Context: an optimization exercise on an open-source flow, tuned for small area, a short achievable clock period and few clock cycles. The choices shown serve that exercise and are no tape-out recipe.
In this exercise RTL edits were held to simulation tests only and were not proved equivalent to the original.
Some runs may be left out. An edit can pass the tests and still lose a function that they never use.

File: flow/flow/run.sh
#!/bin/bash
# Layout flow: the standard synthesis unchanged, then the standard
# layout steps, with
#  - the timing repair asked to leave SETUP_SLACK_MARGIN ns of setup slack,
#    i.e. to aim at a shorter period than the constraint's 40 ns;
#  - small port buffers (every port still gets its own buffer);
#  - clock tree synthesis without dummy loads.
set -euo pipefail
MARGIN=31
CTS="-sink_clustering_enable -repair_clock_nets -dont_use_dummy_load -sink_clustering_size 20 -sink_clustering_max_diameter 100"
bash standard.sh synth > synth.log 2>&1
sed "s|CLKGATE_MAP_FILE= |CLKGATE_MAP_FILE= SETUP_SLACK_MARGIN=$MARGIN 'BUFFER_PORTS_ARGS=-buffer_cell sky130_fd_sc_hd__buf_1' 'CTS_ARGS=$CTS' |" standard.sh > layout.sh
bash layout.sh > layout.log 2>&1
File: flow/standard.sh
#!/bin/bash
# synth_recipe.tcl (not shown) runs the flow's synth.tcl, then flattens the netlist and writes it again
# the make line also repeats each setting of config.mk as NAME=value (left out here)
make -C /OpenROAD-flow-scripts/flow DESIGN_CONFIG=/design/flow/config.mk WORK_HOME=/design/flow/orfs CLKGATE_MAP_FILE= SYNTH_SCRIPT=/design/flow/synth_recipe.tcl "${@:-finish}"
File: flow/config.mk
export PLATFORM = sky130hd
export DESIGN_NAME = kmeans_top
export DESIGN_NICKNAME = kmeans_top
export VERILOG_FILES = /design/flow/design.v
export SDC_FILE = /design/flow/constraint.sdc
export NUM_CORES = 8
export LEC_CHECK = 0
export ABC_CLOCK_PERIOD_IN_PS = 9000
export CAP_MARGIN = 20
export CORE_MARGIN = 2
export CORE_UTILIZATION = 65
export PLACE_DENSITY = 0.75
export SLEW_MARGIN = 20
export SYNTH_HIERARCHICAL = 1
File: flow/constraint.sdc
create_clock -name core_clock -period 40.0 [get_ports {clk}]
set_input_delay 8.0000 -clock core_clock [delete_from_list [all_inputs] [get_ports {clk}]]
set_output_delay 8.0000 -clock core_clock [all_outputs]
set_load 0.01 [all_outputs]
File: flow/design.v
module sqdist (
    input  [31:0] pn,    
    input  [31:0] c,
    output [17:0] d
);
    wire w1 = ~(c[0] ^ pn[0]);
    wire w2 = c[0] | pn[0];
    wire w3, w4;
    kfa f5 (.a(c[1]), .b(pn[1]), .c(w2), .s(w3), .co(w4));
    wire w6, w7;
    kfa f8 (.a(c[2]), .b(pn[2]), .c(w4), .s(w6), .co(w7));
    wire w9, w10;
    kfa f11 (.a(c[3]), .b(pn[3]), .c(w7), .s(w9), .co(w10));
    wire w12, w13;
    kfa f14 (.a(c[4]), .b(pn[4]), .c(w10), .s(w12), .co(w13));
    wire w15, w16;
    kfa f17 (.a(c[5]), .b(pn[5]), .c(w13), .s(w15), .co(w16));
    wire w18, w19;
    kfa f20 (.a(c[6]), .b(pn[6]), .c(w16), .s(w18), .co(w19));
    wire w21, w22;
    kfa f23 (.a(c[7]), .b(pn[7]), .c(w19), .s(w21), .co(w22));
    wire w24 = c[7] ^ pn[7] ^ w22;
    wire w25 = w1 & w3;
    wire w26 = w1 & w6;
    wire w27 = w1 & w9;
    wire w28 = w1 & w12;
    wire w29 = w1 & w15;
    wire w30 = w1 & w18;
    wire w31 = w1 & w21;
    wire w32 = w3 & w6;
    wire w33 = w3 & w9;
    wire w34 = w3 & w12;
    wire w35 = w3 & w15;
    wire w36 = w3 & w18;
    wire w37 = w3 & w21;
    wire w38 = w6 & w9;
    wire w39 = w6 & w12;
    wire w40 = w6 & w15;
    wire w41 = w6 & w18;
    wire w42 = w6 & w21;
    wire w43 = w9 & w12;
    wire w44 = w9 & w15;
    wire w45 = w9 & w18;
    wire w46 = w9 & w21;
    wire w47 = w12 & w15;
    wire w48 = w12 & w18;
    wire w49 = w12 & w21;
    wire w50 = w15 & w18;
    wire w51 = w15 & w21;
    wire w52 = w18 & w21;
    wire w53 = ~(w24 & w1);
    wire w54 = ~(w24 & w3);
    wire w55 = ~(w24 & w6);
    wire w56 = ~(w24 & w9);
    wire w57 = ~(w24 & w12);
    wire w58 = ~(w24 & w15);
    wire w59 = ~(w24 & w18);
    wire w60 = ~(w24 & w21);
    wire w61 = ~(c[8] ^ pn[8]);
    wire w62 = c[8] | pn[8];
    wire w63, w64;
    kfa f65 (.a(c[9]), .b(pn[9]), .c(w62), .s(w63), .co(w64));
    wire w66, w67;
    kfa f68 (.a(c[10]), .b(pn[10]), .c(w64), .s(w66), .co(w67));
    wire w69, w70;
    kfa f71 (.a(c[11]), .b(pn[11]), .c(w67), .s(w69), .co(w70));
    wire w72, w73;
    kfa f74 (.a(c[12]), .b(pn[12]), .c(w70), .s(w72), .co(w73));
    wire w75, w76;
    kfa f77 (.a(c[13]), .b(pn[13]), .c(w73), .s(w75), .co(w76));
    wire w78, w79;
    kfa f80 (.a(c[14]), .b(pn[14]), .c(w76), .s(w78), .co(w79));
    wire w81, w82;
    kfa f83 (.a(c[15]), .b(pn[15]), .c(w79), .s(w81), .co(w82));
    wire w84 = c[15] ^ pn[15] ^ w82;
    wire w85 = w61 & w63;
    wire w86 = w61 & w66;
    wire w87 = w61 & w69;
    wire w88 = w61 & w72;
    wire w89 = w61 & w75;
    wire w90 = w61 & w78;
    wire w91 = w61 & w81;
    wire w92 = w63 & w66;
    wire w93 = w63 & w69;
    wire w94 = w63 & w72;
    wire w95 = w63 & w75;
    wire w96 = w63 & w78;
    wire w97 = w63 & w81;
    wire w98 = w66 & w69;
    wire w99 = w66 & w72;
    wire w100 = w66 & w75;
    wire w101 = w66 & w78;
    wire w102 = w66 & w81;
    wire w103 = w69 & w72;
    wire w104 = w69 & w75;
    wire w105 = w69 & w78;
    wire w106 = w69 & w81;
    wire w107 = w72 & w75;
    wire w108 = w72 & w78;
    wire w109 = w72 & w81;
    wire w110 = w75 & w78;
    wire w111 = w75 & w81;
    wire w112 = w78 & w81;
    wire w113 = ~(w84 & w61);
    wire w114 = ~(w84 & w63);
    wire w115 = ~(w84 & w66);
    wire w116 = ~(w84 & w69);
    wire w117 = ~(w84 & w72);
    wire w118 = ~(w84 & w75);
    wire w119 = ~(w84 & w78);
    wire w120 = ~(w84 & w81);
    wire w121 = ~(c[16] ^ pn[16]);
    wire w122 = c[16] | pn[16];
    wire w123, w124;
    kfa f125 (.a(c[17]), .b(pn[17]), .c(w122), .s(w123), .co(w124));
    wire w126, w127;
    kfa f128 (.a(c[18]), .b(pn[18]), .c(w124), .s(w126), .co(w127));
    wire w129, w130;
    kfa f131 (.a(c[19]), .b(pn[19]), .c(w127), .s(w129), .co(w130));
    wire w132, w133;
    kfa f134 (.a(c[20]), .b(pn[20]), .c(w130), .s(w132), .co(w133));
    wire w135, w136;
    kfa f137 (.a(c[21]), .b(pn[21]), .c(w133), .s(w135), .co(w136));
    wire w138, w139;
    kfa f140 (.a(c[22]), .b(pn[22]), .c(w136), .s(w138), .co(w139));
    wire w141, w142;
    kfa f143 (.a(c[23]), .b(pn[23]), .c(w139), .s(w141), .co(w142));
    wire w144 = c[23] ^ pn[23] ^ w142;
    wire w145 = w121 & w123;
    wire w146 = w121 & w126;
    wire w147 = w121 & w129;
    wire w148 = w121 & w132;
    wire w149 = w121 & w135;
    wire w150 = w121 & w138;
    wire w151 = w121 & w141;
    wire w152 = w123 & w126;
    wire w153 = w123 & w129;
    wire w154 = w123 & w132;
    wire w155 = w123 & w135;
    wire w156 = w123 & w138;
    wire w157 = w123 & w141;
    wire w158 = w126 & w129;
    wire w159 = w126 & w132;
    wire w160 = w126 & w135;
    wire w161 = w126 & w138;
    wire w162 = w126 & w141;
    wire w163 = w129 & w132;
    wire w164 = w129 & w135;
    wire w165 = w129 & w138;
    wire w166 = w129 & w141;
    wire w167 = w132 & w135;
    wire w168 = w132 & w138;
    wire w169 = w132 & w141;
    wire w170 = w135 & w138;
    wire w171 = w135 & w141;
    wire w172 = w138 & w141;
    wire w173 = ~(w144 & w121);
    wire w174 = ~(w144 & w123);
    wire w175 = ~(w144 & w126);
    wire w176 = ~(w144 & w129);
    wire w177 = ~(w144 & w132);
    wire w178 = ~(w144 & w135);
    wire w179 = ~(w144 & w138);
    wire w180 = ~(w144 & w141);
    wire w181 = ~(c[24] ^ pn[24]);
    wire w182 = c[24] | pn[24];
    wire w183, w184;
    kfa f185 (.a(c[25]), .b(pn[25]), .c(w182), .s(w183), .co(w184));
    wire w186, w187;
    kfa f188 (.a(c[26]), .b(pn[26]), .c(w184), .s(w186), .co(w187));
    wire w189, w190;
    kfa f191 (.a(c[27]), .b(pn[27]), .c(w187), .s(w189), .co(w190));
    wire w192, w193;
    kfa f194 (.a(c[28]), .b(pn[28]), .c(w190), .s(w192), .co(w193));
    wire w195, w196;
    kfa f197 (.a(c[29]), .b(pn[29]), .c(w193), .s(w195), .co(w196));
    wire w198, w199;
    kfa f200 (.a(c[30]), .b(pn[30]), .c(w196), .s(w198), .co(w199));
    wire w201, w202;
    kfa f203 (.a(c[31]), .b(pn[31]), .c(w199), .s(w201), .co(w202));
    wire w204 = c[31] ^ pn[31] ^ w202;
    wire w205 = w181 & w183;
    wire w206 = w181 & w186;
    wire w207 = w181 & w189;
    wire w208 = w181 & w192;
    wire w209 = w181 & w195;
    wire w210 = w181 & w198;
    wire w211 = w181 & w201;
    wire w212 = w183 & w186;
    wire w213 = w183 & w189;
    wire w214 = w183 & w192;
    wire w215 = w183 & w195;
    wire w216 = w183 & w198;
    wire w217 = w183 & w201;
    wire w218 = w186 & w189;
    wire w219 = w186 & w192;
    wire w220 = w186 & w195;
    wire w221 = w186 & w198;
    wire w222 = w186 & w201;
    wire w223 = w189 & w192;
    wire w224 = w189 & w195;
    wire w225 = w189 & w198;
    wire w226 = w189 & w201;
    wire w227 = w192 & w195;
    wire w228 = w192 & w198;
    wire w229 = w192 & w201;
    wire w230 = w195 & w198;
    wire w231 = w195 & w201;
    wire w232 = w198 & w201;
    wire w233 = ~(w204 & w181);
    wire w234 = ~(w204 & w183);
    wire w235 = ~(w204 & w186);
    wire w236 = ~(w204 & w189);
    wire w237 = ~(w204 & w192);
    wire w238 = ~(w204 & w195);
    wire w239 = ~(w204 & w198);
    wire w240 = ~(w204 & w201);
    wire w241, w242;
    kfa f243 (.a(w1), .b(w61), .c(w121), .s(w241), .co(w242));
    wire w244, w245;
    kfa f246 (.a(w3), .b(w63), .c(w123), .s(w244), .co(w245));
    wire w247, w248;
    kfa f249 (.a(w183), .b(w25), .c(w85), .s(w247), .co(w248));
    wire w250, w251;
    kfa f252 (.a(w145), .b(w205), .c(w244), .s(w250), .co(w251));
    wire w253, w254;
    kfa f255 (.a(w245), .b(w248), .c(w26), .s(w253), .co(w254));
    wire w256, w257;
    kfa f258 (.a(w86), .b(w146), .c(w206), .s(w256), .co(w257));
    wire w259, w260;
    kfa f261 (.a(w251), .b(w253), .c(w256), .s(w259), .co(w260));
    wire w262, w263;
    kfa f264 (.a(w6), .b(w66), .c(w126), .s(w262), .co(w263));
    wire w265, w266;
    kfa f267 (.a(w186), .b(w32), .c(w92), .s(w265), .co(w266));
    wire w268, w269;
    kfa f270 (.a(w152), .b(w212), .c(w262), .s(w268), .co(w269));
    wire w271, w272;
    kfa f273 (.a(w27), .b(w87), .c(w147), .s(w271), .co(w272));
    wire w274, w275;
    kfa f276 (.a(w207), .b(w254), .c(w257), .s(w274), .co(w275));
    wire w277, w278;
    kfa f279 (.a(w265), .b(w268), .c(w260), .s(w277), .co(w278));
    wire w280, w281;
    kfa f282 (.a(w271), .b(w274), .c(w277), .s(w280), .co(w281));
    wire w283, w284;
    kfa f285 (.a(w263), .b(w33), .c(w93), .s(w283), .co(w284));
    wire w286, w287;
    kfa f288 (.a(w153), .b(w213), .c(w266), .s(w286), .co(w287));
    wire w289, w290;
    kfa f291 (.a(w269), .b(w28), .c(w88), .s(w289), .co(w290));
    wire w292, w293;
    kfa f294 (.a(w148), .b(w208), .c(w272), .s(w292), .co(w293));
    wire w295, w296;
    kfa f297 (.a(w275), .b(w283), .c(w286), .s(w295), .co(w296));
    wire w298, w299;
    kfa f300 (.a(w278), .b(w289), .c(w292), .s(w298), .co(w299));
    wire w301, w302;
    kfa f303 (.a(w295), .b(w281), .c(w298), .s(w301), .co(w302));
    wire w304, w305;
    kfa f306 (.a(w9), .b(w69), .c(w129), .s(w304), .co(w305));
    wire w307, w308;
    kfa f309 (.a(w189), .b(w38), .c(w98), .s(w307), .co(w308));
    wire w310, w311;
    kfa f312 (.a(w158), .b(w218), .c(w304), .s(w310), .co(w311));
    wire w313, w314;
    kfa f315 (.a(w34), .b(w94), .c(w154), .s(w313), .co(w314));
    wire w316, w317;
    kfa f318 (.a(w214), .b(w284), .c(w287), .s(w316), .co(w317));
    wire w319, w320;
    kfa f321 (.a(w307), .b(w29), .c(w89), .s(w319), .co(w320));
    wire w322, w323;
    kfa f324 (.a(w149), .b(w209), .c(w290), .s(w322), .co(w323));
    wire w325, w326;
    kfa f327 (.a(w293), .b(w310), .c(w296), .s(w325), .co(w326));
    wire w328, w329;
    kfa f330 (.a(w313), .b(w316), .c(w299), .s(w328), .co(w329));
    wire w331, w332;
    kfa f333 (.a(w319), .b(w322), .c(w325), .s(w331), .co(w332));
    wire w334, w335;
    kfa f336 (.a(w302), .b(w328), .c(w331), .s(w334), .co(w335));
    wire w337, w338;
    kfa f339 (.a(w305), .b(w39), .c(w99), .s(w337), .co(w338));
    wire w340, w341;
    kfa f342 (.a(w159), .b(w219), .c(w308), .s(w340), .co(w341));
    wire w343, w344;
    kfa f345 (.a(w311), .b(w35), .c(w95), .s(w343), .co(w344));
    wire w346, w347;
    kfa f348 (.a(w155), .b(w215), .c(w314), .s(w346), .co(w347));
    wire w349, w350;
    kfa f351 (.a(w317), .b(w337), .c(w340), .s(w349), .co(w350));
    wire w352, w353;
    kfa f354 (.a(w30), .b(w90), .c(w150), .s(w352), .co(w353));
    wire w355, w356;
    kfa f357 (.a(w210), .b(w320), .c(w323), .s(w355), .co(w356));
    wire w358, w359;
    kfa f360 (.a(w326), .b(w343), .c(w346), .s(w358), .co(w359));
    wire w361, w362;
    kfa f363 (.a(w349), .b(w329), .c(w352), .s(w361), .co(w362));
    wire w364, w365;
    kfa f366 (.a(w355), .b(w332), .c(w358), .s(w364), .co(w365));
    wire w367, w368;
    kfa f369 (.a(w361), .b(w335), .c(w364), .s(w367), .co(w368));
    wire w370, w371;
    kfa f372 (.a(w12), .b(w72), .c(w132), .s(w370), .co(w371));
    wire w373, w374;
    kfa f375 (.a(w192), .b(w43), .c(w103), .s(w373), .co(w374));
    wire w376, w377;
    kfa f378 (.a(w163), .b(w223), .c(w370), .s(w376), .co(w377));
    wire w379, w380;
    kfa f381 (.a(w40), .b(w100), .c(w160), .s(w379), .co(w380));
    wire w382, w383;
    kfa f384 (.a(w220), .b(w338), .c(w341), .s(w382), .co(w383));
    wire w385, w386;
    kfa f387 (.a(w373), .b(w36), .c(w96), .s(w385), .co(w386));
    wire w388, w389;
    kfa f390 (.a(w156), .b(w216), .c(w344), .s(w388), .co(w389));
    wire w391, w392;
    kfa f393 (.a(w347), .b(w376), .c(w350), .s(w391), .co(w392));
    wire w394, w395;
    kfa f396 (.a(w379), .b(w382), .c(w31), .s(w394), .co(w395));
    wire w397, w398;
    kfa f399 (.a(w91), .b(w151), .c(w211), .s(w397), .co(w398));
    wire w400, w401;
    kfa f402 (.a(w353), .b(w356), .c(w359), .s(w400), .co(w401));
    wire w403, w404;
    kfa f405 (.a(w385), .b(w388), .c(w391), .s(w403), .co(w404));
    wire w406, w407;
    kfa f408 (.a(w362), .b(w394), .c(w397), .s(w406), .co(w407));
    wire w409, w410;
    kfa f411 (.a(w365), .b(w400), .c(w403), .s(w409), .co(w410));
    wire w412, w413;
    kfa f414 (.a(w406), .b(w368), .c(w409), .s(w412), .co(w413));
    wire w415, w416;
    kfa f417 (.a(w371), .b(w44), .c(w104), .s(w415), .co(w416));
    wire w418, w419;
    kfa f420 (.a(w164), .b(w224), .c(w374), .s(w418), .co(w419));
    wire w421, w422;
    kfa f423 (.a(w377), .b(w41), .c(w101), .s(w421), .co(w422));
    wire w424, w425;
    kfa f426 (.a(w161), .b(w221), .c(w380), .s(w424), .co(w425));
    wire w427, w428;
    kfa f429 (.a(w383), .b(w415), .c(w418), .s(w427), .co(w428));
    wire w430, w431;
    kfa f432 (.a(w37), .b(w97), .c(w157), .s(w430), .co(w431));
    wire w433, w434;
    kfa f435 (.a(w217), .b(w386), .c(w389), .s(w433), .co(w434));
    wire w436, w437;
    kfa f438 (.a(w392), .b(w421), .c(w424), .s(w436), .co(w437));
    wire w439, w440;
    kfa f441 (.a(w427), .b(w53), .c(w113), .s(w439), .co(w440));
    wire w442, w443;
    kfa f444 (.a(w173), .b(w233), .c(w395), .s(w442), .co(w443));
    wire w445, w446;
    kfa f447 (.a(w398), .b(w401), .c(w430), .s(w445), .co(w446));
    wire w448, w449;
    kfa f450 (.a(w433), .b(w404), .c(w436), .s(w448), .co(w449));
    wire w451, w452;
    kfa f453 (.a(w439), .b(w442), .c(w407), .s(w451), .co(w452));
    wire w454, w455;
    kfa f456 (.a(w445), .b(w448), .c(w410), .s(w454), .co(w455));
    wire w457, w458;
    kfa f459 (.a(w451), .b(w413), .c(w454), .s(w457), .co(w458));
    wire w460, w461;
    kfa f462 (.a(w15), .b(w75), .c(w135), .s(w460), .co(w461));
    wire w463, w464;
    kfa f465 (.a(w195), .b(w47), .c(w107), .s(w463), .co(w464));
    wire w466, w467;
    kfa f468 (.a(w167), .b(w227), .c(w460), .s(w466), .co(w467));
    wire w469, w470;
    kfa f471 (.a(w45), .b(w105), .c(w165), .s(w469), .co(w470));
    wire w472, w473;
    kfa f474 (.a(w225), .b(w416), .c(w419), .s(w472), .co(w473));
    wire w475, w476;
    kfa f477 (.a(w463), .b(w42), .c(w102), .s(w475), .co(w476));
    wire w478, w479;
    kfa f480 (.a(w162), .b(w222), .c(w422), .s(w478), .co(w479));
    wire w481, w482;
    kfa f483 (.a(w425), .b(w466), .c(w428), .s(w481), .co(w482));
    wire w484, w485;
    kfa f486 (.a(w469), .b(w472), .c(w54), .s(w484), .co(w485));
    wire w487, w488;
    kfa f489 (.a(w114), .b(w174), .c(w234), .s(w487), .co(w488));
    wire w490, w491;
    kfa f492 (.a(w431), .b(w434), .c(w437), .s(w490), .co(w491));
    wire w493, w494;
    kfa f495 (.a(w475), .b(w478), .c(w481), .s(w493), .co(w494));
    wire w496, w497;
    kfa f498 (.a(w440), .b(w443), .c(w484), .s(w496), .co(w497));
    wire w499, w500;
    kfa f501 (.a(w487), .b(w446), .c(w449), .s(w499), .co(w500));
    wire w502, w503;
    kfa f504 (.a(w490), .b(w493), .c(w452), .s(w502), .co(w503));
    wire w505, w506;
    kfa f507 (.a(w496), .b(w499), .c(w455), .s(w505), .co(w506));
    wire w508, w509;
    kfa f510 (.a(w502), .b(w458), .c(w505), .s(w508), .co(w509));
    wire w511, w512;
    kfa f513 (.a(1'b1), .b(w461), .c(w48), .s(w511), .co(w512));
    wire w514, w515;
    kfa f516 (.a(w108), .b(w168), .c(w228), .s(w514), .co(w515));
    wire w517, w518;
    kfa f519 (.a(w464), .b(w467), .c(w46), .s(w517), .co(w518));
    wire w520, w521;
    kfa f522 (.a(w106), .b(w166), .c(w226), .s(w520), .co(w521));
    wire w523, w524;
    kfa f525 (.a(w470), .b(w473), .c(w511), .s(w523), .co(w524));
    wire w526, w527;
    kfa f528 (.a(w514), .b(w55), .c(w115), .s(w526), .co(w527));
    wire w529, w530;
    kfa f531 (.a(w175), .b(w235), .c(w476), .s(w529), .co(w530));
    wire w532, w533;
    kfa f534 (.a(w479), .b(w482), .c(w517), .s(w532), .co(w533));
    wire w535, w536;
    kfa f537 (.a(w520), .b(w523), .c(w485), .s(w535), .co(w536));
    wire w538, w539;
    kfa f540 (.a(w488), .b(w526), .c(w529), .s(w538), .co(w539));
    wire w541, w542;
    kfa f543 (.a(w491), .b(w494), .c(w532), .s(w541), .co(w542));
    wire w544, w545;
    kfa f546 (.a(w497), .b(w535), .c(w538), .s(w544), .co(w545));
    wire w547, w548;
    kfa f549 (.a(w500), .b(w541), .c(w503), .s(w547), .co(w548));
    wire w550, w551;
    kfa f552 (.a(w544), .b(w506), .c(w547), .s(w550), .co(w551));
    wire w553, w554;
    kfa f555 (.a(w18), .b(w78), .c(w138), .s(w553), .co(w554));
    wire w556, w557;
    kfa f558 (.a(w198), .b(w50), .c(w110), .s(w556), .co(w557));
    wire w559, w560;
    kfa f561 (.a(w170), .b(w230), .c(w553), .s(w559), .co(w560));
    wire w562, w563;
    kfa f564 (.a(w49), .b(w109), .c(w169), .s(w562), .co(w563));
    wire w565, w566;
    kfa f567 (.a(w229), .b(w512), .c(w515), .s(w565), .co(w566));
    wire w568, w569;
    kfa f570 (.a(w556), .b(w56), .c(w116), .s(w568), .co(w569));
    wire w571, w572;
    kfa f573 (.a(w176), .b(w236), .c(w518), .s(w571), .co(w572));
    wire w574, w575;
    kfa f576 (.a(w521), .b(w559), .c(w524), .s(w574), .co(w575));
    wire w577, w578;
    kfa f579 (.a(w562), .b(w565), .c(w527), .s(w577), .co(w578));
    wire w580, w581;
    kfa f582 (.a(w530), .b(w568), .c(w571), .s(w580), .co(w581));
    wire w583, w584;
    kfa f585 (.a(w533), .b(w574), .c(w536), .s(w583), .co(w584));
    wire w586, w587;
    kfa f588 (.a(w539), .b(w577), .c(w580), .s(w586), .co(w587));
    wire w589, w590;
    kfa f591 (.a(w542), .b(w583), .c(w545), .s(w589), .co(w590));
    wire w592, w593;
    kfa f594 (.a(w586), .b(w548), .c(w589), .s(w592), .co(w593));
    wire w595, w596;
    kfa f597 (.a(w554), .b(w51), .c(w111), .s(w595), .co(w596));
    wire w598, w599;
    kfa f600 (.a(w171), .b(w231), .c(w557), .s(w598), .co(w599));
    wire w601, w602;
    kfa f603 (.a(w560), .b(w57), .c(w117), .s(w601), .co(w602));
    wire w604, w605;
    kfa f606 (.a(w177), .b(w237), .c(w563), .s(w604), .co(w605));
    wire w607, w608;
    kfa f609 (.a(w566), .b(w595), .c(w598), .s(w607), .co(w608));
    wire w610, w611;
    kfa f612 (.a(w569), .b(w572), .c(w601), .s(w610), .co(w611));
    wire w613, w614;
    kfa f615 (.a(w604), .b(w575), .c(w607), .s(w613), .co(w614));
    wire w616, w617;
    kfa f618 (.a(w578), .b(w581), .c(w610), .s(w616), .co(w617));
    wire w619, w620;
    kfa f621 (.a(w613), .b(w584), .c(w587), .s(w619), .co(w620));
    wire w622, w623;
    kfa f624 (.a(w616), .b(w590), .c(w619), .s(w622), .co(w623));
    wire w625, w626;
    kfa f627 (.a(w21), .b(w81), .c(w141), .s(w625), .co(w626));
    wire w628, w629;
    kfa f630 (.a(w201), .b(w52), .c(w112), .s(w628), .co(w629));
    wire w631, w632;
    kfa f633 (.a(w172), .b(w232), .c(w625), .s(w631), .co(w632));
    wire w634, w635;
    kfa f636 (.a(w58), .b(w118), .c(w178), .s(w634), .co(w635));
    wire w637, w638;
    kfa f639 (.a(w238), .b(w596), .c(w599), .s(w637), .co(w638));
    wire w640, w641;
    kfa f642 (.a(w628), .b(w602), .c(w605), .s(w640), .co(w641));
    wire w643, w644;
    kfa f645 (.a(w631), .b(w634), .c(w637), .s(w643), .co(w644));
    wire w646, w647;
    kfa f648 (.a(w608), .b(w611), .c(w640), .s(w646), .co(w647));
    wire w649, w650;
    kfa f651 (.a(w643), .b(w614), .c(w617), .s(w649), .co(w650));
    wire w652, w653;
    kfa f654 (.a(w646), .b(w620), .c(w649), .s(w652), .co(w653));
    wire w655, w656;
    kfa f657 (.a(w626), .b(w59), .c(w119), .s(w655), .co(w656));
    wire w658, w659;
    kfa f660 (.a(w179), .b(w239), .c(w629), .s(w658), .co(w659));
    wire w661, w662;
    kfa f663 (.a(w632), .b(w635), .c(w638), .s(w661), .co(w662));
    wire w664, w665;
    kfa f666 (.a(w655), .b(w658), .c(w641), .s(w664), .co(w665));
    wire w667, w668;
    kfa f669 (.a(w644), .b(w661), .c(w647), .s(w667), .co(w668));
    wire w670, w671;
    kfa f672 (.a(w664), .b(w650), .c(w667), .s(w670), .co(w671));
    wire w673, w674;
    kfa f675 (.a(w24), .b(w84), .c(w144), .s(w673), .co(w674));
    wire w676, w677;
    kfa f678 (.a(w204), .b(w60), .c(w120), .s(w676), .co(w677));
    wire w679, w680;
    kfa f681 (.a(w180), .b(w240), .c(w673), .s(w679), .co(w680));
    wire w682, w683;
    kfa f684 (.a(w656), .b(w659), .c(w676), .s(w682), .co(w683));
    wire w685, w686;
    kfa f687 (.a(w662), .b(w679), .c(w682), .s(w685), .co(w686));
    wire w688, w689;
    kfa f690 (.a(w665), .b(w685), .c(w668), .s(w688), .co(w689));
    wire w691, w692;
    kfa f693 (.a(w674), .b(w677), .c(w680), .s(w691), .co(w692));
    wire w694, w695;
    kfa f696 (.a(w683), .b(w691), .c(w686), .s(w694), .co(w695));
    wire [17:0] ra = {w689, w671, w653, w623, w593, w551, w509, w508, w457, w412, w367, w334, w301, w280, w259, w247, w242, w181};
    wire [17:0] rb = {w694, w688, w670, w652, w622, w592, w550, 1'b0, 1'b0, 1'b0, 1'b0, 1'b0, 1'b0, 1'b0, 1'b0, w250, 1'b0, w241};
    assign d = ra + rb;
endmodule
module kfa (input a, input b, input c, output s, output co);
    assign s = a ^ b ^ c;
    assign co = (a & b) | (a & c) | (b & c);
endmodule
module kmeans_top #
(
    parameter K = 8,
    parameter D = 4,
    parameter W = 8,
    parameter N = 128
)
(
    input clk,
    input rst,
    input start,
    input signed [D*W-1:0] point_flat,
    input signed [K*D*W-1:0] init_centroid_flat,
    output done,
    output [6:0] point_addr,
    output signed [K*D*W-1:0] final_centroid_flat
);
    localparam PASS_LEN = 140;    
    reg        run;        
    reg        done_r;
    reg        conv_q;     
    reg [7:0]  t;          
    wire idle = ~run & ~done_r;
    wire load = idle & start;
    reg [K*D*W-1:0] cen;   
    assign final_centroid_flat = cen;
    assign done = done_r;
    assign point_addr = t[6:0];
    reg [31:0] p0;
    reg        v1;         
    always @(posedge clk) p0 <= point_flat;
    wire [31:0] pn = ~p0;
    wire [17:0] dst [0:K-1];
    genvar gk, gd;
    generate for (gk = 0; gk < K; gk = gk + 1) begin : g_dist
        sqdist u_sq (.pn(pn), .c(cen[gk*32 +: 32]), .d(dst[gk]));
    end endgenerate
    reg [17:0] dq [0:K-1];
    reg [31:0] p1;
    reg        v2;
    integer i;
    always @(posedge clk) begin
        for (i = 0; i < K; i = i + 1) dq[i] <= dst[i];
        p1 <= p0;
    end
    wire        c1a = dq[1] < dq[0];
    wire        c1b = dq[3] < dq[2];
    wire        c1c = dq[5] < dq[4];
    wire        c1d = dq[7] < dq[6];
    wire [17:0] m1a = c1a ? dq[1] : dq[0];
    wire [17:0] m1b = c1b ? dq[3] : dq[2];
    wire [17:0] m1c = c1c ? dq[5] : dq[4];
    wire [17:0] m1d = c1d ? dq[7] : dq[6];
    wire        c2a = m1b < m1a;
    wire        c2b = m1d < m1c;
    wire [17:0] m2a = c2a ? m1b : m1a;
    wire [17:0] m2b = c2b ? m1d : m1c;
    wire [1:0]  i2a = c2a ? {1'b1, c1b} : {1'b0, c1a};
    wire [1:0]  i2b = c2b ? {1'b1, c1d} : {1'b0, c1c};
    wire        c3  = m2b < m2a;
    wire [2:0]  best = c3 ? {1'b1, i2b} : {1'b0, i2a};
    reg  [2:0]  rsel;
    reg  [31:0] p2;
    reg         v3;
    reg         drv;       
    always @(posedge clk) begin
        rsel <= v2 ? best : (t[2:0] - 3'd2);    
        p2 <= p1;
    end
    reg [14:0]  sum [0:K-1][0:D-1];
    reg [6:0]   m   [0:K-1];
    reg [K-1:0] fresh;
    wire [14:0] rs [0:D-1];
    generate for (gd = 0; gd < D; gd = gd + 1) begin : g_rs
        assign rs[gd] = sum[rsel][gd];
    end endgenerate
    wire [6:0] rm = m[rsel];
    wire       rf = fresh[rsel];
    integer d;
    always @(posedge clk) begin
        if (v3) begin
            for (d = 0; d < D; d = d + 1)
                sum[rsel][d] <= (rf ? 15'd0 : rs[d]) + {7'd0, ~p2[d*8+7], p2[d*8 +: 7]};
            m[rsel] <= rf ? 7'd0 : rm + 7'd1;
        end
    end
    localparam [7:0] FASTMASK = 8'b00001011;
    reg [14:0] da [0:D-1];
    reg [6:0]  dam;
    reg        dae;        
    reg        dav;
    reg [2:0]  daj;
    reg [14:0] db [0:D-1];
    reg [6:0]  dbm;
    reg        dbe;
    reg        dbv;
    reg [2:0]  dbj;
    wire [14:0] dq_out [0:D-1];    
    genvar gs, gb;
    generate for (gd = 0; gd < D; gd = gd + 1) begin : g_div
        wire [14:0] ch [0:8];      
        assign ch[0] = rs[gd];
        for (gs = 0; gs < 8; gs = gs + 1) begin : g_step
            wire [14:0] r  = (gs == 3) ? da[gd] : (gs == 6) ? db[gd] : ch[gs];
            wire [6:0]  mn = (gs < 3) ? ~rm : (gs < 6) ? ~dam : ~dbm;    
            wire [7:0]  tt = r[14:7];                                    
            wire [6:0]  df;        
            wire        q;         
            if (FASTMASK[gs]) begin : g_fast
                wire [8:0] sm = {1'b0, tt} + {2'b01, mn};
                assign df = sm[6:0];
                assign q  = sm[8];
            end else begin : g_ripple
                wire [7:0] k;
                assign df[0] = tt[0] ^ mn[0];
                assign k[1]  = tt[0] & mn[0];
                for (gb = 1; gb < 7; gb = gb + 1) begin : g_b
                    kfa u_fa (.a(tt[gb]), .b(mn[gb]), .c(k[gb]), .s(df[gb]), .co(k[gb+1]));
                end
                assign k[0] = 1'b0;
                assign q = tt[7] | k[7];
            end
            assign ch[gs+1] = q ? {df, r[6:0], 1'b1} : {r[13:7], r[6:0], 1'b0};
        end
        assign dq_out[gd] = ch[8];
        always @(posedge clk) begin
            da[gd] <= ch[3];
            db[gd] <= ch[6];
        end
    end endgenerate
    always @(posedge clk) begin
        dam <= rm;  dae <= rf;  daj <= rsel;
        dbm <= dam; dbe <= dae; dbj <= daj;
    end
    wire [31:0] c0 = cen[31:0];
    reg  [31:0] cin;
    always @(*) begin : g_dc
        reg [7:0] q;
        for (d = 0; d < D; d = d + 1) begin
            q = dq_out[d][7:0];    
            cin[d*8 +: 8] = dbe ? c0[d*8 +: 8]
                          : {~q[7], q[6:0]} + {7'd0, ~q[7] & (dq_out[d][14:8] != 7'd0)};
        end
    end
    reg  chg;              
    wire cmp_now = (cin != c0);
    wire last_shift = dbv & (dbj == 3'd7);
    wire cen_sh   = dbv & ~load;
    wire cen_hold = ~load & ~dbv;
    always @(posedge clk)
        cen <= (init_centroid_flat & {K*D*W{load}})
             | ({cin, cen[K*D*W-1:32]} & {K*D*W{cen_sh}})
             | (cen & {K*D*W{cen_hold}});
    always @(posedge clk) begin
        if (rst) begin
            run <= 1'b0; done_r <= 1'b0; conv_q <= 1'b0; t <= 8'd0;
            v1 <= 1'b0; v2 <= 1'b0; v3 <= 1'b0; drv <= 1'b0; dav <= 1'b0; dbv <= 1'b0;
        end else begin
            done_r <= 1'b0;
            conv_q <= run & last_shift & ~(chg | cmp_now);
            if (load) begin
                run <= 1'b1; t <= 8'd0;
                v1 <= 1'b0; v2 <= 1'b0; v3 <= 1'b0; drv <= 1'b0; dav <= 1'b0; dbv <= 1'b0;
            end else if (run) begin
                if (conv_q) begin
                    run <= 1'b0; done_r <= 1'b1;
                    v1 <= 1'b0; v2 <= 1'b0; v3 <= 1'b0; drv <= 1'b0; dav <= 1'b0; dbv <= 1'b0;
                end else begin
                    t   <= (t == PASS_LEN-1) ? 8'd0 : t + 8'd1;
                    v1  <= (t < 128);
                    v2  <= v1;
                    v3  <= v2;
                    drv <= (t >= 130) & (t <= 137);
                    dav <= drv;
                    dbv <= dav;
                end
            end
        end
    end
    always @(posedge clk) begin
        if (run && t == 0) fresh <= {K{1'b1}};
        else if (v3) fresh[rsel] <= 1'b0;
        if (dbv) chg <= (dbj == 3'd0) ? cmp_now : (chg | cmp_now);
    end
endmodule
### Drive-strength map, run 1

(2 px per um)
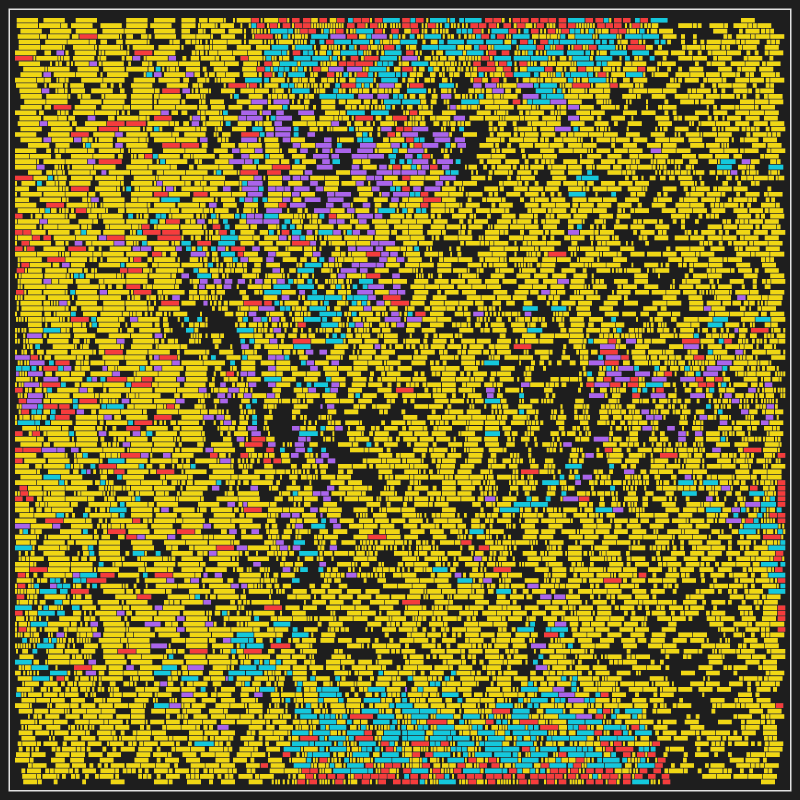
[drive 6 and up] red | cells: 437 | share: 4.8%
[drive 1 or less] yellow | cells: 7497 | share: 82%
[drive 3 to 4] cyan | cells: 759 | share: 8.3%
[drive 2] purple | cells: 455 | share: 5.0%

### Routing congestion map, run 1

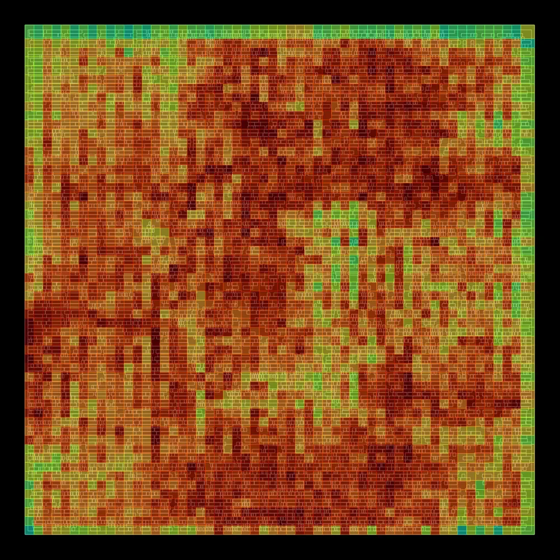
M1 GR Usage: 56.4%
met3 track demand over resource: 20.2%
DR WL/cell: 33.2 um

==> results.yml, run 1 <==
outcome:
  status: "no timing/DRC/antenna violations"
timing:
  drv_slew: 0
  fin_hold_ws_ns: 0.317
  tightest_slew_ns: 1.29
  setup_violations: 0
  rsz0062_at_grt: "yes"
  fin_ws_ns: 30.56
  final.setup.tns_ns: 0
  clock.fmax_mhz: 106
  period_share_pct: 23.6
  fin_crit_ns: 9.44
  hold_violations: 0
  fin_skew_ns: 0.123
  slew_headroom_pct: 14.3
critical_path:
  crit_fanout: 3
  setup.worst_path.start_class: "flip-flop"
  r2r_cells: 23
  reg2reg_from: "p0[8]"
  worstSetupPathType: "reg2out"
  cp-end-kind: "output port"
  regToRegEndpoint: "dq[0][17]"
  ff2ff_setup_slack_ns: 31.07
  worstPathRequired_ns: 32.00
  worstPathArrival_ns: 1.44
cells_and_area:
  finalNonFillerCells: 11111
  final_common_cell: "fa_1"
  mostFrequentLayoutCells: "fa_1, and2_1, nand2_1, edfxtp_1, buf_4"
  multi_input_area_sq_um: 65800
  register_area_sq_um: 30400
  n_fill_cell: 9741
  synthToLayoutAreaGrowth_pct: 14.8
  nNetsFinal: 11394
  layout-drive-gt1-share_pct: 18.0
placement:
  dp.cells: 10619
  portBuffers: 554
  place.gp.congestion: 1.01
  place_ws_ns: 29.23
  place_hpwl_um: 259000
clocking:
  numCtsBuffers: 74
  htree_levels: 3
  clock-sinks: 1203
  tritoncts: "done"
  clock_latency_ns: 0.77
  holdBufCountCts: 0
  clock_path_buffers: 3
  clockRootBuffer: "clkbuf_16"
  path_clk_slew_ns: 0.08
detailed_routing:
  wl_um: 369000
  drc: 0
  vias: 73135
  ant_nets: 0
  drtIter0Drc: 8574
  vias_per_cell: 6.58
  first_pass_iters: 7
global_route:
  grt_first_pass_wirelength_um: 523000
  antenna_found_initial: 45
  grt_max_degree: 113
  grt_remaining_overflow: 0
  grt_usage_pct: 48.6
  grt_pass1_vias: 76104
floorplanning:
  die_y_um: 390
  io_pins: 555
  die_w_um: 390
  core-area_sq_um: 148000
  start_util_pct: 65.5
  dieArea_sq_um: 152000
  std_cell_rows: 141
run:
  maxCapViolations: 0
synthesis:
  post-synth-top-area-cell: "fa_1"
  ys_types: 86
  synth_warnings: 13
  syn_avg_cell_area_sq_um: 11.8
  synthFlopType: "dfxtp_1"
  syn-num-nets: 10417
  ys_ff_latch: 1203
  netlist_area_sq_um: 96800
  yosysTopAreaCellShare_pct: 32.6
  synth.area.top_cells: "fa_1, edfxtp_1, dfxtp_1"
  synth_edf_count: 537
  ys_seq_area_share_pct: 30.4
  syn_inst: 8173
  ys_async_sr_fraction_pct: 0
hold_path:
  hp-start: "p0[0]"
  hold-path-endpoint: "p1[0]"
  hold_depth: 0
  min_path_type: "reg2reg"
Testbench counts for the RTL of run 1, summed over its fixed seeds: cycles 132,252.
### Clock distribution, run 1

(1 px per um)
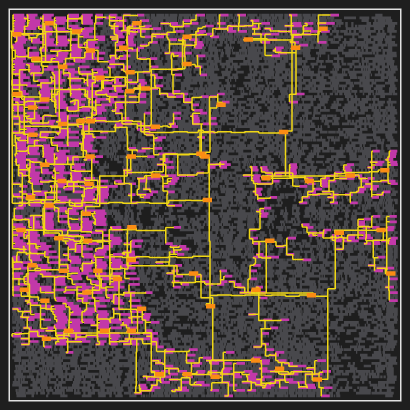
[flip-flops] magenta | count: 1203
[clock wires] yellow | length: 13600 um
[cells driving clock nets] orange | count: 74
flops lie: spread over the die

run 1: registers in the layout (all words and copies together) (netlist names), 7 cells and up:
signal,count
cen,256
da,60
dam,7
db,60
dbm,7
dq,144
fresh,8
m,56
p0,32
p1,32
p2,32
sum,480
t,8
run 1: cell type report:
cell class                      count  area share (%)
Tap cell                         1930            2.17
Sequential cell                  1203            27.3
Clock buffer                       74            1.66
Inverter                          423            1.45
Multi-Input combinational cell   6344            59.1
Timing Repair Buffer             1104            8.21
Antenna cell                       33          0.0742
run 1: logic make-up (layout without fill, tap and decap cells):
logic type / after synthesis / count (layout) / share of synthesized area, %
AO/OA/AOI/OAI: 1054 / 1054 / 6.82
XOR/XNOR: 336 / 336 / 3.04
adder cells (fa/ha/maj): 1953 / 1953 / 37.5
buffers and inverters: 629 / 1601 / 2.54
flip-flops: 1203 / 1203 / 30.4
multiplexers: 629 / 629 / 6.85
other: 8 / 41 / 0.0310
AND/OR/NAND/NOR: 2361 / 2364 / 12.8
run 1: synth_stat cells, types with 24 or more instances:
master and n:
a21o_1 40, a21oi_1 286, a221oi_1 47, a22oi_1 43, and2_1 730, buf_2 30
clkbuf_1 145, dfxtp_1 666, edfxtp_1 537, fa_1 1576, ha_1 377, inv_1 415
mux2_2 248, mux2i_1 377, nand2_1 723, nand3_1 95, nand4_1 44, nor2_1 314
nor2b_1 258, nor3_1 66, o21ai_0 402, o221ai_1 29, o22ai_1 24, xnor2_1 270
xor2_1 66
run 1: Yosys stat by module (local to each module, per instance):
module	cells inside	cell area (sq um)	flip-flops and latches
kfa	1	20.0	0
sqdist	246	1580	0
kmeans_top	4645	52900	1203
run 1: layer usage:
metal	routed length, um	track usage (%)
met1	119000	56.4
met3	51300	20.2
met5	465	0.797
met2	155000	69.0
met4	42700	43.5
run 1: timing repair:
item	in CTS	in global routing
cloned	6	7
pin swaps	20	42
gates resized for setup	1197	173
buffers inserted	315	57
setup endpoints to repair	543	405
run 1: worst max-delay path, cell delays in order, from the launching register on:
cell	delay, ns
dfxtp_2	0.36
buf_12	0.20
buf_6	0.13
run 1: stage by stage:
step | utilization [%] | area (sq um)
6_report | 75.2 | 111000
5_1_grt | 75.2 | 111000
4_1_cts | 74.3 | 110000
3_5_place_dp | 68.9 | 102000
3_3_place_gp | 68.9 | 102000
2_1_floorplan | - | 96900
run 1: worst max path at each step:
| stage | start | endpoint | slack (ns) | cells past startpoint |
|---|---|---|---|---|
| after floorplan | start | cen[100] | 31.03 | 6 |
| after global placement | start | cen[97] | 29.30 | 5 |
| after detailed placement | start | cen[75] | 29.23 | 5 |
| after CTS | cen[179] | final_centroid_flat[179] | 30.58 | 2 |
| after global routing | cen[179] | final_centroid_flat[179] | 30.56 | 2 |
| final | cen[179] | final_centroid_flat[179] | 30.56 | 2 |
### Cell area per tile, run 1

(1 px per um) 39 x 39 tiles, from dark purple (low) to yellow (high), 0 to 100% covered.
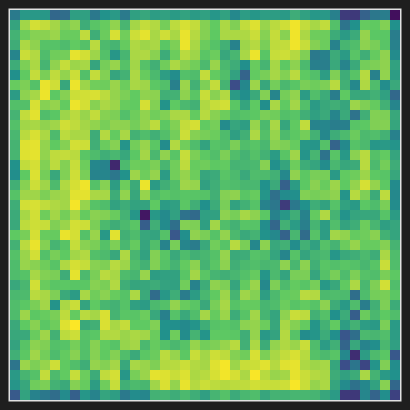

--- run 2 (diff from run 1) ---
--- a/flow/flow/run.sh
+++ b/flow/flow/run.sh
@@ -6,7 +6,7 @@
 #  - small port buffers (every port still gets its own buffer);
 #  - clock tree synthesis without dummy loads.
 set -euo pipefail
-MARGIN=31
+MARGIN=30.3
 CTS="-sink_clustering_enable -repair_clock_nets -dont_use_dummy_load -sink_clustering_size 20 -sink_clustering_max_diameter 100"
 bash standard.sh synth > synth.log 2>&1
 sed "s|CLKGATE_MAP_FILE= |CLKGATE_MAP_FILE= SETUP_SLACK_MARGIN=$MARGIN 'BUFFER_PORTS_ARGS=-buffer_cell sky130_fd_sc_hd__buf_1' 'CTS_ARGS=$CTS' |" standard.sh > layout.sh
### Cell area per tile, run 2

(1 px per um) 39 x 39 tiles, from dark purple (low) to yellow (high), 0 to 100% covered.
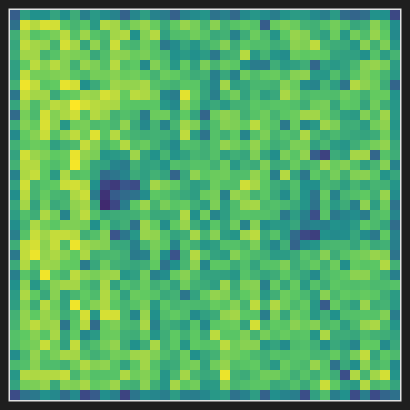
tiles over 75% full: 34%
mean over tiles: 67%
fullest tile: 100%

### Clock distribution, run 2

(1 px per um)
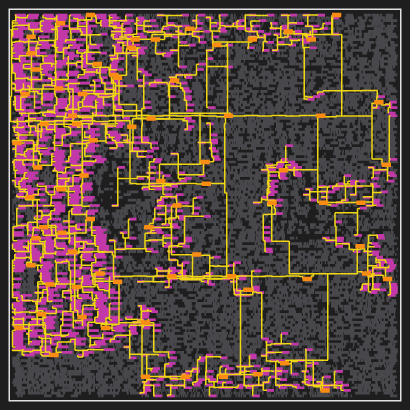
[cells driving clock nets] orange | count: 75
[clock wires] yellow | length: 13800 um
[flip-flops] magenta | count: 1203
flops lie: spread over the die

==> results.yml, run 2 <==
outcome:
  status: "no timing/DRC/antenna violations"
timing:
  setup_violations: 0
  rsz0062_at_grt: "no"
  drv_slew: 0
  final.setup.tns_ns: 0
  hold_violations: 0
  fin_crit_ns: 9.70
  tightest_slew_ns: 1.21
  slew_headroom_pct: 18.9
  clock.fmax_mhz: 103
  fin_skew_ns: 0.101
hold_path:
  min_path_type: "reg2reg"
critical_path:
  crit_chain: "buf_1"
  worstSetupPathType: "reg2out"
  crit_fanout: 4
  cpPeakStageDelay_ns: 0.55
  setup.worst_path.start_class: "flip-flop"
  ff2ff_setup_slack_ns: 30.60
  slowest_stage: "dfxtp_1"
synthesis:
  synth_compound_area_share_pct: 6.82
  post-synth-top-area-cell: "fa_1"
  syn_avg_cell_area_sq_um: 11.8
  synthTopCellsByCount: "fa_1, and2_1, nand2_1"
  ys_ff_latch: 1203
  ys_seq_area_share_pct: 30.4
  syn_inst: 8173
  ys_async_sr_fraction_pct: 0
  synth_simple_gate_area_share_pct: 12.8
floorplanning:
  std_cell_rows: 141
  core-area_sq_um: 148000
placement:
  place_area_sq_um: 102000
  place.gp.congestion: 1.01
  dp.cells: 10600
detailed_routing:
  vias_per_cell: 6.43
  ant_nets: 0
  vias: 69081
clocking:
  numCtsBuffers: 75
  clock-sinks: 1203
cells_and_area:
  largest_reg_flops: 480
  final_common_cell: "fa_1"
  nNetsFinal: 11044
  layout-drive-gt1-share_pct: 7.75
global_route:
  grt_pass1_vias: 71729
  antenna_found_initial: 15
### Routing congestion map, run 2

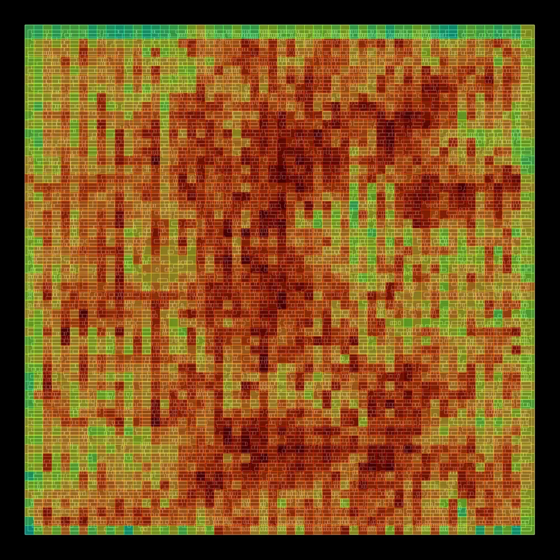
DR WL/cell: 30.9 um
grt peak-use layer: met2

## run 2: stage by stage
stage / setup slack, ns
6_report: 30.30
5_1_grt: 30.28
4_1_cts: 30.30
3_5_place_dp: 29.40
3_3_place_gp: 29.50
2_1_floorplan: 30.37
## run 2: final cells by class
cell class	count	area [sq um]	share of cell area, %
Multi-Input combinational cell	6342	65300	62.4
Sequential cell	1203	29500	28.2
Timing Repair Buffer	755	3840	3.67
Tap cell	1930	2410	2.31
Clock buffer	75	1880	1.80
Inverter	423	1610	1.54
Antenna cell	11	27.5	0.0263
## run 2: cell families after synthesis
group                    Yosys count
other                              8
AO/OA/AOI/OAI                   1054
buffers and inverters            629
flip-flops                      1203
multiplexers                     629
adder cells (fa/ha/maj)         1953
AND/OR/NAND/NOR                 2361
XOR/XNOR                         336
## run 2: worst paths after layout
kind            start                        to  cells after the start
min          da[2][0]                  db[2][3]                      0
max reg2reg    dam[0]                 db[0][14]                     26
max          cen[195]  final_centroid_flat[195]                      1
min reg2reg  da[2][0]                  db[2][3]                      0
## run 2: modules after synthesis, one instance, submodules excluded
module | times used | cells | flip-flops and latches
sqdist | 8 | 246 | 0
kmeans_top | 1 | 4645 | 1203
kfa | 1560 | 1 | 0
## run 2: repair_timing
action	in CTS	in global routing
setup buffers	4	44
pin swaps	3	11
setup endpoints to repair	164	178
gates cloned	1	4
resized for setup	51	52
## run 2: per-layer routing
layer | routed length (um) | GRT usage [%] | share of wire (%)
met2 | 146000 | 64.8 | 44
met4 | 31300 | 32.9 | 9.4
met5 | 214 | 0.734 | 0.065
met3 | 38900 | 13.2 | 12
met1 | 115000 | 54.0 | 35
### Drive-strength map, run 2

(2 px per um)
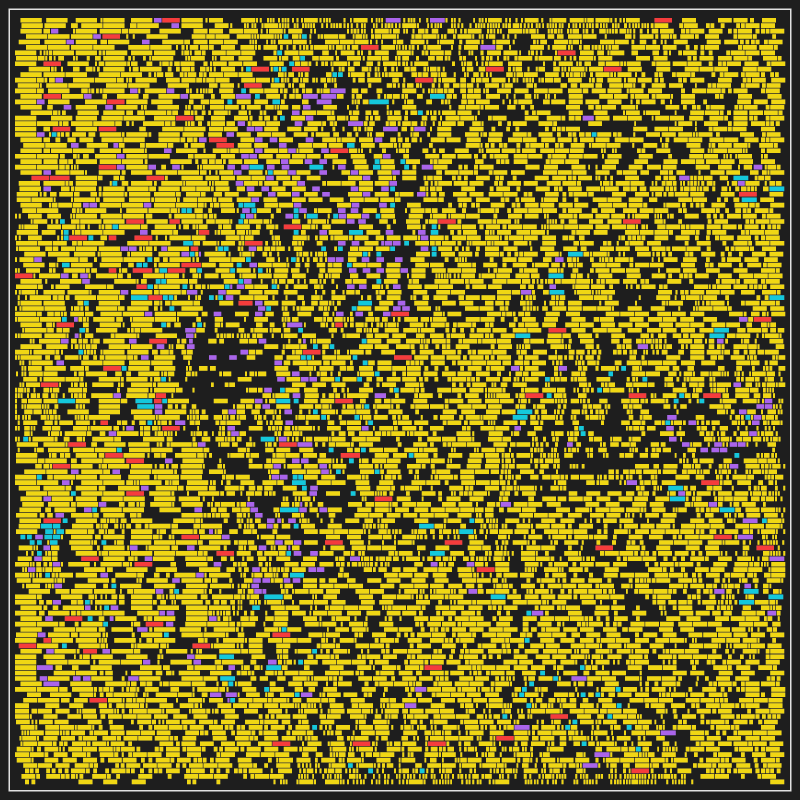

--- run 3 (diff from run 2) ---
--- a/flow/flow/run.sh
+++ b/flow/flow/run.sh
@@ -6,7 +6,7 @@
 #  - small port buffers (every port still gets its own buffer);
 #  - clock tree synthesis without dummy loads.
 set -euo pipefail
-MARGIN=30.3
+MARGIN=30.8
 CTS="-sink_clustering_enable -repair_clock_nets -dont_use_dummy_load -sink_clustering_size 20 -sink_clustering_max_diameter 100"
 bash standard.sh synth > synth.log 2>&1
 sed "s|CLKGATE_MAP_FILE= |CLKGATE_MAP_FILE= SETUP_SLACK_MARGIN=$MARGIN 'BUFFER_PORTS_ARGS=-buffer_cell sky130_fd_sc_hd__buf_1' 'CTS_ARGS=$CTS' |" standard.sh > layout.sh
### Drive-strength map, run 3

(2 px per um)
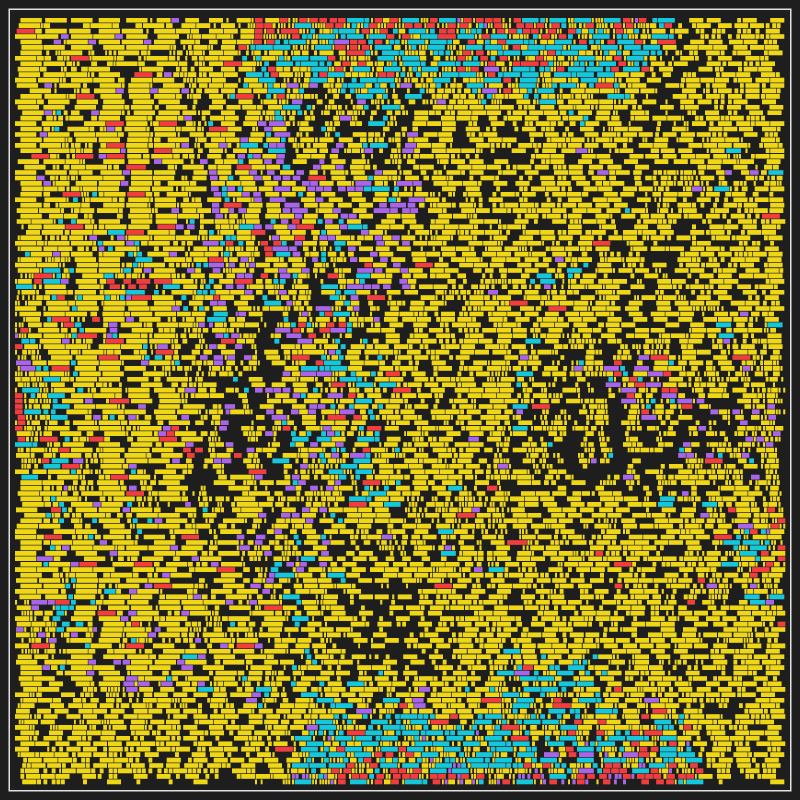
[drive 6 and up] red | cells: 354 | share: 3.9%
[drive 1 or less] yellow | cells: 7552 | share: 83%
[drive 2] purple | cells: 443 | share: 4.9%
[drive 3 to 4] cyan | cells: 732 | share: 8.1%

### Cell area per tile, run 3

(1 px per um) 39 x 39 tiles, from dark purple (low) to yellow (high), 0 to 100% covered.
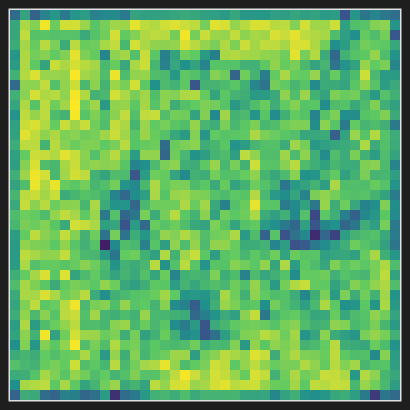
fullest tile: 100%
tiles over 75% full: 45%
emptiest ninth of the die: right middle

### Routing congestion map, run 3

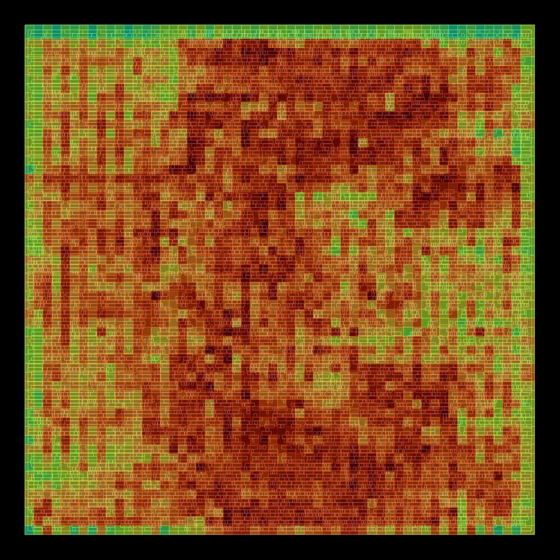
M1 GR Usage: 55.0%
DR WL/cell: 32.2 um
Final Util: 74.3%
GR Util met2: 66.8%
met3 track demand over resource: 17.5%

==> results.yml, run 3 <==
cells_and_area:
  top_register: "sum"
  mostFrequentLayoutCells: "fa_1, and2_1, nand2_1, edfxtp_1, buf_4"
  n_fill_cell: 10003
  final_common_cell: "fa_1"
  nNetsFinal: 11327
  layout-drive-gt1-share_pct: 16.8
  reg.largest.list: "sum (480), cen (256), dq (144)"
timing:
  fin_crit_ns: 9.34
  rsz0062_at_grt: "yes"
  final.setup.tns_ns: 0
  clock.fmax_mhz: 107
  fin_skew_ns: 0.118
  hold_violations: 0
  tightest_slew_ns: 1.31
  period_share_pct: 23.4
  setup_violations: 0
  slew_headroom_pct: 10.4
  drv_slew: 0
synthesis:
  synth.area.top_cells: "fa_1, edfxtp_1, dfxtp_1"
  ys_ff_latch: 1203
  post-synth-top-area-cell: "fa_1"
  ys_seq_area_share_pct: 30.4
  netlist_area_sq_um: 96800
  syn_avg_cell_area_sq_um: 11.8
  syn-num-nets: 10417
  yosysTopAreaCellShare_pct: 32.6
  synth_warnings: 13
  ys_async_sr_fraction_pct: 0
  syn_inst: 8173
critical_path:
  cpPeakStageDelay_ns: 0.49
  worstSetupPathType: "reg2out"
  worstPathRequired_ns: 32.00
  worstPathArrival_ns: 1.34
  setup.worst_path.start_class: "flip-flop"
  crit_chain: "buf_6"
  worst-path-buf-inv: 1
  crit_fanout: 2
  cp_top_family: "flip-flops"
  cp-end-kind: "output port"
  slowest_stage: "dfxtp_4"
global_route:
  grt_first_pass_wirelength_um: 504000
  grt_usage_pct: 46.7
  grt_pass1_vias: 74411
  grt_remaining_overflow: 0
  grt_max_degree: 127
floorplanning:
  die_w_um: 390
  std_cell_rows: 141
  io_pins: 555
  dieArea_sq_um: 152000
detailed_routing:
  ant_nets: 0
  drtIter0Drc: 8369
  first_pass_iters: 7
  wl_um: 355000
  vias_per_cell: 6.52
  drc: 0
  vias: 71885
clocking:
  clock_latency_ns: 0.77
  numCtsBuffers: 74
  htree_levels: 3
  clock-sinks: 1203
  clockRootBuffer: "clkbuf_16"
  holdBufCountCts: 0
  clock_path_buffers: 3
  tritoncts: "done"
outcome:
  status: "no timing/DRC/antenna violations"
run:
  maxCapViolations: 0
hold_path:
  min_path_type: "reg2reg"
[run 3: worst paths after layout]
kind	depth (start not counted)	endpoint	startpoint	slack, ns
max	1	final_centroid_flat[56]	cen[56]	30.66
min	0	p2[1]	p1[1]	0.27
max reg2reg	30	chg	dbm[0]	31.00
min reg2reg	0	p2[1]	p1[1]	0.27
[run 3: final cells by class]
type	count	area [sq um]	area share [%]
Multi-Input combinational cell	6344	65600	59.7
Sequential cell	1203	30400	27.6
Timing Repair Buffer	1037	7960	7.24
Tap cell	1930	2410	2.20
Clock buffer	74	1850	1.69
Inverter	423	1610	1.47
Antenna cell	19	47.5	0.0433
[run 3: stage by stage]
step	instances	setup WS, ns	area (sq um)	hold WS [ns]
3_5_place_dp	10599	29.39	102000	0.312
3_3_place_gp	10597	29.50	102000	0.312
2_1_floorplan	8173	30.81	96800	0.310
4_1_cts	10959	30.64	109000	0.277
6_report	11030	30.66	110000	0.275
5_1_grt	11020	30.65	110000	0.298
[run 3: cell families (layout without fill, tap and decap cells)]
logic type	after synthesis	after routing	synth area share, %
AOI/OAI and AO/OA	1054	1054	6.82
xor gates and xnor gates	336	336	3.04
adders and majority gates	1953	1953	37.5
buffers and inverters	629	1534	2.54
DFF	1203	1203	30.4
muxes	629	629	6.85
other	8	27	0.0310
and+or+nand+nor	2361	2364	12.8
[run 3: what timing repair did]
| item | CTS | global route |
|---|---|---|
| endpoints found under the setup margin | 506 | 430 |
| cloned | 3 | 6 |
| buffers inserted | 283 | 45 |
| pin swaps | 11 | 16 |
| gates resized for setup | 1108 | 119 |
[run 3: worst reg2reg max path, delay by kind of cell (launching register included)]
kind	cells	cell delay, ns
fa+ha+maj	15	5.54
mux	1	0.38
simple gates	8	1.37
xor+xnor	1	0.12
compound gates	3	0.75
flops	1	0.36
buf+inv	2	0.26
[run 3: modules after synthesis, one instance, submodules excluded]
module,cells,cell area [sq um],times used,flops+latches
kfa,1,20.0,1560,0
kmeans_top,4645,52900,1,1203
sqdist,246,1580,8,0
[run 3: metal layers]
layer | up-vias | global-route usage, % | share of wire, %
met1 | 36337 | 55.0 | 33
met5 | - | 0.574 | 0.072
met4 | 22 | 41.9 | 11
met3 | 1419 | 17.5 | 13
li1 | 29358 | - | -
met2 | 4749 | 66.8 | 43
### The metal 2 layer, run 3

(1.5 px per um)
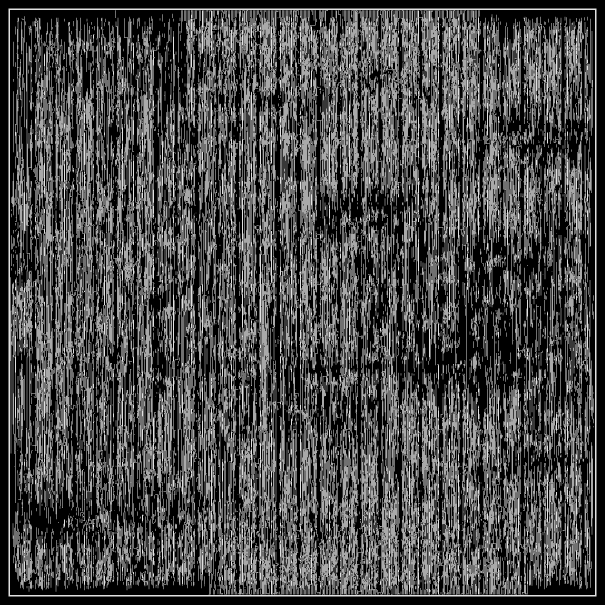

--- run 4 (diff from run 3) ---
--- a/flow/flow/run.sh
+++ b/flow/flow/run.sh
@@ -6,7 +6,7 @@
 #  - small port buffers (every port still gets its own buffer);
 #  - clock tree synthesis without dummy loads.
 set -euo pipefail
-MARGIN=30.8
+MARGIN=30.6
 CTS="-sink_clustering_enable -repair_clock_nets -dont_use_dummy_load -sink_clustering_size 20 -sink_clustering_max_diameter 100"
 bash standard.sh synth > synth.log 2>&1
 sed "s|CLKGATE_MAP_FILE= |CLKGATE_MAP_FILE= SETUP_SLACK_MARGIN=$MARGIN 'BUFFER_PORTS_ARGS=-buffer_cell sky130_fd_sc_hd__buf_1' 'CTS_ARGS=$CTS' |" standard.sh > layout.sh
### The metal 2 layer, run 4

(1.5 px per um)
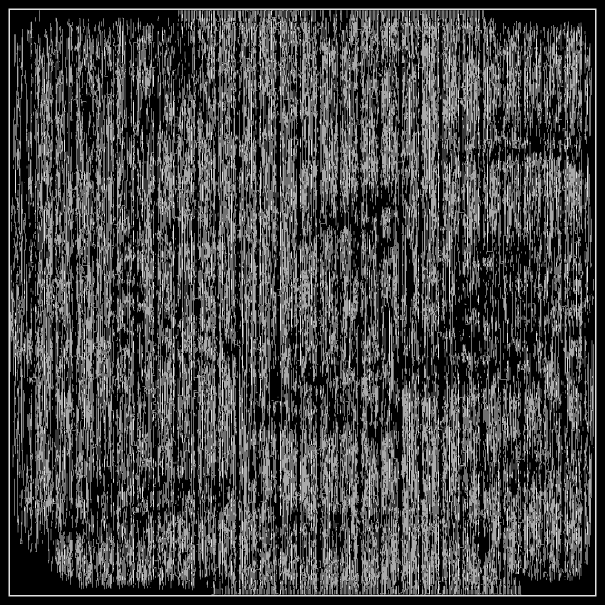
share of all routed wire: 44%
main direction: vertical
longest straight run: 146 um
wire length on this layer: 147 mm

### Drive-strength map, run 4

(2 px per um)
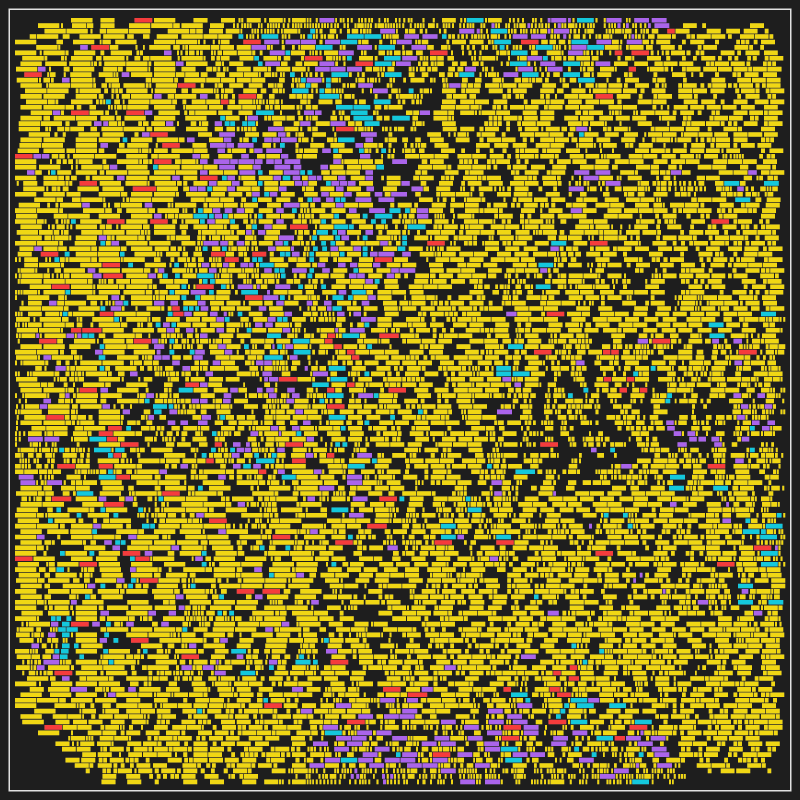
Setup WS post-layout: 30.58 ns
area grow syn2layout: 9.58%

==> results.yml, run 4 <==
floorplanning:
  std_cell_rows: 141
  die_y_um: 390
  die_w_um: 390
  dieArea_sq_um: 152000
  start_util_pct: 65.5
  io_pins: 555
  core-area_sq_um: 148000
clocking:
  holdBufCountCts: 0
  tritoncts: "done"
  htree_levels: 3
  clockRootBuffer: "clkbuf_16"
  clock-sinks: 1203
  path_clk_slew_ns: 0.08
  clock_latency_ns: 0.74
  clock_path_buffers: 3
  numCtsBuffers: 75
critical_path:
  cp_top_family: "flip-flops"
  worstPathRequired_ns: 32.00
  worstPathArrival_ns: 1.42
  cp-end-kind: "output port"
  cpPeakStageDelay_ns: 0.53
  setup.worst_path.start_class: "flip-flop"
  r2r_cells: 29
  crit_fanout: 4
  reg2reg_from: "dam[0]"
  ff2ff_setup_slack_ns: 30.76
  crit_chain: "buf_1"
  worstSetupPathType: "reg2out"
  worst-path-buf-inv: 1
  slowest_stage: "dfxtp_2"
  regToRegEndpoint: "db[3][10]"
cells_and_area:
  mostFrequentLayoutCells: "fa_1, and2_1, nand2_1, edfxtp_1, buf_1"
  largest_reg_flops: 480
  layout-drive-gt1-share_pct: 11.7
  n_fill_cell: 10568
  nNetsFinal: 11107
  postLayoutCoreUtil_pct: 71.8
  multi_input_area_sq_um: 65600
  reg.largest.list: "sum (480), cen (256), dq (144)"
  final_common_cell: "fa_1"
  register_area_sq_um: 29900
  top_register: "sum"
timing:
  fin_skew_ns: 0.0840
  setup_violations: 0
  period_share_pct: 23.6
  slew_headroom_pct: 16.3
  drv_slew: 0
  final.setup.tns_ns: 0
  rsz0062_at_grt: "yes"
  tightest_slew_ns: 1.22
  clock.fmax_mhz: 106
  fin_crit_ns: 9.42
  hold_violations: 0
global_route:
  grt_remaining_overflow: 0
  grt_max_degree: 120
  grt_first_pass_wirelength_um: 479000
  grt_usage_pct: 44.0
  grt_pass1_vias: 72800
  antenna_found_initial: 25
hold_path:
  min_path_type: "reg2reg"
  hp-start: "p1[9]"
  hold-path-endpoint: "p2[9]"
  hold_depth: 0
synthesis:
  yosysMostFrequentCell: "fa_1"
  ys_seq_area_share_pct: 30.4
  syn_inst: 8173
  synthTopCellsByCount: "fa_1, and2_1, nand2_1"
  ys_types: 86
  synth.area.top_cells: "fa_1, edfxtp_1, dfxtp_1"
  ys_ff_latch: 1203
  synth_warnings: 13
  ys_async_sr_fraction_pct: 0
  syn_avg_cell_area_sq_um: 11.8
  yosysTopAreaCellShare_pct: 32.6
  syn-num-nets: 10417
  synthFlopType: "dfxtp_1"
  synth_edf_count: 537
  netlist_area_sq_um: 96800
  post-synth-top-area-cell: "fa_1"
detailed_routing:
  wl_um: 334000
  first_pass_iters: 6
  drtIter0Drc: 7243
  vias_per_cell: 6.46
  vias: 69827
  ant_nets: 0
  wl_per_cell_um: 30.9
  drc: 0
placement:
  place_ws_ns: 28.36
  place_hpwl_um: 251000
  place.gp.congestion: 0.990
  portBuffers: 554
run:
  maxCapViolations: 0
outcome:
  status: "no timing/DRC/antenna violations"
### Cell area per tile, run 4

(1 px per um) 39 x 39 tiles, from dark purple (low) to yellow (high), 0 to 100% covered.
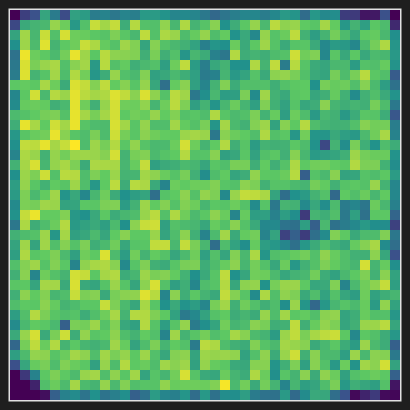
nearly empty tiles: 0.60%
fullest tile: 100%
mean over tiles: 68%
tiles over 75% full: 38%

-- run 4: cell counts after synthesis --
Identical to the previous run, type by type.
-- run 4: timing repair --
action                     4_1_cts  5_1_grt
gates cloned                     4        4
setup buffers                   37       69
pin swaps                       14       25
gates resized for setup        375      147
setup endpoints to repair      369      175
-- run 4: cells by family after synthesis --
| logic type | share of synthesized area, % |
|---|---|
| AO/OA/AOI/OAI | 6.82 |
| XOR/XNOR | 3.04 |
| adder cells (fa/ha/maj) | 37.5 |
| buffers and inverters | 2.54 |
| flip-flops | 30.4 |
| multiplexers | 6.85 |
| other | 0.0310 |
| AND/OR/NAND/NOR | 12.8 |
-- run 4: area by class of cell --
type	count	area share, %
multi-input cells	6344	61.8
flip-flops and latches	1203	28.1
diodes	11	0.0259
well taps	1930	2.28
clock buffers	75	1.77
repair buffers	816	4.42
inverters	423	1.53
-- run 4: worst max path at each step --
stage             start                       end  slack [ns]  depth (start not counted)
2_1_floorplan   rsel[1]                 da[0][10]       30.62                         34
3_3_place_gp      start                   cen[93]       28.44                          6
3_5_place_dp      start                   cen[76]       28.36                          6
4_1_cts         rsel[1]                  da[0][8]       30.58                         32
5_1_grt          dam[0]                 db[2][11]       30.53                         28
6_report       cen[217]  final_centroid_flat[217]       30.58                          1
-- run 4: Yosys stat by module (local to each module, per instance) --
module,cells inside,area (sq um),copies in the design
sqdist,246,1580,8
kmeans_top,4645,52900,1
kfa,1,20.0,1560
-- run 4: metrics by stage --
stage	instances	cell area, sq um	hold slack [ns]
6_report	10802	106000	0.329
3_3_place_gp	10599	102000	0.312
2_1_floorplan	8173	96800	0.310
5_1_grt	10794	106000	0.326
3_5_place_dp	10600	102000	0.312
4_1_cts	10716	105000	0.322
-- run 4: routing by layer --
layer / up-vias / track usage [%] / part of all wire (%)
li1: 28905 / - / -
met1: 35566 / 53.2 / 34
met2: 4199 / 65.2 / 44
met3: 1133 / 13.6 / 12
met4: 24 / 35.8 / 10
met5: - / 0.287 / 0.058
### Clock distribution, run 4

(1 px per um)
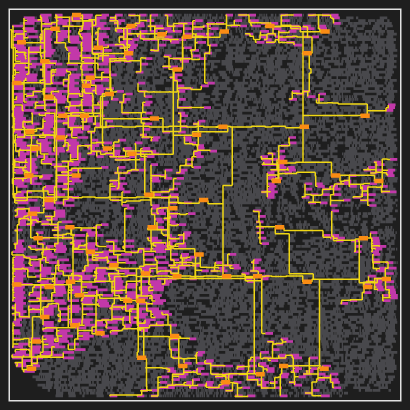

--- run 5 (diff from run 4) ---
--- a/flow/config.mk
+++ b/flow/config.mk
@@ -8,7 +8,7 @@
 export ABC_CLOCK_PERIOD_IN_PS = 9000
 export CAP_MARGIN = 20
 export CORE_MARGIN = 2
-export CORE_UTILIZATION = 65
-export PLACE_DENSITY = 0.75
+export CORE_UTILIZATION = 75
+export PLACE_DENSITY = 0.85
 export SLEW_MARGIN = 20
 export SYNTH_HIERARCHICAL = 1
### Clock distribution, run 5

(1 px per um)
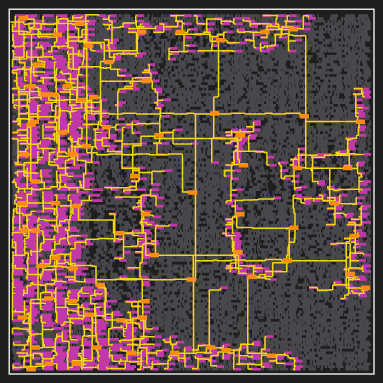
[flip-flops] magenta | count: 1203
[clock wires] yellow | length: 13600 um
[cells driving clock nets] orange | count: 75
flops lie: spread over the die
routed clock nets: 76

### Routing congestion map, run 5

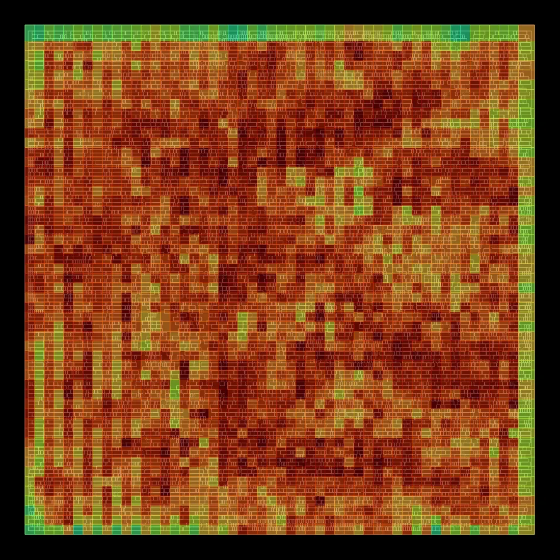
Final Util: 82.5%
GR Util met2: 74.5%
met3 track demand over resource: 21.9%
GRT Total Usage: 52.1%
DR WL/cell: 32.7 um

==> results.yml, run 5 <==
placement:
  place_ws_ns: 29.21
  dp.cells: 10325
  place_area_sq_um: 101000
  place_hpwl_um: 250000
  portBuffers: 554
detailed_routing:
  wl_um: 345000
  drtIter0Drc: 9691
  ant_nets: 0
  vias_per_cell: 6.98
  wl_met1_um: 104000
  top_layer: "met5"
  wl_met3_um: 52800
  first_pass_iters: 9
  met2_length_um: 146000
  vias: 73600
  drc: 0
global_route:
  grt_remaining_overflow: 0
  grt_max_degree: 136
  antenna_found_initial: 41
  grt_first_pass_wirelength_um: 489000
  grt_pass1_vias: 75227
timing:
  clock.fmax_mhz: 106
  setup_violations: 0
  rsz0062_at_grt: "yes"
  drv_slew: 0
  fin_crit_ns: 9.42
  fin_skew_ns: 0.0751
  final.setup.tns_ns: 0
  slew_headroom_pct: 5.49
  tightest_slew_ns: 1.41
  fin_ws_ns: 30.58
  hold_violations: 0
  fin_hold_ws_ns: 0.328
  period_share_pct: 23.6
critical_path:
  cp-end-kind: "flip-flop"
  slowest_stage: "fa_1"
  worstSetupPathType: "reg2reg"
  ff2ff_setup_slack_ns: 30.58
  cp_top_family: "adder cells"
  cpMostUsedCell: "fa_1"
  worstPathArrival_ns: 9.84
  crit_fanout: 8
  cpPeakStageDelay_ns: 0.46
  worst-path-buf-inv: 3
synthesis:
  synth.area.top_cells: "fa_1, edfxtp_1, dfxtp_1"
  ys_seq_area_share_pct: 30.4
  syn_avg_cell_area_sq_um: 11.8
  syn_inst: 8173
  ys_types: 86
  synth_warnings: 13
  synthFlopType: "dfxtp_1"
  synthTopCellsByCount: "fa_1, and2_1, nand2_1"
  post-synth-top-area-cell: "fa_1"
  syn-num-nets: 10417
  netlist_area_sq_um: 96800
  ys_ff_latch: 1203
  ys_async_sr_fraction_pct: 0
  yosysMostFrequentCell: "fa_1"
  yosysTopAreaCellShare_pct: 32.6
  synth_edf_count: 537
cells_and_area:
  synthToLayoutAreaGrowth_pct: 8.94
  final_common_cell: "fa_1"
  layout-drive-gt1-share_pct: 10.9
  top_register: "sum"
  finalNonFillerCells: 10545
  nNetsFinal: 11100
  fin_area_sq_um: 106000
  largest_reg_flops: 480
  reg.largest.list: "sum (480), cen (256), dq (144)"
  mostFrequentLayoutCells: "fa_1, and2_1, nand2_1, edfxtp_1, buf_1"
clocking:
  htree_levels: 3
  holdBufCountCts: 0
  numCtsBuffers: 75
  clock-sinks: 1203
  path_clk_slew_ns: 0.10
  clock_latency_ns: 0.74
  clock_path_buffers: 3
  clockRootBuffer: "clkbuf_16"
  tritoncts: "done"
floorplanning:
  core-area_sq_um: 128000
  std_cell_rows: 131
  die_w_um: 363
  die_y_um: 363
  start_util_pct: 75.7
  dieArea_sq_um: 132000
  io_pins: 555
outcome:
  status: "no timing/DRC/antenna violations"
hold_path:
  min_path_type: "reg2reg"
run:
  maxCapViolations: 0
### Cell area per tile, run 5

(1 px per um) 36 x 36 tiles, from dark purple (low) to yellow (high), 0 to 100% covered.
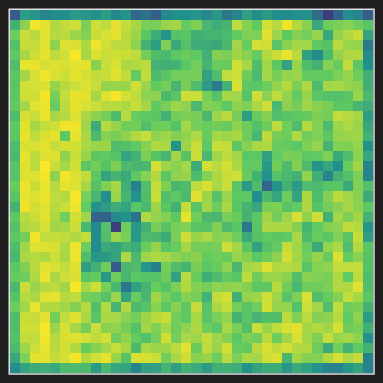
tiles over 75% full: 66%
fullest tile: 100%
mean over tiles: 78%

run 5: changes by cell type in the layout (fill, tap and decap cells not counted), sizes merged:
cell,previous run,this run
diode,11,29
bufbuf,1,0
and2,735,736
clkinv,8,7
inv,407,412
clkinvlp,8,4
clkbuf,89,85
buf,801,798
run 5: cell families (layout without fill, tap and decap cells):
kind of cell    Yosys count  count (layout)  synth area share, %
fa+ha+maj              1953            1953                 37.5
compound gates         1054            1054                 6.82
other cells               8              37               0.0310
buf+inv                 629            1306                 2.54
mux                     629             629                 6.85
xor+xnor                336             336                 3.04
flops                  1203            1203                 30.4
simple gates           2361            2365                 12.8
run 5: path summary, 6_finish.rpt:
check	start	endpoint	cells past startpoint
min	p1[7]	p2[7]	0
max reg2reg	dbm[0]	chg	32
min reg2reg	p1[7]	p2[7]	0
max	dbm[0]	chg	32
run 5: modules after synthesis, one instance, submodules excluded:
module | area, sq um | cells inside | times used | flops+latches
kfa | 20.0 | 1 | 1560 | 0
kmeans_top | 52900 | 4645 | 1 | 1203
sqdist | 1580 | 246 | 8 | 0
run 5: routing by layer:
| layer | up-vias | global-route usage, % |
|---|---|---|
| met2 | 6260 | 74.5 |
| met5 | - | 0 |
| met4 | 40 | 48.5 |
| met3 | 2053 | 21.9 |
| met1 | 36325 | 59.3 |
| li1 | 28922 | - |
run 5: worst register-to-register path, delay by kind of cell, from the launching register on:
kind | cells | cell delay [ns]
DFF | 1 | 0.35
adders and majority gates | 14 | 5.38
xor gates and xnor gates | 2 | 0.49
buffers and inverters | 3 | 0.46
and+or+nand+nor | 8 | 1.32
AOI/OAI and AO/OA | 4 | 0.70
muxes | 1 | 0.41
run 5: area by class of cell:
type	instances	area, sq um
repair buffers	808	4540
diodes	29	72.6
fillers	7127	22300
clock buffers	75	1880
well taps	1662	2080
flip-flops and latches	1203	29900
inverters	423	1610
multi-input cells	6345	65400
run 5: timing repair:
action / CTS / global route
gates resized for setup: 366 / 118
setup buffers: 48 / 60
pin swaps: 10 / 14
setup endpoints to repair: 440 / 299
gates cloned: 2 / 4
### The metal 2 layer, run 5

(2 px per um)
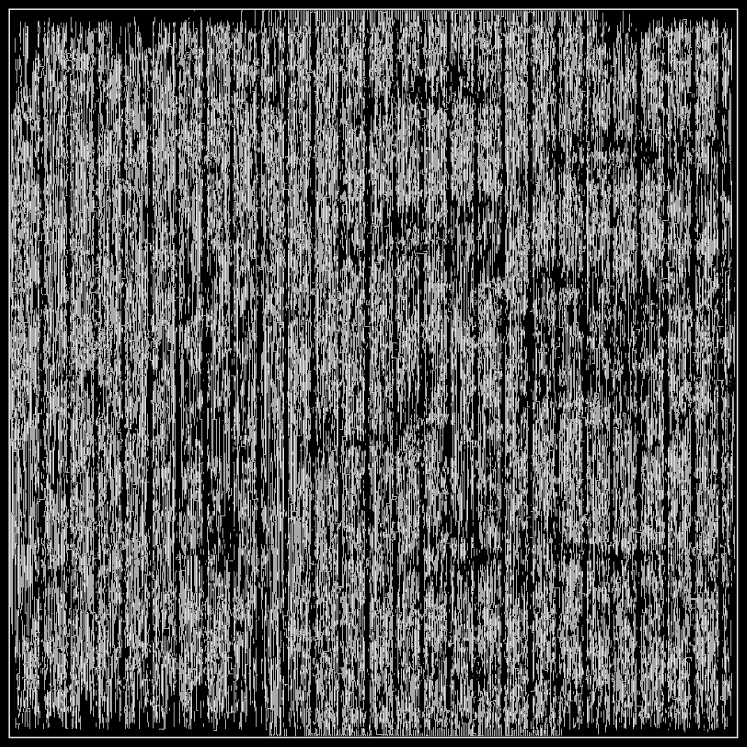

--- run 6 (diff from run 5) ---
--- a/flow/flow/run.sh
+++ b/flow/flow/run.sh
@@ -6,8 +6,8 @@
 #  - small port buffers (every port still gets its own buffer);
 #  - clock tree synthesis without dummy loads.
 set -euo pipefail
-MARGIN=30.6
-CTS="-sink_clustering_enable -repair_clock_nets -dont_use_dummy_load -sink_clustering_size 20 -sink_clustering_max_diameter 100"
+MARGIN=31
+CTS="-sink_clustering_enable -repair_clock_nets -dont_use_dummy_load"
 bash standard.sh synth > synth.log 2>&1
 sed "s|CLKGATE_MAP_FILE= |CLKGATE_MAP_FILE= SETUP_SLACK_MARGIN=$MARGIN 'BUFFER_PORTS_ARGS=-buffer_cell sky130_fd_sc_hd__buf_1' 'CTS_ARGS=$CTS' |" standard.sh > layout.sh
 bash layout.sh > layout.log 2>&1
--- a/flow/config.mk
+++ b/flow/config.mk
@@ -8,7 +8,7 @@
 export ABC_CLOCK_PERIOD_IN_PS = 9000
 export CAP_MARGIN = 20
 export CORE_MARGIN = 2
-export CORE_UTILIZATION = 75
-export PLACE_DENSITY = 0.85
+export CORE_UTILIZATION = 65
+export PLACE_DENSITY = 0.75
 export SLEW_MARGIN = 20
 export SYNTH_HIERARCHICAL = 1
### The metal 2 layer, run 6

(1.5 px per um)
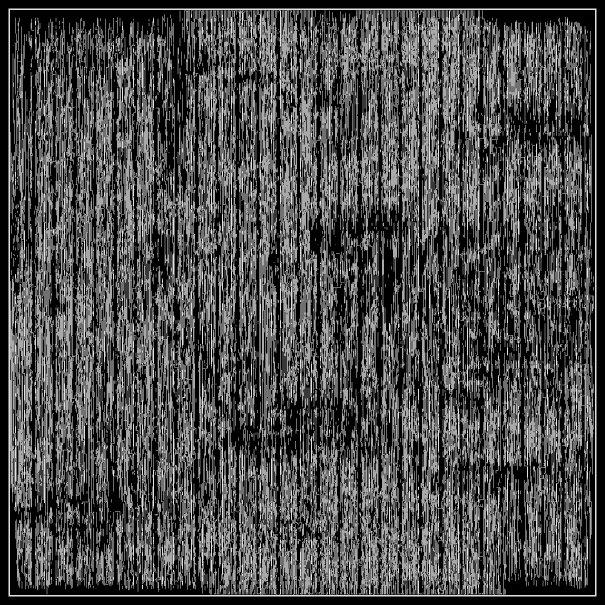
nets with wire on the layer: 10185
wire length on this layer: 156 mm

### Clock distribution, run 6

(1 px per um)
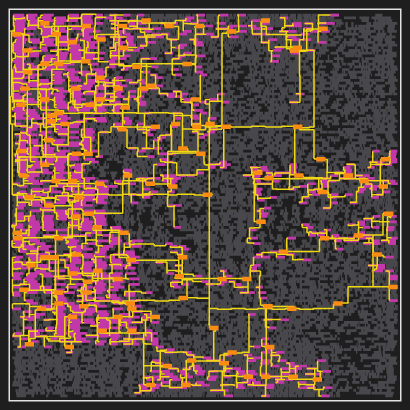
[flip-flops] magenta | count: 1203
[clock wires] yellow | length: 14400 um
[cells driving clock nets] orange | count: 131
flops lie: spread over the die

### Drive-strength map, run 6

(2 px per um)
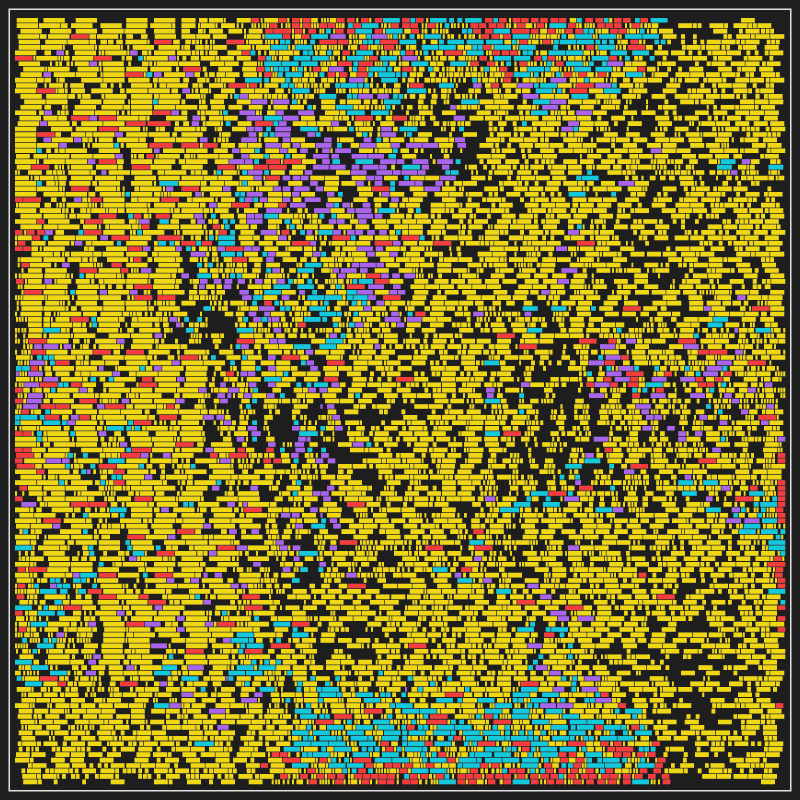
[drive 1 or less] yellow | cells: 7484 | share: 81%
[drive 6 and up] red | cells: 476 | share: 5.2%
[drive 3 to 4] cyan | cells: 757 | share: 8.2%
[drive 2] purple | cells: 466 | share: 5.1%

==> results.yml, run 6 <==
synthesis:
  synth.area.top_cells: "fa_1, edfxtp_1, dfxtp_1"
  yosysTopAreaCellShare_pct: 32.6
  yosysMostFrequentCell: "fa_1"
  synth_warnings: 13
  ys_types: 86
placement:
  portBuffers: 554
cells_and_area:
  nNetsFinal: 11429
  synthToLayoutAreaGrowth_pct: 16.1
  top_register: "sum"
  register_area_sq_um: 30400
  layout-drive-gt1-share_pct: 18.5
  n_fill_cell: 9548
  multi_input_area_sq_um: 65800
  final_common_cell: "fa_1"
detailed_routing:
  ant_nets: 0
  vias_per_cell: 6.59
  vias: 73456
  first_pass_iters: 8
timing:
  tightest_slew_ns: 1.26
  final.setup.tns_ns: 0
  fin_hold_ws_ns: 0.296
  period_share_pct: 23.7
  rsz0062_at_grt: "yes"
floorplanning:
  start_util_pct: 65.5
  std_cell_rows: 141
critical_path:
  slowest_stage: "dfxtp_2"
  setup.worst_path.start_class: "flip-flop"
  cp-end-kind: "output port"
  crit_fanout: 4
  cpPeakStageDelay_ns: 0.35
  worstPathRequired_ns: 32.00
outcome:
  status: "no timing/DRC/antenna violations"
clocking:
  clock_path_buffers: 3
  numCtsBuffers: 131
  clock-sinks: 1203
global_route:
  grt_remaining_overflow: 0
-- run 6: critical path: cells and delay by family, from the launching register on --
kind     cells  cell delay (ns)
flops        1             0.35
buf+inv      2             0.33
-- run 6: through the flow --
stage	utilization, %	cell area, sq um	instances	worst slack [ns]
CTS	75.2	111000	11044	30.52
global placement	68.9	102000	10618	29.30
finish	76.0	112000	11139	30.52
floorplan	-	96900	8173	31.03
detailed placement	68.9	102000	10619	29.23
global route	76.0	112000	11128	30.52
-- run 6: per-layer routing --
layer  part of all wire, %  track usage (%)  up-vias
met3                    14             20.0     1670
met2                    42             69.1     5275
met1                    32             57.0    36876
li1                      -                -    29589
met4                    11             43.1       46
met5                  0.17             1.08        -
-- run 6: path summary, 6_finish.rpt --
path                                from                       end  slack [ns]  depth (start not counted)
worst max-delay path            cen[179]  final_centroid_flat[179]       30.52                          2
worst min-delay path            da[1][3]                  db[1][6]        0.30                          0
worst max register to register    dam[0]                  db[1][9]       31.15                         29
worst min register to register  da[1][3]                  db[1][6]        0.30                          0
-- run 6: area by class of cell --
| class | instances | share of cell area, % |
|---|---|---|
| repair inverters | 1 | 0.00445 |
| multi-input cells | 6344 | 58.6 |
| well taps | 1930 | 2.15 |
| repair buffers | 1081 | 7.85 |
| flip-flops and latches | 1203 | 27.0 |
| diodes | 26 | 0.0579 |
| clock buffers | 131 | 2.92 |
| inverters | 423 | 1.44 |
-- run 6: cells by family after synthesis --
family / count (synthesis) / synth area share, %
buffers and inverters: 629 / 2.54
muxes: 629 / 6.85
xor gates and xnor gates: 336 / 3.04
other: 8 / 0.0310
and+or+nand+nor: 2361 / 12.8
adders and majority gates: 1953 / 37.5
AOI/OAI and AO/OA: 1054 / 6.82
DFF: 1203 / 30.4
-- run 6: Yosys stat by module, one instance, submodules excluded --
module	times used	flip-flops and latches	area, sq um	cells inside
kmeans_top	1	1203	52900	4645
kfa	1560	0	20.0	1
sqdist	8	0	1580	246
-- run 6: repair_timing --
item / CTS / global route
setup endpoints to repair: 543 / 430
gates cloned: 6 / 5
pin swaps: 20 / 23
setup buffers: 288 / 64
resized for setup: 1206 / 155
### Routing congestion map, run 6

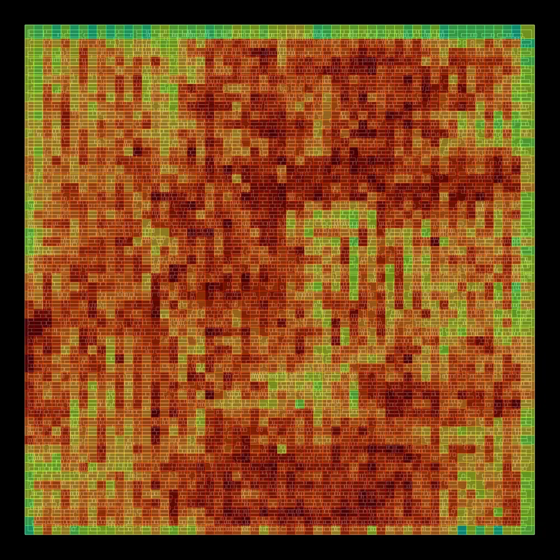

--- run 7 (diff from run 6) ---
--- a/flow/design.v
+++ b/flow/design.v
@@ -527,6 +527,10 @@
     assign s = a ^ b ^ c;
     assign co = (a & b) | (a & c) | (b & c);
 endmodule
+module kha (input a, input b, output s, output co);
+    assign s = a ^ b;
+    assign co = a & b;
+endmodule
 module kmeans_top #
 (
     parameter K = 8,
@@ -589,29 +593,56 @@
     wire        c3  = m2b < m2a;
     wire [2:0]  best = c3 ? {1'b1, i2b} : {1'b0, i2a};
     reg  [2:0]  rsel;
+    reg  [K-1:0] roh;      
     reg  [31:0] p2;
     reg         v3;
     reg         drv;       
     always @(posedge clk) begin
         rsel <= v2 ? best : (t[2:0] - 3'd2);    
+        roh  <= {{K-1{1'b0}}, 1'b1} << (v2 ? best : (t[2:0] - 3'd2));
         p2 <= p1;
     end
+    integer d;
     reg [14:0]  sum [0:K-1][0:D-1];
     reg [6:0]   m   [0:K-1];
     reg [K-1:0] fresh;
-    wire [14:0] rs [0:D-1];
-    generate for (gd = 0; gd < D; gd = gd + 1) begin : g_rs
-        assign rs[gd] = sum[rsel][gd];
+    wire [K-1:0] rsg = roh & ~fresh;
+    reg  [14:0] rs [0:D-1];
+    reg  [6:0]  rm;
+    integer rk;
+    always @(*) begin
+        for (d = 0; d < D; d = d + 1) begin
+            rs[d] = 15'd0;
+            for (rk = 0; rk < K; rk = rk + 1)
+                rs[d] = rs[d] | (sum[rk][d] & {15{rsg[rk]}});
+        end
+        rm = 7'd0;
+        for (rk = 0; rk < K; rk = rk + 1)
+            rm = rm | (m[rk] & {7{rsg[rk]}});
+    end
+    wire       rf = |(roh & fresh);
+    wire [14:0] acc [0:D-1];
+    genvar ga;
+    generate for (gd = 0; gd < D; gd = gd + 1) begin : g_acc
+        wire [14:0] x  = rs[gd];
+        wire [7:0]  pu = {~p2[gd*8+7], p2[gd*8 +: 7]};
+        wire [15:0] k;
+        kha u_h0 (.a(x[0]), .b(pu[0]), .s(acc[gd][0]), .co(k[1]));
+        for (ga = 1; ga < 8; ga = ga + 1) begin : g_lo
+            kfa u_fa (.a(x[ga]), .b(pu[ga]), .c(k[ga]), .s(acc[gd][ga]), .co(k[ga+1]));
+        end
+        for (ga = 8; ga < 15; ga = ga + 1) begin : g_hi
+            kha u_ha (.a(x[ga]), .b(k[ga]), .s(acc[gd][ga]), .co(k[ga+1]));
+        end
+        assign k[0] = 1'b0;
     end endgenerate
-    wire [6:0] rm = m[rsel];
-    wire       rf = fresh[rsel];
-    integer d;
     always @(posedge clk) begin
-        if (v3) begin
-            for (d = 0; d < D; d = d + 1)
-                sum[rsel][d] <= (rf ? 15'd0 : rs[d]) + {7'd0, ~p2[d*8+7], p2[d*8 +: 7]};
-            m[rsel] <= rf ? 7'd0 : rm + 7'd1;
-        end
+        for (rk = 0; rk < K; rk = rk + 1)
+            if (v3 && roh[rk]) begin
+                for (d = 0; d < D; d = d + 1)
+                    sum[rk][d] <= acc[d];
+                m[rk] <= rf ? 7'd0 : rm + 7'd1;
+            end
     end
     localparam [7:0] FASTMASK = 8'b00001011;
     reg [14:0] da [0:D-1];
@@ -708,7 +739,7 @@
     end
     always @(posedge clk) begin
         if (run && t == 0) fresh <= {K{1'b1}};
-        else if (v3) fresh[rsel] <= 1'b0;
+        else if (v3) fresh <= fresh & ~roh;
         if (dbv) chg <= (dbj == 3'd0) ? cmp_now : (chg | cmp_now);
     end
 endmodule
--- a/flow/flow/run.sh
+++ b/flow/flow/run.sh
@@ -6,8 +6,8 @@
 #  - small port buffers (every port still gets its own buffer);
 #  - clock tree synthesis without dummy loads.
 set -euo pipefail
-MARGIN=31
-CTS="-sink_clustering_enable -repair_clock_nets -dont_use_dummy_load"
+MARGIN=30.6
+CTS="-sink_clustering_enable -repair_clock_nets -dont_use_dummy_load -sink_clustering_size 20 -sink_clustering_max_diameter 100"
 bash standard.sh synth > synth.log 2>&1
 sed "s|CLKGATE_MAP_FILE= |CLKGATE_MAP_FILE= SETUP_SLACK_MARGIN=$MARGIN 'BUFFER_PORTS_ARGS=-buffer_cell sky130_fd_sc_hd__buf_1' 'CTS_ARGS=$CTS' |" standard.sh > layout.sh
 bash layout.sh > layout.log 2>&1
### Routing congestion map, run 7

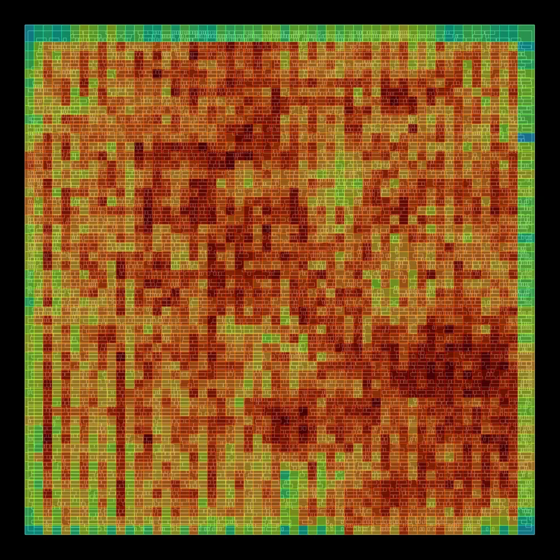
GRT Total Usage: 45.7%
M1 GR Usage: 55.7%
GR Util met2: 65.3%

### The metal 2 layer, run 7

(1.5 px per um)
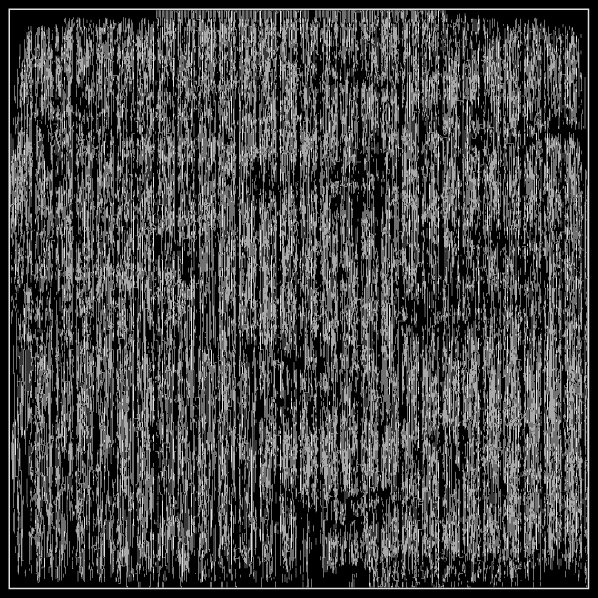
main direction: vertical
wire length on this layer: 143 mm
longest straight run: 135 um
nets with wire on the layer: 9409
share of all routed wire: 43%

### Drive-strength map, run 7

(2 px per um)
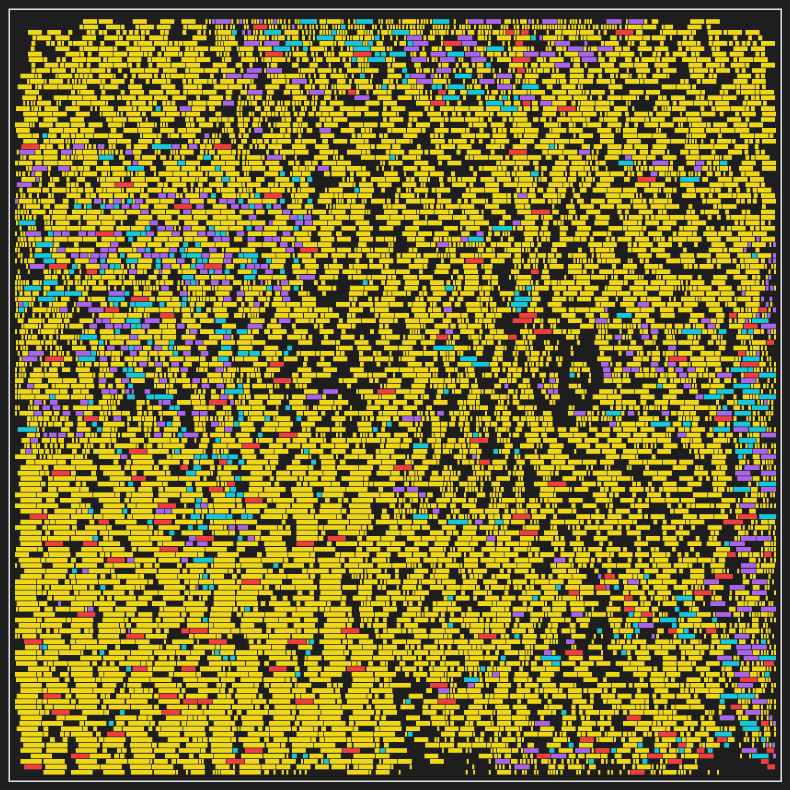
[drive 2] purple | cells: 412 | share: 4.9%
[drive 6 and up] red | cells: 143 | share: 1.7%
[drive 3 to 4] cyan | cells: 362 | share: 4.3%
[drive 1 or less] yellow | cells: 7483 | share: 89%

==> results.yml, run 7 <==
outcome:
  status: "no timing/DRC/antenna violations"
cells_and_area:
  final_common_cell: "fa_1"
  layout-drive-gt1-share_pct: 10.9
  multi_input_area_sq_um: 63000
  largest_reg_flops: 480
  synthToLayoutAreaGrowth_pct: 9.70
  register_area_sq_um: 30000
  n_fill_cell: 10189
  postLayoutCoreUtil_pct: 72.0
  nNetsFinal: 10667
  mostFrequentLayoutCells: "fa_1, and2_1, nand2_1, edfxtp_1, buf_1"
global_route:
  antenna_found_initial: 43
  grt_pass1_vias: 69014
  grt_max_degree: 137
  grt_first_pass_wirelength_um: 475000
  grt_remaining_overflow: 0
placement:
  place.gp.congestion: 1.01
  portBuffers: 554
clocking:
  clockRootBuffer: "clkbuf_16"
  path_clk_slew_ns: 0.08
  numCtsBuffers: 77
  clock_path_buffers: 3
  tritoncts: "done"
  htree_levels: 3
  holdBufCountCts: 0
  clock-sinks: 1211
  clock_latency_ns: 0.75
critical_path:
  cpPeakStageDelay_ns: 0.45
  crit_fanout: 115
  slowest_stage: "and2_4"
  regToRegEndpoint: "db[2][14]"
  reg2reg_from: "dam[0]"
  crit_chain: "buf_1 > and2_4 > buf_8 > buf_16 > o21ai_0"
  ff2ff_setup_slack_ns: 30.70
  r2r_cells: 27
  worstPathRequired_ns: 40.56
  worstPathArrival_ns: 10.01
  worstSetupPathType: "in2reg"
  cp-end-kind: "flip-flop"
  setup.worst_path.start_class: "input pin"
synthesis:
  syn_inst: 7667
  synthTopCellsByCount: "fa_1, and2_1, dfxtp_1"
  syn_avg_cell_area_sq_um: 12.3
  ys_types: 92
  yosysTopAreaCellShare_pct: 33.9
  synth.area.top_cells: "fa_1, edfxtp_1, dfxtp_1"
  synth_warnings: 19
  ys_seq_area_share_pct: 31.4
  synth_edf_count: 537
  ys_ff_latch: 1211
  yosysMostFrequentCell: "fa_1"
  syn-num-nets: 9932
  ys_async_sr_fraction_pct: 0
  netlist_area_sq_um: 94500
  synthFlopType: "dfxtp_1"
  post-synth-top-area-cell: "fa_1"
detailed_routing:
  vias_per_cell: 6.51
  vias: 67165
  wl_um: 335000
  wl_per_cell_um: 32.4
  drc: 0
  drtIter0Drc: 7284
  first_pass_iters: 6
floorplanning:
  die_y_um: 385
  io_pins: 555
  std_cell_rows: 139
  start_util_pct: 65.6
  die_w_um: 385
  core-area_sq_um: 144000
  dieArea_sq_um: 148000
timing:
  tightest_slew_ns: 1.17
  rsz0062_at_grt: "yes"
  fin_crit_ns: 9.45
  hold_violations: 0
  fin_skew_ns: 0.0965
  period_share_pct: 23.6
  final.setup.tns_ns: 0
  drv_slew: 0
  slew_headroom_pct: 21.7
hold_path:
  hold_depth: 0
  hold-path-endpoint: "p2[23]"
  hp-start: "p1[23]"
  min_path_type: "reg2reg"
run:
  maxCapViolations: 0
Testbench counts for the RTL of run 7, summed over its fixed seeds: cycles 132,252.
-- run 7: repair_timing --
action,4_1_cts,5_1_grt
gates resized for setup,384,86
endpoints found under the setup margin,383,203
buffers inserted,51,81
gates cloned,5,2
pin swaps,3,18
-- run 7: logic make-up after synthesis --
group / Yosys count / synth area share, %
buffers and inverters: 564 / 2.33
multiplexers: 495 / 5.50
AND/OR/NAND/NOR: 2091 / 11.8
flip-flops: 1211 / 31.4
other: 8 / 0.0318
adder cells (fa/ha/maj): 1974 / 38.9
XOR/XNOR: 290 / 2.69
AO/OA/AOI/OAI: 1034 / 7.42
-- run 7: critical path: cells and delay by family --
family	cells	cell delay (ns)
compound gates	1	0.22
buf+inv	3	1.06
simple gates	1	0.45
-- run 7: metrics by stage --
step           area, sq um  setup WS, ns  hold slack, ns  std cells
2_1_floorplan        94500         30.61           0.310       7667
3_3_place_gp         99300         29.74           0.311      10086
3_5_place_dp         99300         29.60           0.312      10087
4_1_cts             103000         30.52           0.330      10220
5_1_grt             104000         30.49           0.334      10305
6_report            104000         30.55           0.330      10324
-- run 7: metal layers --
metal	vias to the layer above	track usage, %	share of wire (%)
met5	-	0	0.078
met4	42	38.5	10
met3	1137	16.2	13
met2	4291	65.3	43
met1	34269	55.7	34
li1	27426	-	-
-- run 7: area by class of cell --
cell class              count  share of cell area [%]
diodes                     21                  0.0507
multi-input cells        5897                    60.8
well taps                1903                    2.30
clock buffers              77                    1.86
inverters                 386                    1.42
repair buffers            829                    4.61
flip-flops and latches   1211                    29.0
-- run 7: per-module statistics from Yosys, one instance, submodules excluded --
module | cells inside | flops+latches
kfa | 1 | 0
kha | 1 | 0
kmeans_top | 4087 | 1211
sqdist | 245 | 0
-- run 7: worst max-delay path by stage --
| stage | endpoint | start |
|---|---|---|
| 6_report | cen[109] | start |
| 5_1_grt | db[2][14] | dam[0] |
| 4_1_cts | final_centroid_flat[186] | cen[186] |
| 3_5_place_dp | cen[109] | start |
| 3_3_place_gp | cen[77] | start |
| 2_1_floorplan | cen[172] | start |
### Cell area per tile, run 7

(1 px per um) 39 x 39 tiles, from dark purple (low) to yellow (high), 0 to 100% covered.
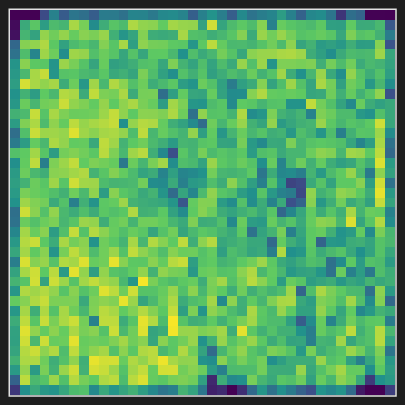

--- run 8 (diff from run 7) ---
--- a/flow/flow/run.sh
+++ b/flow/flow/run.sh
@@ -7,7 +7,7 @@
 #  - clock tree synthesis without dummy loads.
 set -euo pipefail
 MARGIN=30.6
-CTS="-sink_clustering_enable -repair_clock_nets -dont_use_dummy_load -sink_clustering_size 20 -sink_clustering_max_diameter 100"
+CTS="-sink_clustering_enable -repair_clock_nets -dont_use_dummy_load -sink_clustering_size 24 -sink_clustering_max_diameter 120"
 bash standard.sh synth > synth.log 2>&1
 sed "s|CLKGATE_MAP_FILE= |CLKGATE_MAP_FILE= SETUP_SLACK_MARGIN=$MARGIN 'BUFFER_PORTS_ARGS=-buffer_cell sky130_fd_sc_hd__buf_1' 'CTS_ARGS=$CTS' |" standard.sh > layout.sh
 bash layout.sh > layout.log 2>&1
### Cell area per tile, run 8

(1 px per um) 39 x 39 tiles, from dark purple (low) to yellow (high), 0 to 100% covered.
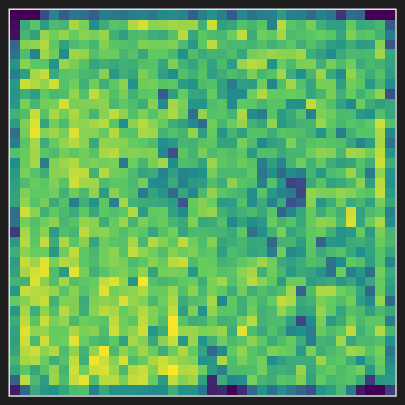
fullest tile: 100%
nearly empty tiles: 0.60%
tiles over 75% full: 37%

### Routing congestion map, run 8

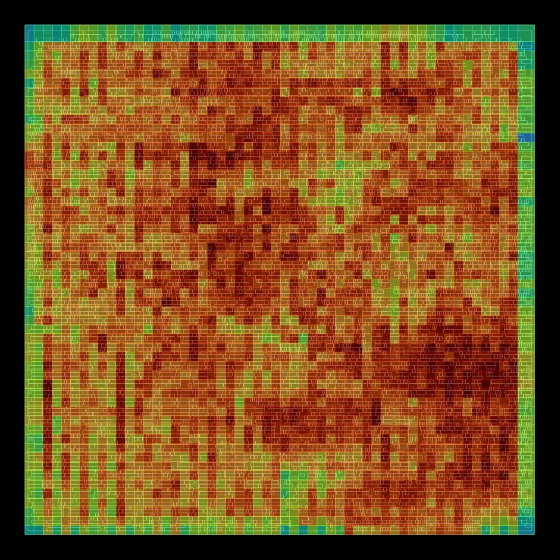
GR Util met2: 65.5%
met3 track demand over resource: 16.1%
GRT Total Usage: 45.5%

### Clock distribution, run 8

(1 px per um)
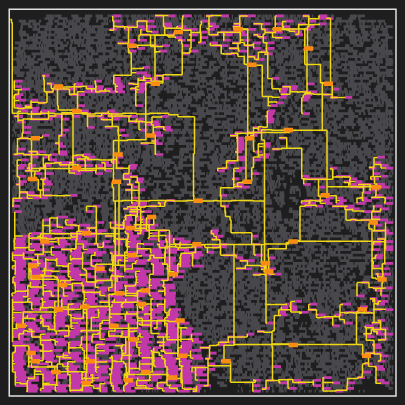
clk_skew: 0.135 ns
clk latency of the worst-skew pair: 0.77 ns

==> results.yml, run 8 <==
timing:
  slew_headroom_pct: 21.1
  clock.fmax_mhz: 106
  final.setup.tns_ns: 0
  drv_slew: 0
  fin_hold_ws_ns: 0.329
  period_share_pct: 23.7
  rsz0062_at_grt: "yes"
  setup_violations: 0
  fin_ws_ns: 30.54
  hold_violations: 0
  fin_crit_ns: 9.46
cells_and_area:
  register_area_sq_um: 30100
  n_fill_cell: 10271
  reg.largest.list: "sum (480), cen (256), dq (144)"
  final_common_cell: "fa_1"
  fin_area_sq_um: 103000
  top_register: "sum"
  layout-drive-gt1-share_pct: 10.9
  synthToLayoutAreaGrowth_pct: 9.26
  largest_reg_flops: 480
  nNetsFinal: 10646
critical_path:
  cpPeakStageDelay_ns: 0.56
  cp_top_family: "flip-flops"
  crit_fanout: 2
  crit_chain: "buf_6"
  worst-path-buf-inv: 1
  setup.worst_path.start_class: "flip-flop"
  cp-end-kind: "output port"
  worstPathArrival_ns: 1.46
clocking:
  holdBufCountCts: 0
  tritoncts: "done"
  clock-sinks: 1211
  clock_path_buffers: 3
detailed_routing:
  wl_per_cell_um: 32.4
  first_pass_iters: 6
  ant_nets: 0
  drc: 0
  drtIter0Drc: 7136
  vias_per_cell: 6.52
  vias: 67280
global_route:
  antenna_found_initial: 49
  grt_first_pass_wirelength_um: 474000
  grt_remaining_overflow: 0
  grt_max_degree: 137
floorplanning:
  std_cell_rows: 139
  die_y_um: 385
  io_pins: 555
  start_util_pct: 65.6
  die_w_um: 385
  core-area_sq_um: 144000
placement:
  place_area_sq_um: 99300
  portBuffers: 554
  place_hpwl_um: 248000
synthesis:
  synth.area.top_cells: "fa_1, edfxtp_1, dfxtp_1"
  post-synth-top-area-cell: "fa_1"
  ys_seq_area_share_pct: 31.4
  synth_edf_count: 537
  syn-num-nets: 9932
  syn_avg_cell_area_sq_um: 12.3
  yosysMostFrequentCell: "fa_1"
  ys_ff_latch: 1211
  syn_inst: 7667
  synth_warnings: 19
  yosysTopAreaCellShare_pct: 33.9
outcome:
  status: "no timing/DRC/antenna violations"
run:
  maxCapViolations: 0
## run 8: cell counts after synthesis
No cell type changed its count.
## run 8: area by class of cell
type	instances	area share [%]
multi-input cells	5897	61.0
flip-flops and latches	1211	29.1
repair buffers	825	4.56
well taps	1903	2.31
clock buffers	60	1.45
inverters	386	1.43
diodes	30	0.0727
## run 8: metrics by stage
step | std cells | utilization (%)
5_1_grt | 10284 | 71.6
3_5_place_dp | 10087 | 69.0
3_3_place_gp | 10086 | 69.0
4_1_cts | 10211 | 71.0
6_report | 10312 | 71.7
2_1_floorplan | 7667 | -
## run 8: cells by family (layout without fill, tap and decap cells)
kind of cell / count (synthesis) / in the layout / share of synthesized area, %
buffers and inverters: 564 / 1271 / 2.33
multiplexers: 495 / 495 / 5.50
AO/OA/AOI/OAI: 1034 / 1034 / 7.42
AND/OR/NAND/NOR: 2091 / 2096 / 11.8
other: 8 / 38 / 0.0318
flip-flops: 1211 / 1211 / 31.4
XOR/XNOR: 290 / 290 / 2.69
adder cells (fa/ha/maj): 1974 / 1974 / 38.9
## run 8: final timing paths
| path | slack (ns) | from | cells past startpoint | endpoint |
|---|---|---|---|---|
| hold reg to reg | 0.33 | p1[0] | 0 | p2[0] |
| hold / removal | 0.33 | p1[0] | 0 | p2[0] |
| setup / recovery | 30.54 | cen[188] | 1 | final_centroid_flat[188] |
| setup reg to reg | 30.71 | dam[0] | 28 | db[2][8] |
## run 8: modules after synthesis, one instance, submodules excluded
module,flops+latches,times used,cells
kfa,0,1588,1
kmeans_top,1211,1,4087
sqdist,0,8,245
kha,0,32,1
## run 8: worst register-to-register path: cells and delay by family (launching register included)
kind / cells / cell delay (ns)
fa+ha+maj: 14 / 5.63
compound gates: 6 / 1.20
mux: 3 / 1.05
buf+inv: 3 / 0.50
simple gates: 2 / 0.43
flops: 1 / 0.39
## run 8: repair_timing
item,in CTS,in global routing
resized for setup,397,94
gates cloned,5,1
pin swaps,6,14
endpoints found under the setup margin,383,161
buffers inserted,59,70
## run 8: metal layers
metal | up-vias | global-route usage, % | share of wire [%]
li1 | 27377 | - | -
met1 | 34398 | 55.3 | 34
met2 | 4316 | 65.5 | 43
met3 | 1145 | 16.1 | 13
met4 | 44 | 37.5 | 10
met5 | - | 0 | 0.090
### Drive-strength map, run 8

(2 px per um)
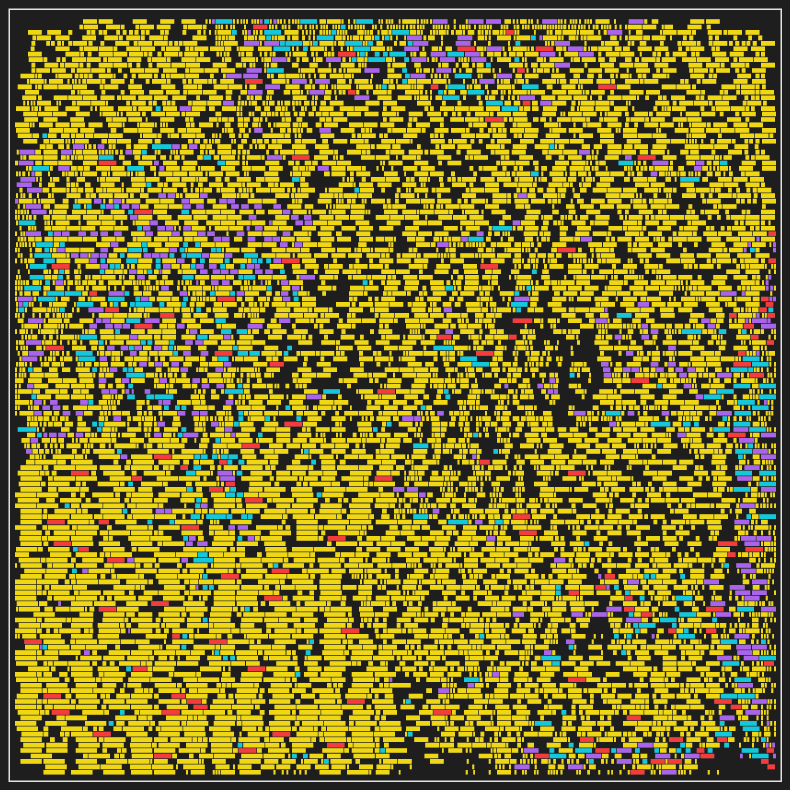

--- run 9 (diff from run 8) ---
--- a/flow/config.mk
+++ b/flow/config.mk
@@ -9,6 +9,7 @@
 export CAP_MARGIN = 20
 export CORE_MARGIN = 2
 export CORE_UTILIZATION = 65
+export GPL_ROUTABILITY_DRIVEN = 0
 export PLACE_DENSITY = 0.75
 export SLEW_MARGIN = 20
 export SYNTH_HIERARCHICAL = 1
### Drive-strength map, run 9

(2 px per um)
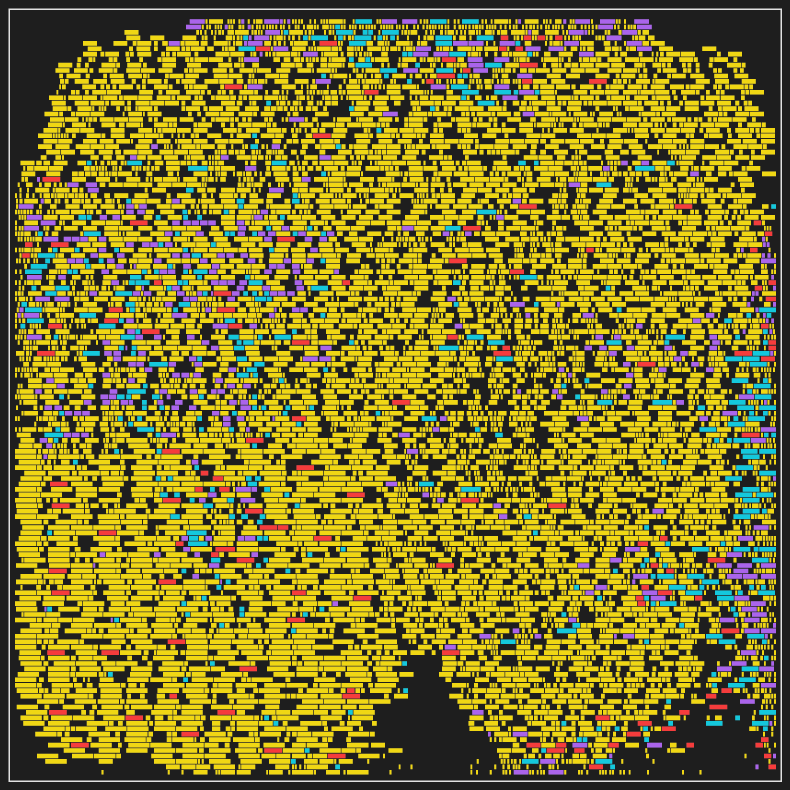
[drive 6 and up] red | cells: 133 | share: 1.6%
[drive 2] purple | cells: 416 | share: 5.0%
[drive 1 or less] yellow | cells: 7451 | share: 89%
[drive 3 to 4] cyan | cells: 401 | share: 4.8%

### Routing congestion map, run 9

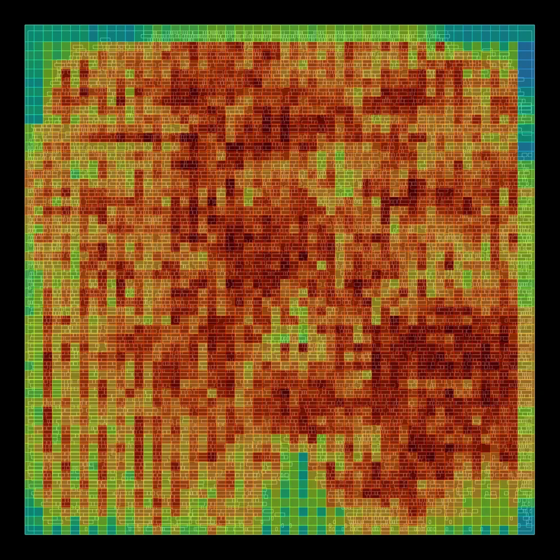
met3 track demand over resource: 19.0%
GRT Total Usage: 45.0%
M1 GR Usage: 53.1%
GR Util met2: 63.4%

### The metal 2 layer, run 9

(1.5 px per um)
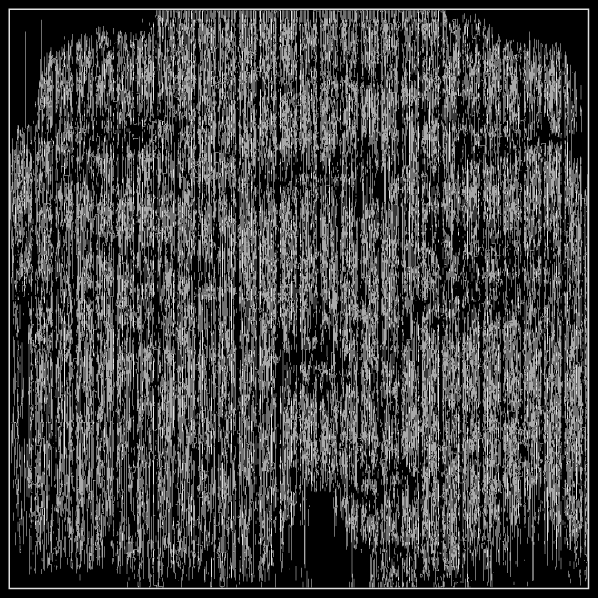
longest straight run: 140 um
wire length on this layer: 139 mm
main direction: vertical
share of all routed wire: 42%
nets with wire on the layer: 9490

==> results.yml, run 9 <==
outcome:
  status: "no timing/DRC/antenna violations"
global_route:
  grt_remaining_overflow: 0
  antenna_found_initial: 44
  grt_max_degree: 121
clocking:
  tritoncts: "done"
  clock-sinks: 1211
  clockRootBuffer: "clkbuf_16"
  clock_latency_ns: 0.76
  numCtsBuffers: 61
  htree_levels: 2
  path_clk_slew_ns: 0.11
  clock_path_buffers: 3
cells_and_area:
  layout-drive-gt1-share_pct: 11.3
  mostFrequentLayoutCells: "fa_1, and2_1, nand2_1, edfxtp_1, buf_1"
  largest_reg_flops: 480
  fin_area_sq_um: 103000
synthesis:
  synthTopCellsByCount: "fa_1, and2_1, dfxtp_1"
  ys_ff_latch: 1211
  yosysMostFrequentCell: "fa_1"
  ys_seq_area_share_pct: 31.4
  ys_async_sr_fraction_pct: 0
  syn_inst: 7667
  syn_avg_cell_area_sq_um: 12.3
  post-synth-top-area-cell: "fa_1"
  synth_edf_count: 537
  synth_warnings: 19
detailed_routing:
  vias: 67439
  wl_per_cell_um: 32.0
  wl_um: 330000
  vias_per_cell: 6.53
  drc: 0
timing:
  fin_crit_ns: 9.44
  setup_violations: 0
  hold_violations: 0
  period_share_pct: 23.6
  clock.fmax_mhz: 106
placement:
  place_hpwl_um: 242000
critical_path:
  crit_chain: "buf_6"
  worstSetupPathType: "reg2out"
  cp_top_family: "flip-flops"
floorplanning:
  die_y_um: 385
## run 9: cell count changes in the layout (fill, tap and decap cells not counted), moves of 5 or more
| cell | before | now |
|---|---|---|
| buf_1 | 507 | 490 |
| buf_2 | 30 | 40 |
| buf_4 | 218 | 232 |
| buf_6 | 27 | 40 |
| dfxtp_1 | 477 | 483 |
| dfxtp_2 | 116 | 102 |
| dfxtp_4 | 81 | 89 |
| diode_2 | 30 | 25 |
## run 9: path summary, 6_finish.rpt
kind | start | end | slack (ns) | depth (start not counted)
setup reg to reg | dam[0] | db[3][10] | 30.78 | 26
setup / recovery | cen[85] | final_centroid_flat[85] | 30.56 | 1
hold reg to reg | p1[22] | p2[22] | 0.33 | 0
hold / removal | p1[22] | p2[22] | 0.33 | 0
## run 9: worst reg2reg max path: cells and delay by family, from the launching register on
kind | cells | cell delay [ns]
buffers and inverters | 2 | 0.39
flip-flops | 1 | 0.39
AO/OA/AOI/OAI | 7 | 1.66
adder cells (fa/ha/maj) | 14 | 5.47
multiplexers | 3 | 1.14
## run 9: per-layer routing
| metal | share of wire, % | wire length [um] | GRT usage, % |
|---|---|---|---|
| met1 | 33 | 108000 | 53.1 |
| met2 | 42 | 139000 | 63.4 |
| met3 | 14 | 47400 | 19.0 |
| met4 | 11 | 35100 | 38.9 |
| met5 | 0.16 | 542 | 0 |
## run 9: final cells by class
class	count	area (sq um)
clock buffers	61	1530
well taps	1903	2380
multi-input cells	5900	63100
repair buffers	843	4860
flip-flops and latches	1211	30100
diodes	25	62.6
inverters	386	1470
fillers	10038	40500
## run 9: stage by stage
stage / std cells / utilization (%) / worst slack (ns)
6_report: 10329 / 71.8 / 30.56
5_1_grt: 10308 / 71.8 / 30.49
4_1_cts: 10197 / 70.9 / 30.57
3_5_place_dp: 10076 / 68.9 / 28.94
3_3_place_gp: 10076 / 68.9 / 29.08
2_1_floorplan: 7667 / - / 30.61
## run 9: repair_timing
action                     in CTS  in global routing
setup endpoints to repair     386                277
gates resized for setup       395                124
pin swaps                       4                 19
setup buffers                  54                104
hold buffers                    0                  0
cloned                          6                  2
## run 9: kinds of logic after synthesis
| group | Yosys count | synth area share, % |
|---|---|---|
| buf+inv | 564 | 2.33 |
| simple gates | 2091 | 11.8 |
| xor+xnor | 290 | 2.69 |
| compound gates | 1034 | 7.42 |
| other cells | 8 | 0.0318 |
| flops | 1211 | 31.4 |
| mux | 495 | 5.50 |
| fa+ha+maj | 1974 | 38.9 |
## run 9: Yosys stat by module (local to each module, per instance)
module / flops+latches / copies in the design
kha: 0 / 32
kfa: 0 / 1588
kmeans_top: 1211 / 1
sqdist: 0 / 8
### Cell area per tile, run 9

(1 px per um) 39 x 39 tiles, from dark purple (low) to yellow (high), 0 to 100% covered.
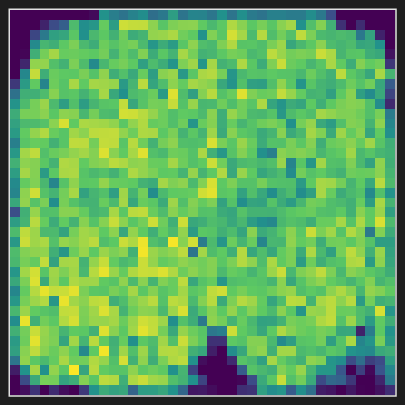

--- run 10 (diff from run 9) ---
--- a/flow/config.mk
+++ b/flow/config.mk
@@ -10,6 +10,6 @@
 export CORE_MARGIN = 2
 export CORE_UTILIZATION = 65
 export GPL_ROUTABILITY_DRIVEN = 0
-export PLACE_DENSITY = 0.75
+export PLACE_DENSITY = 0.85
 export SLEW_MARGIN = 20
 export SYNTH_HIERARCHICAL = 1
### Cell area per tile, run 10

(1 px per um) 39 x 39 tiles, from dark purple (low) to yellow (high), 0 to 100% covered.
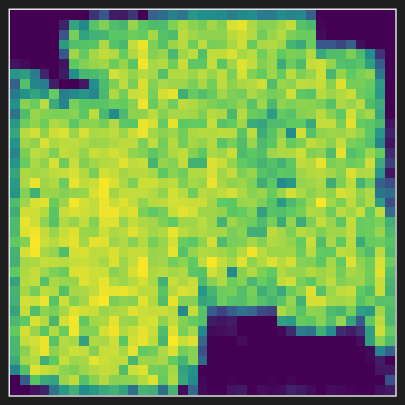
nearly empty tiles: 11%
emptiest ninth of the die: bottom right
fullest tile: 100%
tiles over 75% full: 62%
mean over tiles: 68%

### The metal 2 layer, run 10

(1.5 px per um)
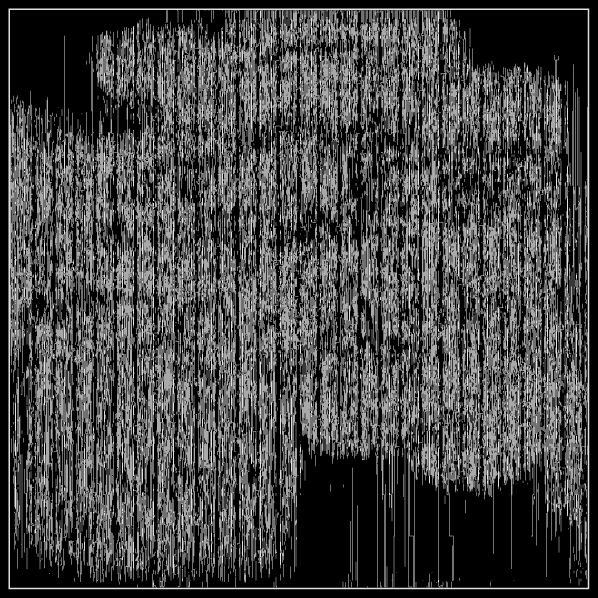
main direction: vertical
nets with wire on the layer: 9664
share of all routed wire: 41%
wire length on this layer: 138 mm
longest straight run: 135 um

==> results.yml, run 10 <==
outcome:
  status: "no timing/DRC/antenna violations"
timing:
  fin_skew_ns: 0.121
  setup_violations: 0
  slew_headroom_pct: 15.8
  tightest_slew_ns: 1.25
  hold_violations: 0
  rsz0062_at_grt: "yes"
  fin_crit_ns: 9.47
  drv_slew: 0
  clock.fmax_mhz: 106
  final.setup.tns_ns: 0
  period_share_pct: 23.7
synthesis:
  syn-num-nets: 9932
  synth_warnings: 19
  synthTopCellsByCount: "fa_1, and2_1, dfxtp_1"
  ys_ff_latch: 1211
  synth_edf_count: 537
  yosysTopAreaCellShare_pct: 33.9
  yosysMostFrequentCell: "fa_1"
  ys_async_sr_fraction_pct: 0
  ys_types: 92
  ys_seq_area_share_pct: 31.4
  post-synth-top-area-cell: "fa_1"
  netlist_area_sq_um: 94500
  synthFlopType: "dfxtp_1"
hold_path:
  min_path_type: "reg2reg"
detailed_routing:
  first_pass_iters: 10
  drc: 0
  vias_per_cell: 6.83
  wl_per_cell_um: 32.9
  drtIter0Drc: 9464
  vias: 70323
clocking:
  clock-sinks: 1211
  clock_path_buffers: 3
  clockRootBuffer: "clkbuf_16"
  path_clk_slew_ns: 0.10
  clock_latency_ns: 0.77
run:
  maxCapViolations: 0
critical_path:
  worst-path-buf-inv: 1
  cp-end-kind: "output port"
  setup.worst_path.start_class: "flip-flop"
  worstPathArrival_ns: 1.47
  cp_top_family: "flip-flops"
  worstPathRequired_ns: 32.00
  crit_fanout: 4
  slowest_stage: "dfxtp_4"
  cpPeakStageDelay_ns: 0.50
cells_and_area:
  synthToLayoutAreaGrowth_pct: 9.23
  nNetsFinal: 10617
  final_common_cell: "fa_1"
  top_register: "sum"
  n_fill_cell: 9203
  finalNonFillerCells: 10303
  largest_reg_flops: 480
  layout-drive-gt1-share_pct: 11.0
global_route:
  grt_max_degree: 138
  antenna_found_initial: 54
  grt_pass1_vias: 72428
  grtUsageMet1_pct: 49.9
  top_usage_layer: "met2"
  use_met3_pct: 25.2
  grt_remaining_overflow: 0
floorplanning:
  core-area_sq_um: 144000
  dieArea_sq_um: 148000
  start_util_pct: 65.6
placement:
  place_hpwl_um: 249000
  portBuffers: 554
### Routing congestion map, run 10

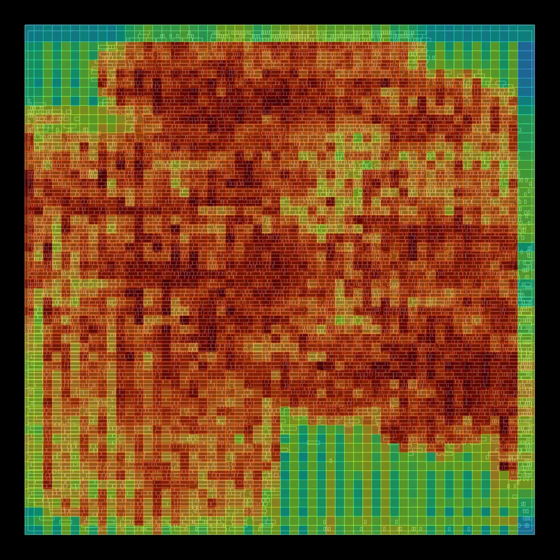
Final Util: 71.7%
GR Util met2: 62.6%
GRT Total Usage: 45.4%

## run 10: area by class of cell
cell class	instances	area (sq um)	area share, %
clock buffer	66	1650	1.60
tap	1903	2380	2.31
timing repair buffer	793	4360	4.23
antenna	50	125	0.121
inverter	386	1480	1.43
multi-input combinational	5894	63000	61.1
sequential	1211	30200	29.2
## run 10: per-layer routing
metal	part of all wire (%)	routed length, um
met1	30	101000
met2	41	138000
met3	17	58800
met4	12	39200
met5	0.39	1310
## run 10: logic make-up after synthesis
family,count (synthesis),synth area share (%)
buffers and inverters,564,2.33
XOR/XNOR,290,2.69
flip-flops,1211,31.4
AND/OR/NAND/NOR,2091,11.8
adder cells (fa/ha/maj),1974,38.9
multiplexers,495,5.50
AO/OA/AOI/OAI,1034,7.42
other,8,0.0318
## run 10: path summary, 6_finish.rpt
path                 start                        to  slack [ns]  depth (start not counted)
setup / recovery  cen[204]  final_centroid_flat[204]       30.53                          1
hold / removal      p1[30]                    p2[30]        0.29                          0
setup reg to reg    dbm[0]                       chg       30.62                         30
hold reg to reg     p1[30]                    p2[30]        0.29                          0
## run 10: per-module statistics from Yosys (local to each module, per instance)
module / cell area [sq um] / cells / flops+latches
kfa: 20.0 / 1 / 0
kha: 12.5 / 1 / 0
kmeans_top: 49700 / 4087 / 1211
sqdist: 1570 / 245 / 0
## run 10: stage by stage
stage               hold slack, ns  utilization [%]  area [sq um]  worst slack, ns
floorplan                    0.310                -         94500            30.61
global placement             0.313             68.8         99100            29.50
detailed placement           0.312             68.8         99100            29.39
CTS                          0.278             70.7        102000            30.60
global route                 0.282             71.6        103000            30.42
finish                       0.286             71.7        103000            30.53
## run 10: what timing repair did
action / 4_1_cts / 5_1_grt
buffers inserted: 30 / 90
pin swaps: 6 / 17
setup endpoints to repair: 407 / 338
resized for setup: 386 / 155
hold buffers: 0 / 0
cloned: 1 / 2

## port drivers added, routing unchanged
The flow's constraints put no driver on any port. The routed layouts listed below were extracted and timed again, unchanged, in two steps.
Step 1, drivers: a clkbuf_16 drives clk and a buf_2 each remaining input, both assumed.
Step 2 times the ports against the registers' clock, not the clock port: input delays grow and output delays shrink by t, the midpoint of the rising clock arrivals with the driver on.
a / b / c = no drivers / after step 1 / after step 2; a / b = the first two.
run | t, ns | setup WS [ns] | latest minus earliest clock arrival (ns) | cell pins on the clock port's net
run 1 | 0.789 | 30.563 / 30.472 / 30.323 | 0.147 / 0.147 | 1
run 2 | 0.786 | 30.298 / 30.216 / 29.643 | 0.104 / 0.104 | 1
run 3 | 0.797 | 30.656 / 30.568 / 29.985 | 0.123 / 0.123 | 1
run 4 | 0.787 | 30.576 / 30.488 / 29.970 | 0.094 / 0.095 | 1
run 5 | 0.791 | 30.576 / 30.491 / 29.848 | 0.077 / 0.077 | 1
run 6 | 0.843 | 30.524 / 30.435 / 30.259 | 0.110 / 0.110 | 1
run 7 | 0.788 | 30.553 / 30.497 / 29.819 | 0.099 / 0.100 | 1
run 8 | 0.785 | 30.538 / 30.453 / 29.857 | 0.139 / 0.139 | 1
run 9 | 0.803 | 30.559 / 30.467 / 29.969 | 0.110 / 0.110 | 1
run 10 | 0.798 | 30.532 / 30.439 / 29.960 | 0.130 / 0.129 | 1
After both steps setup and hold are still met in every run listed. For run 7, which loses most, drivers alone change the setup slack by -0.056 ns; drivers and shift together by -0.734 ns.
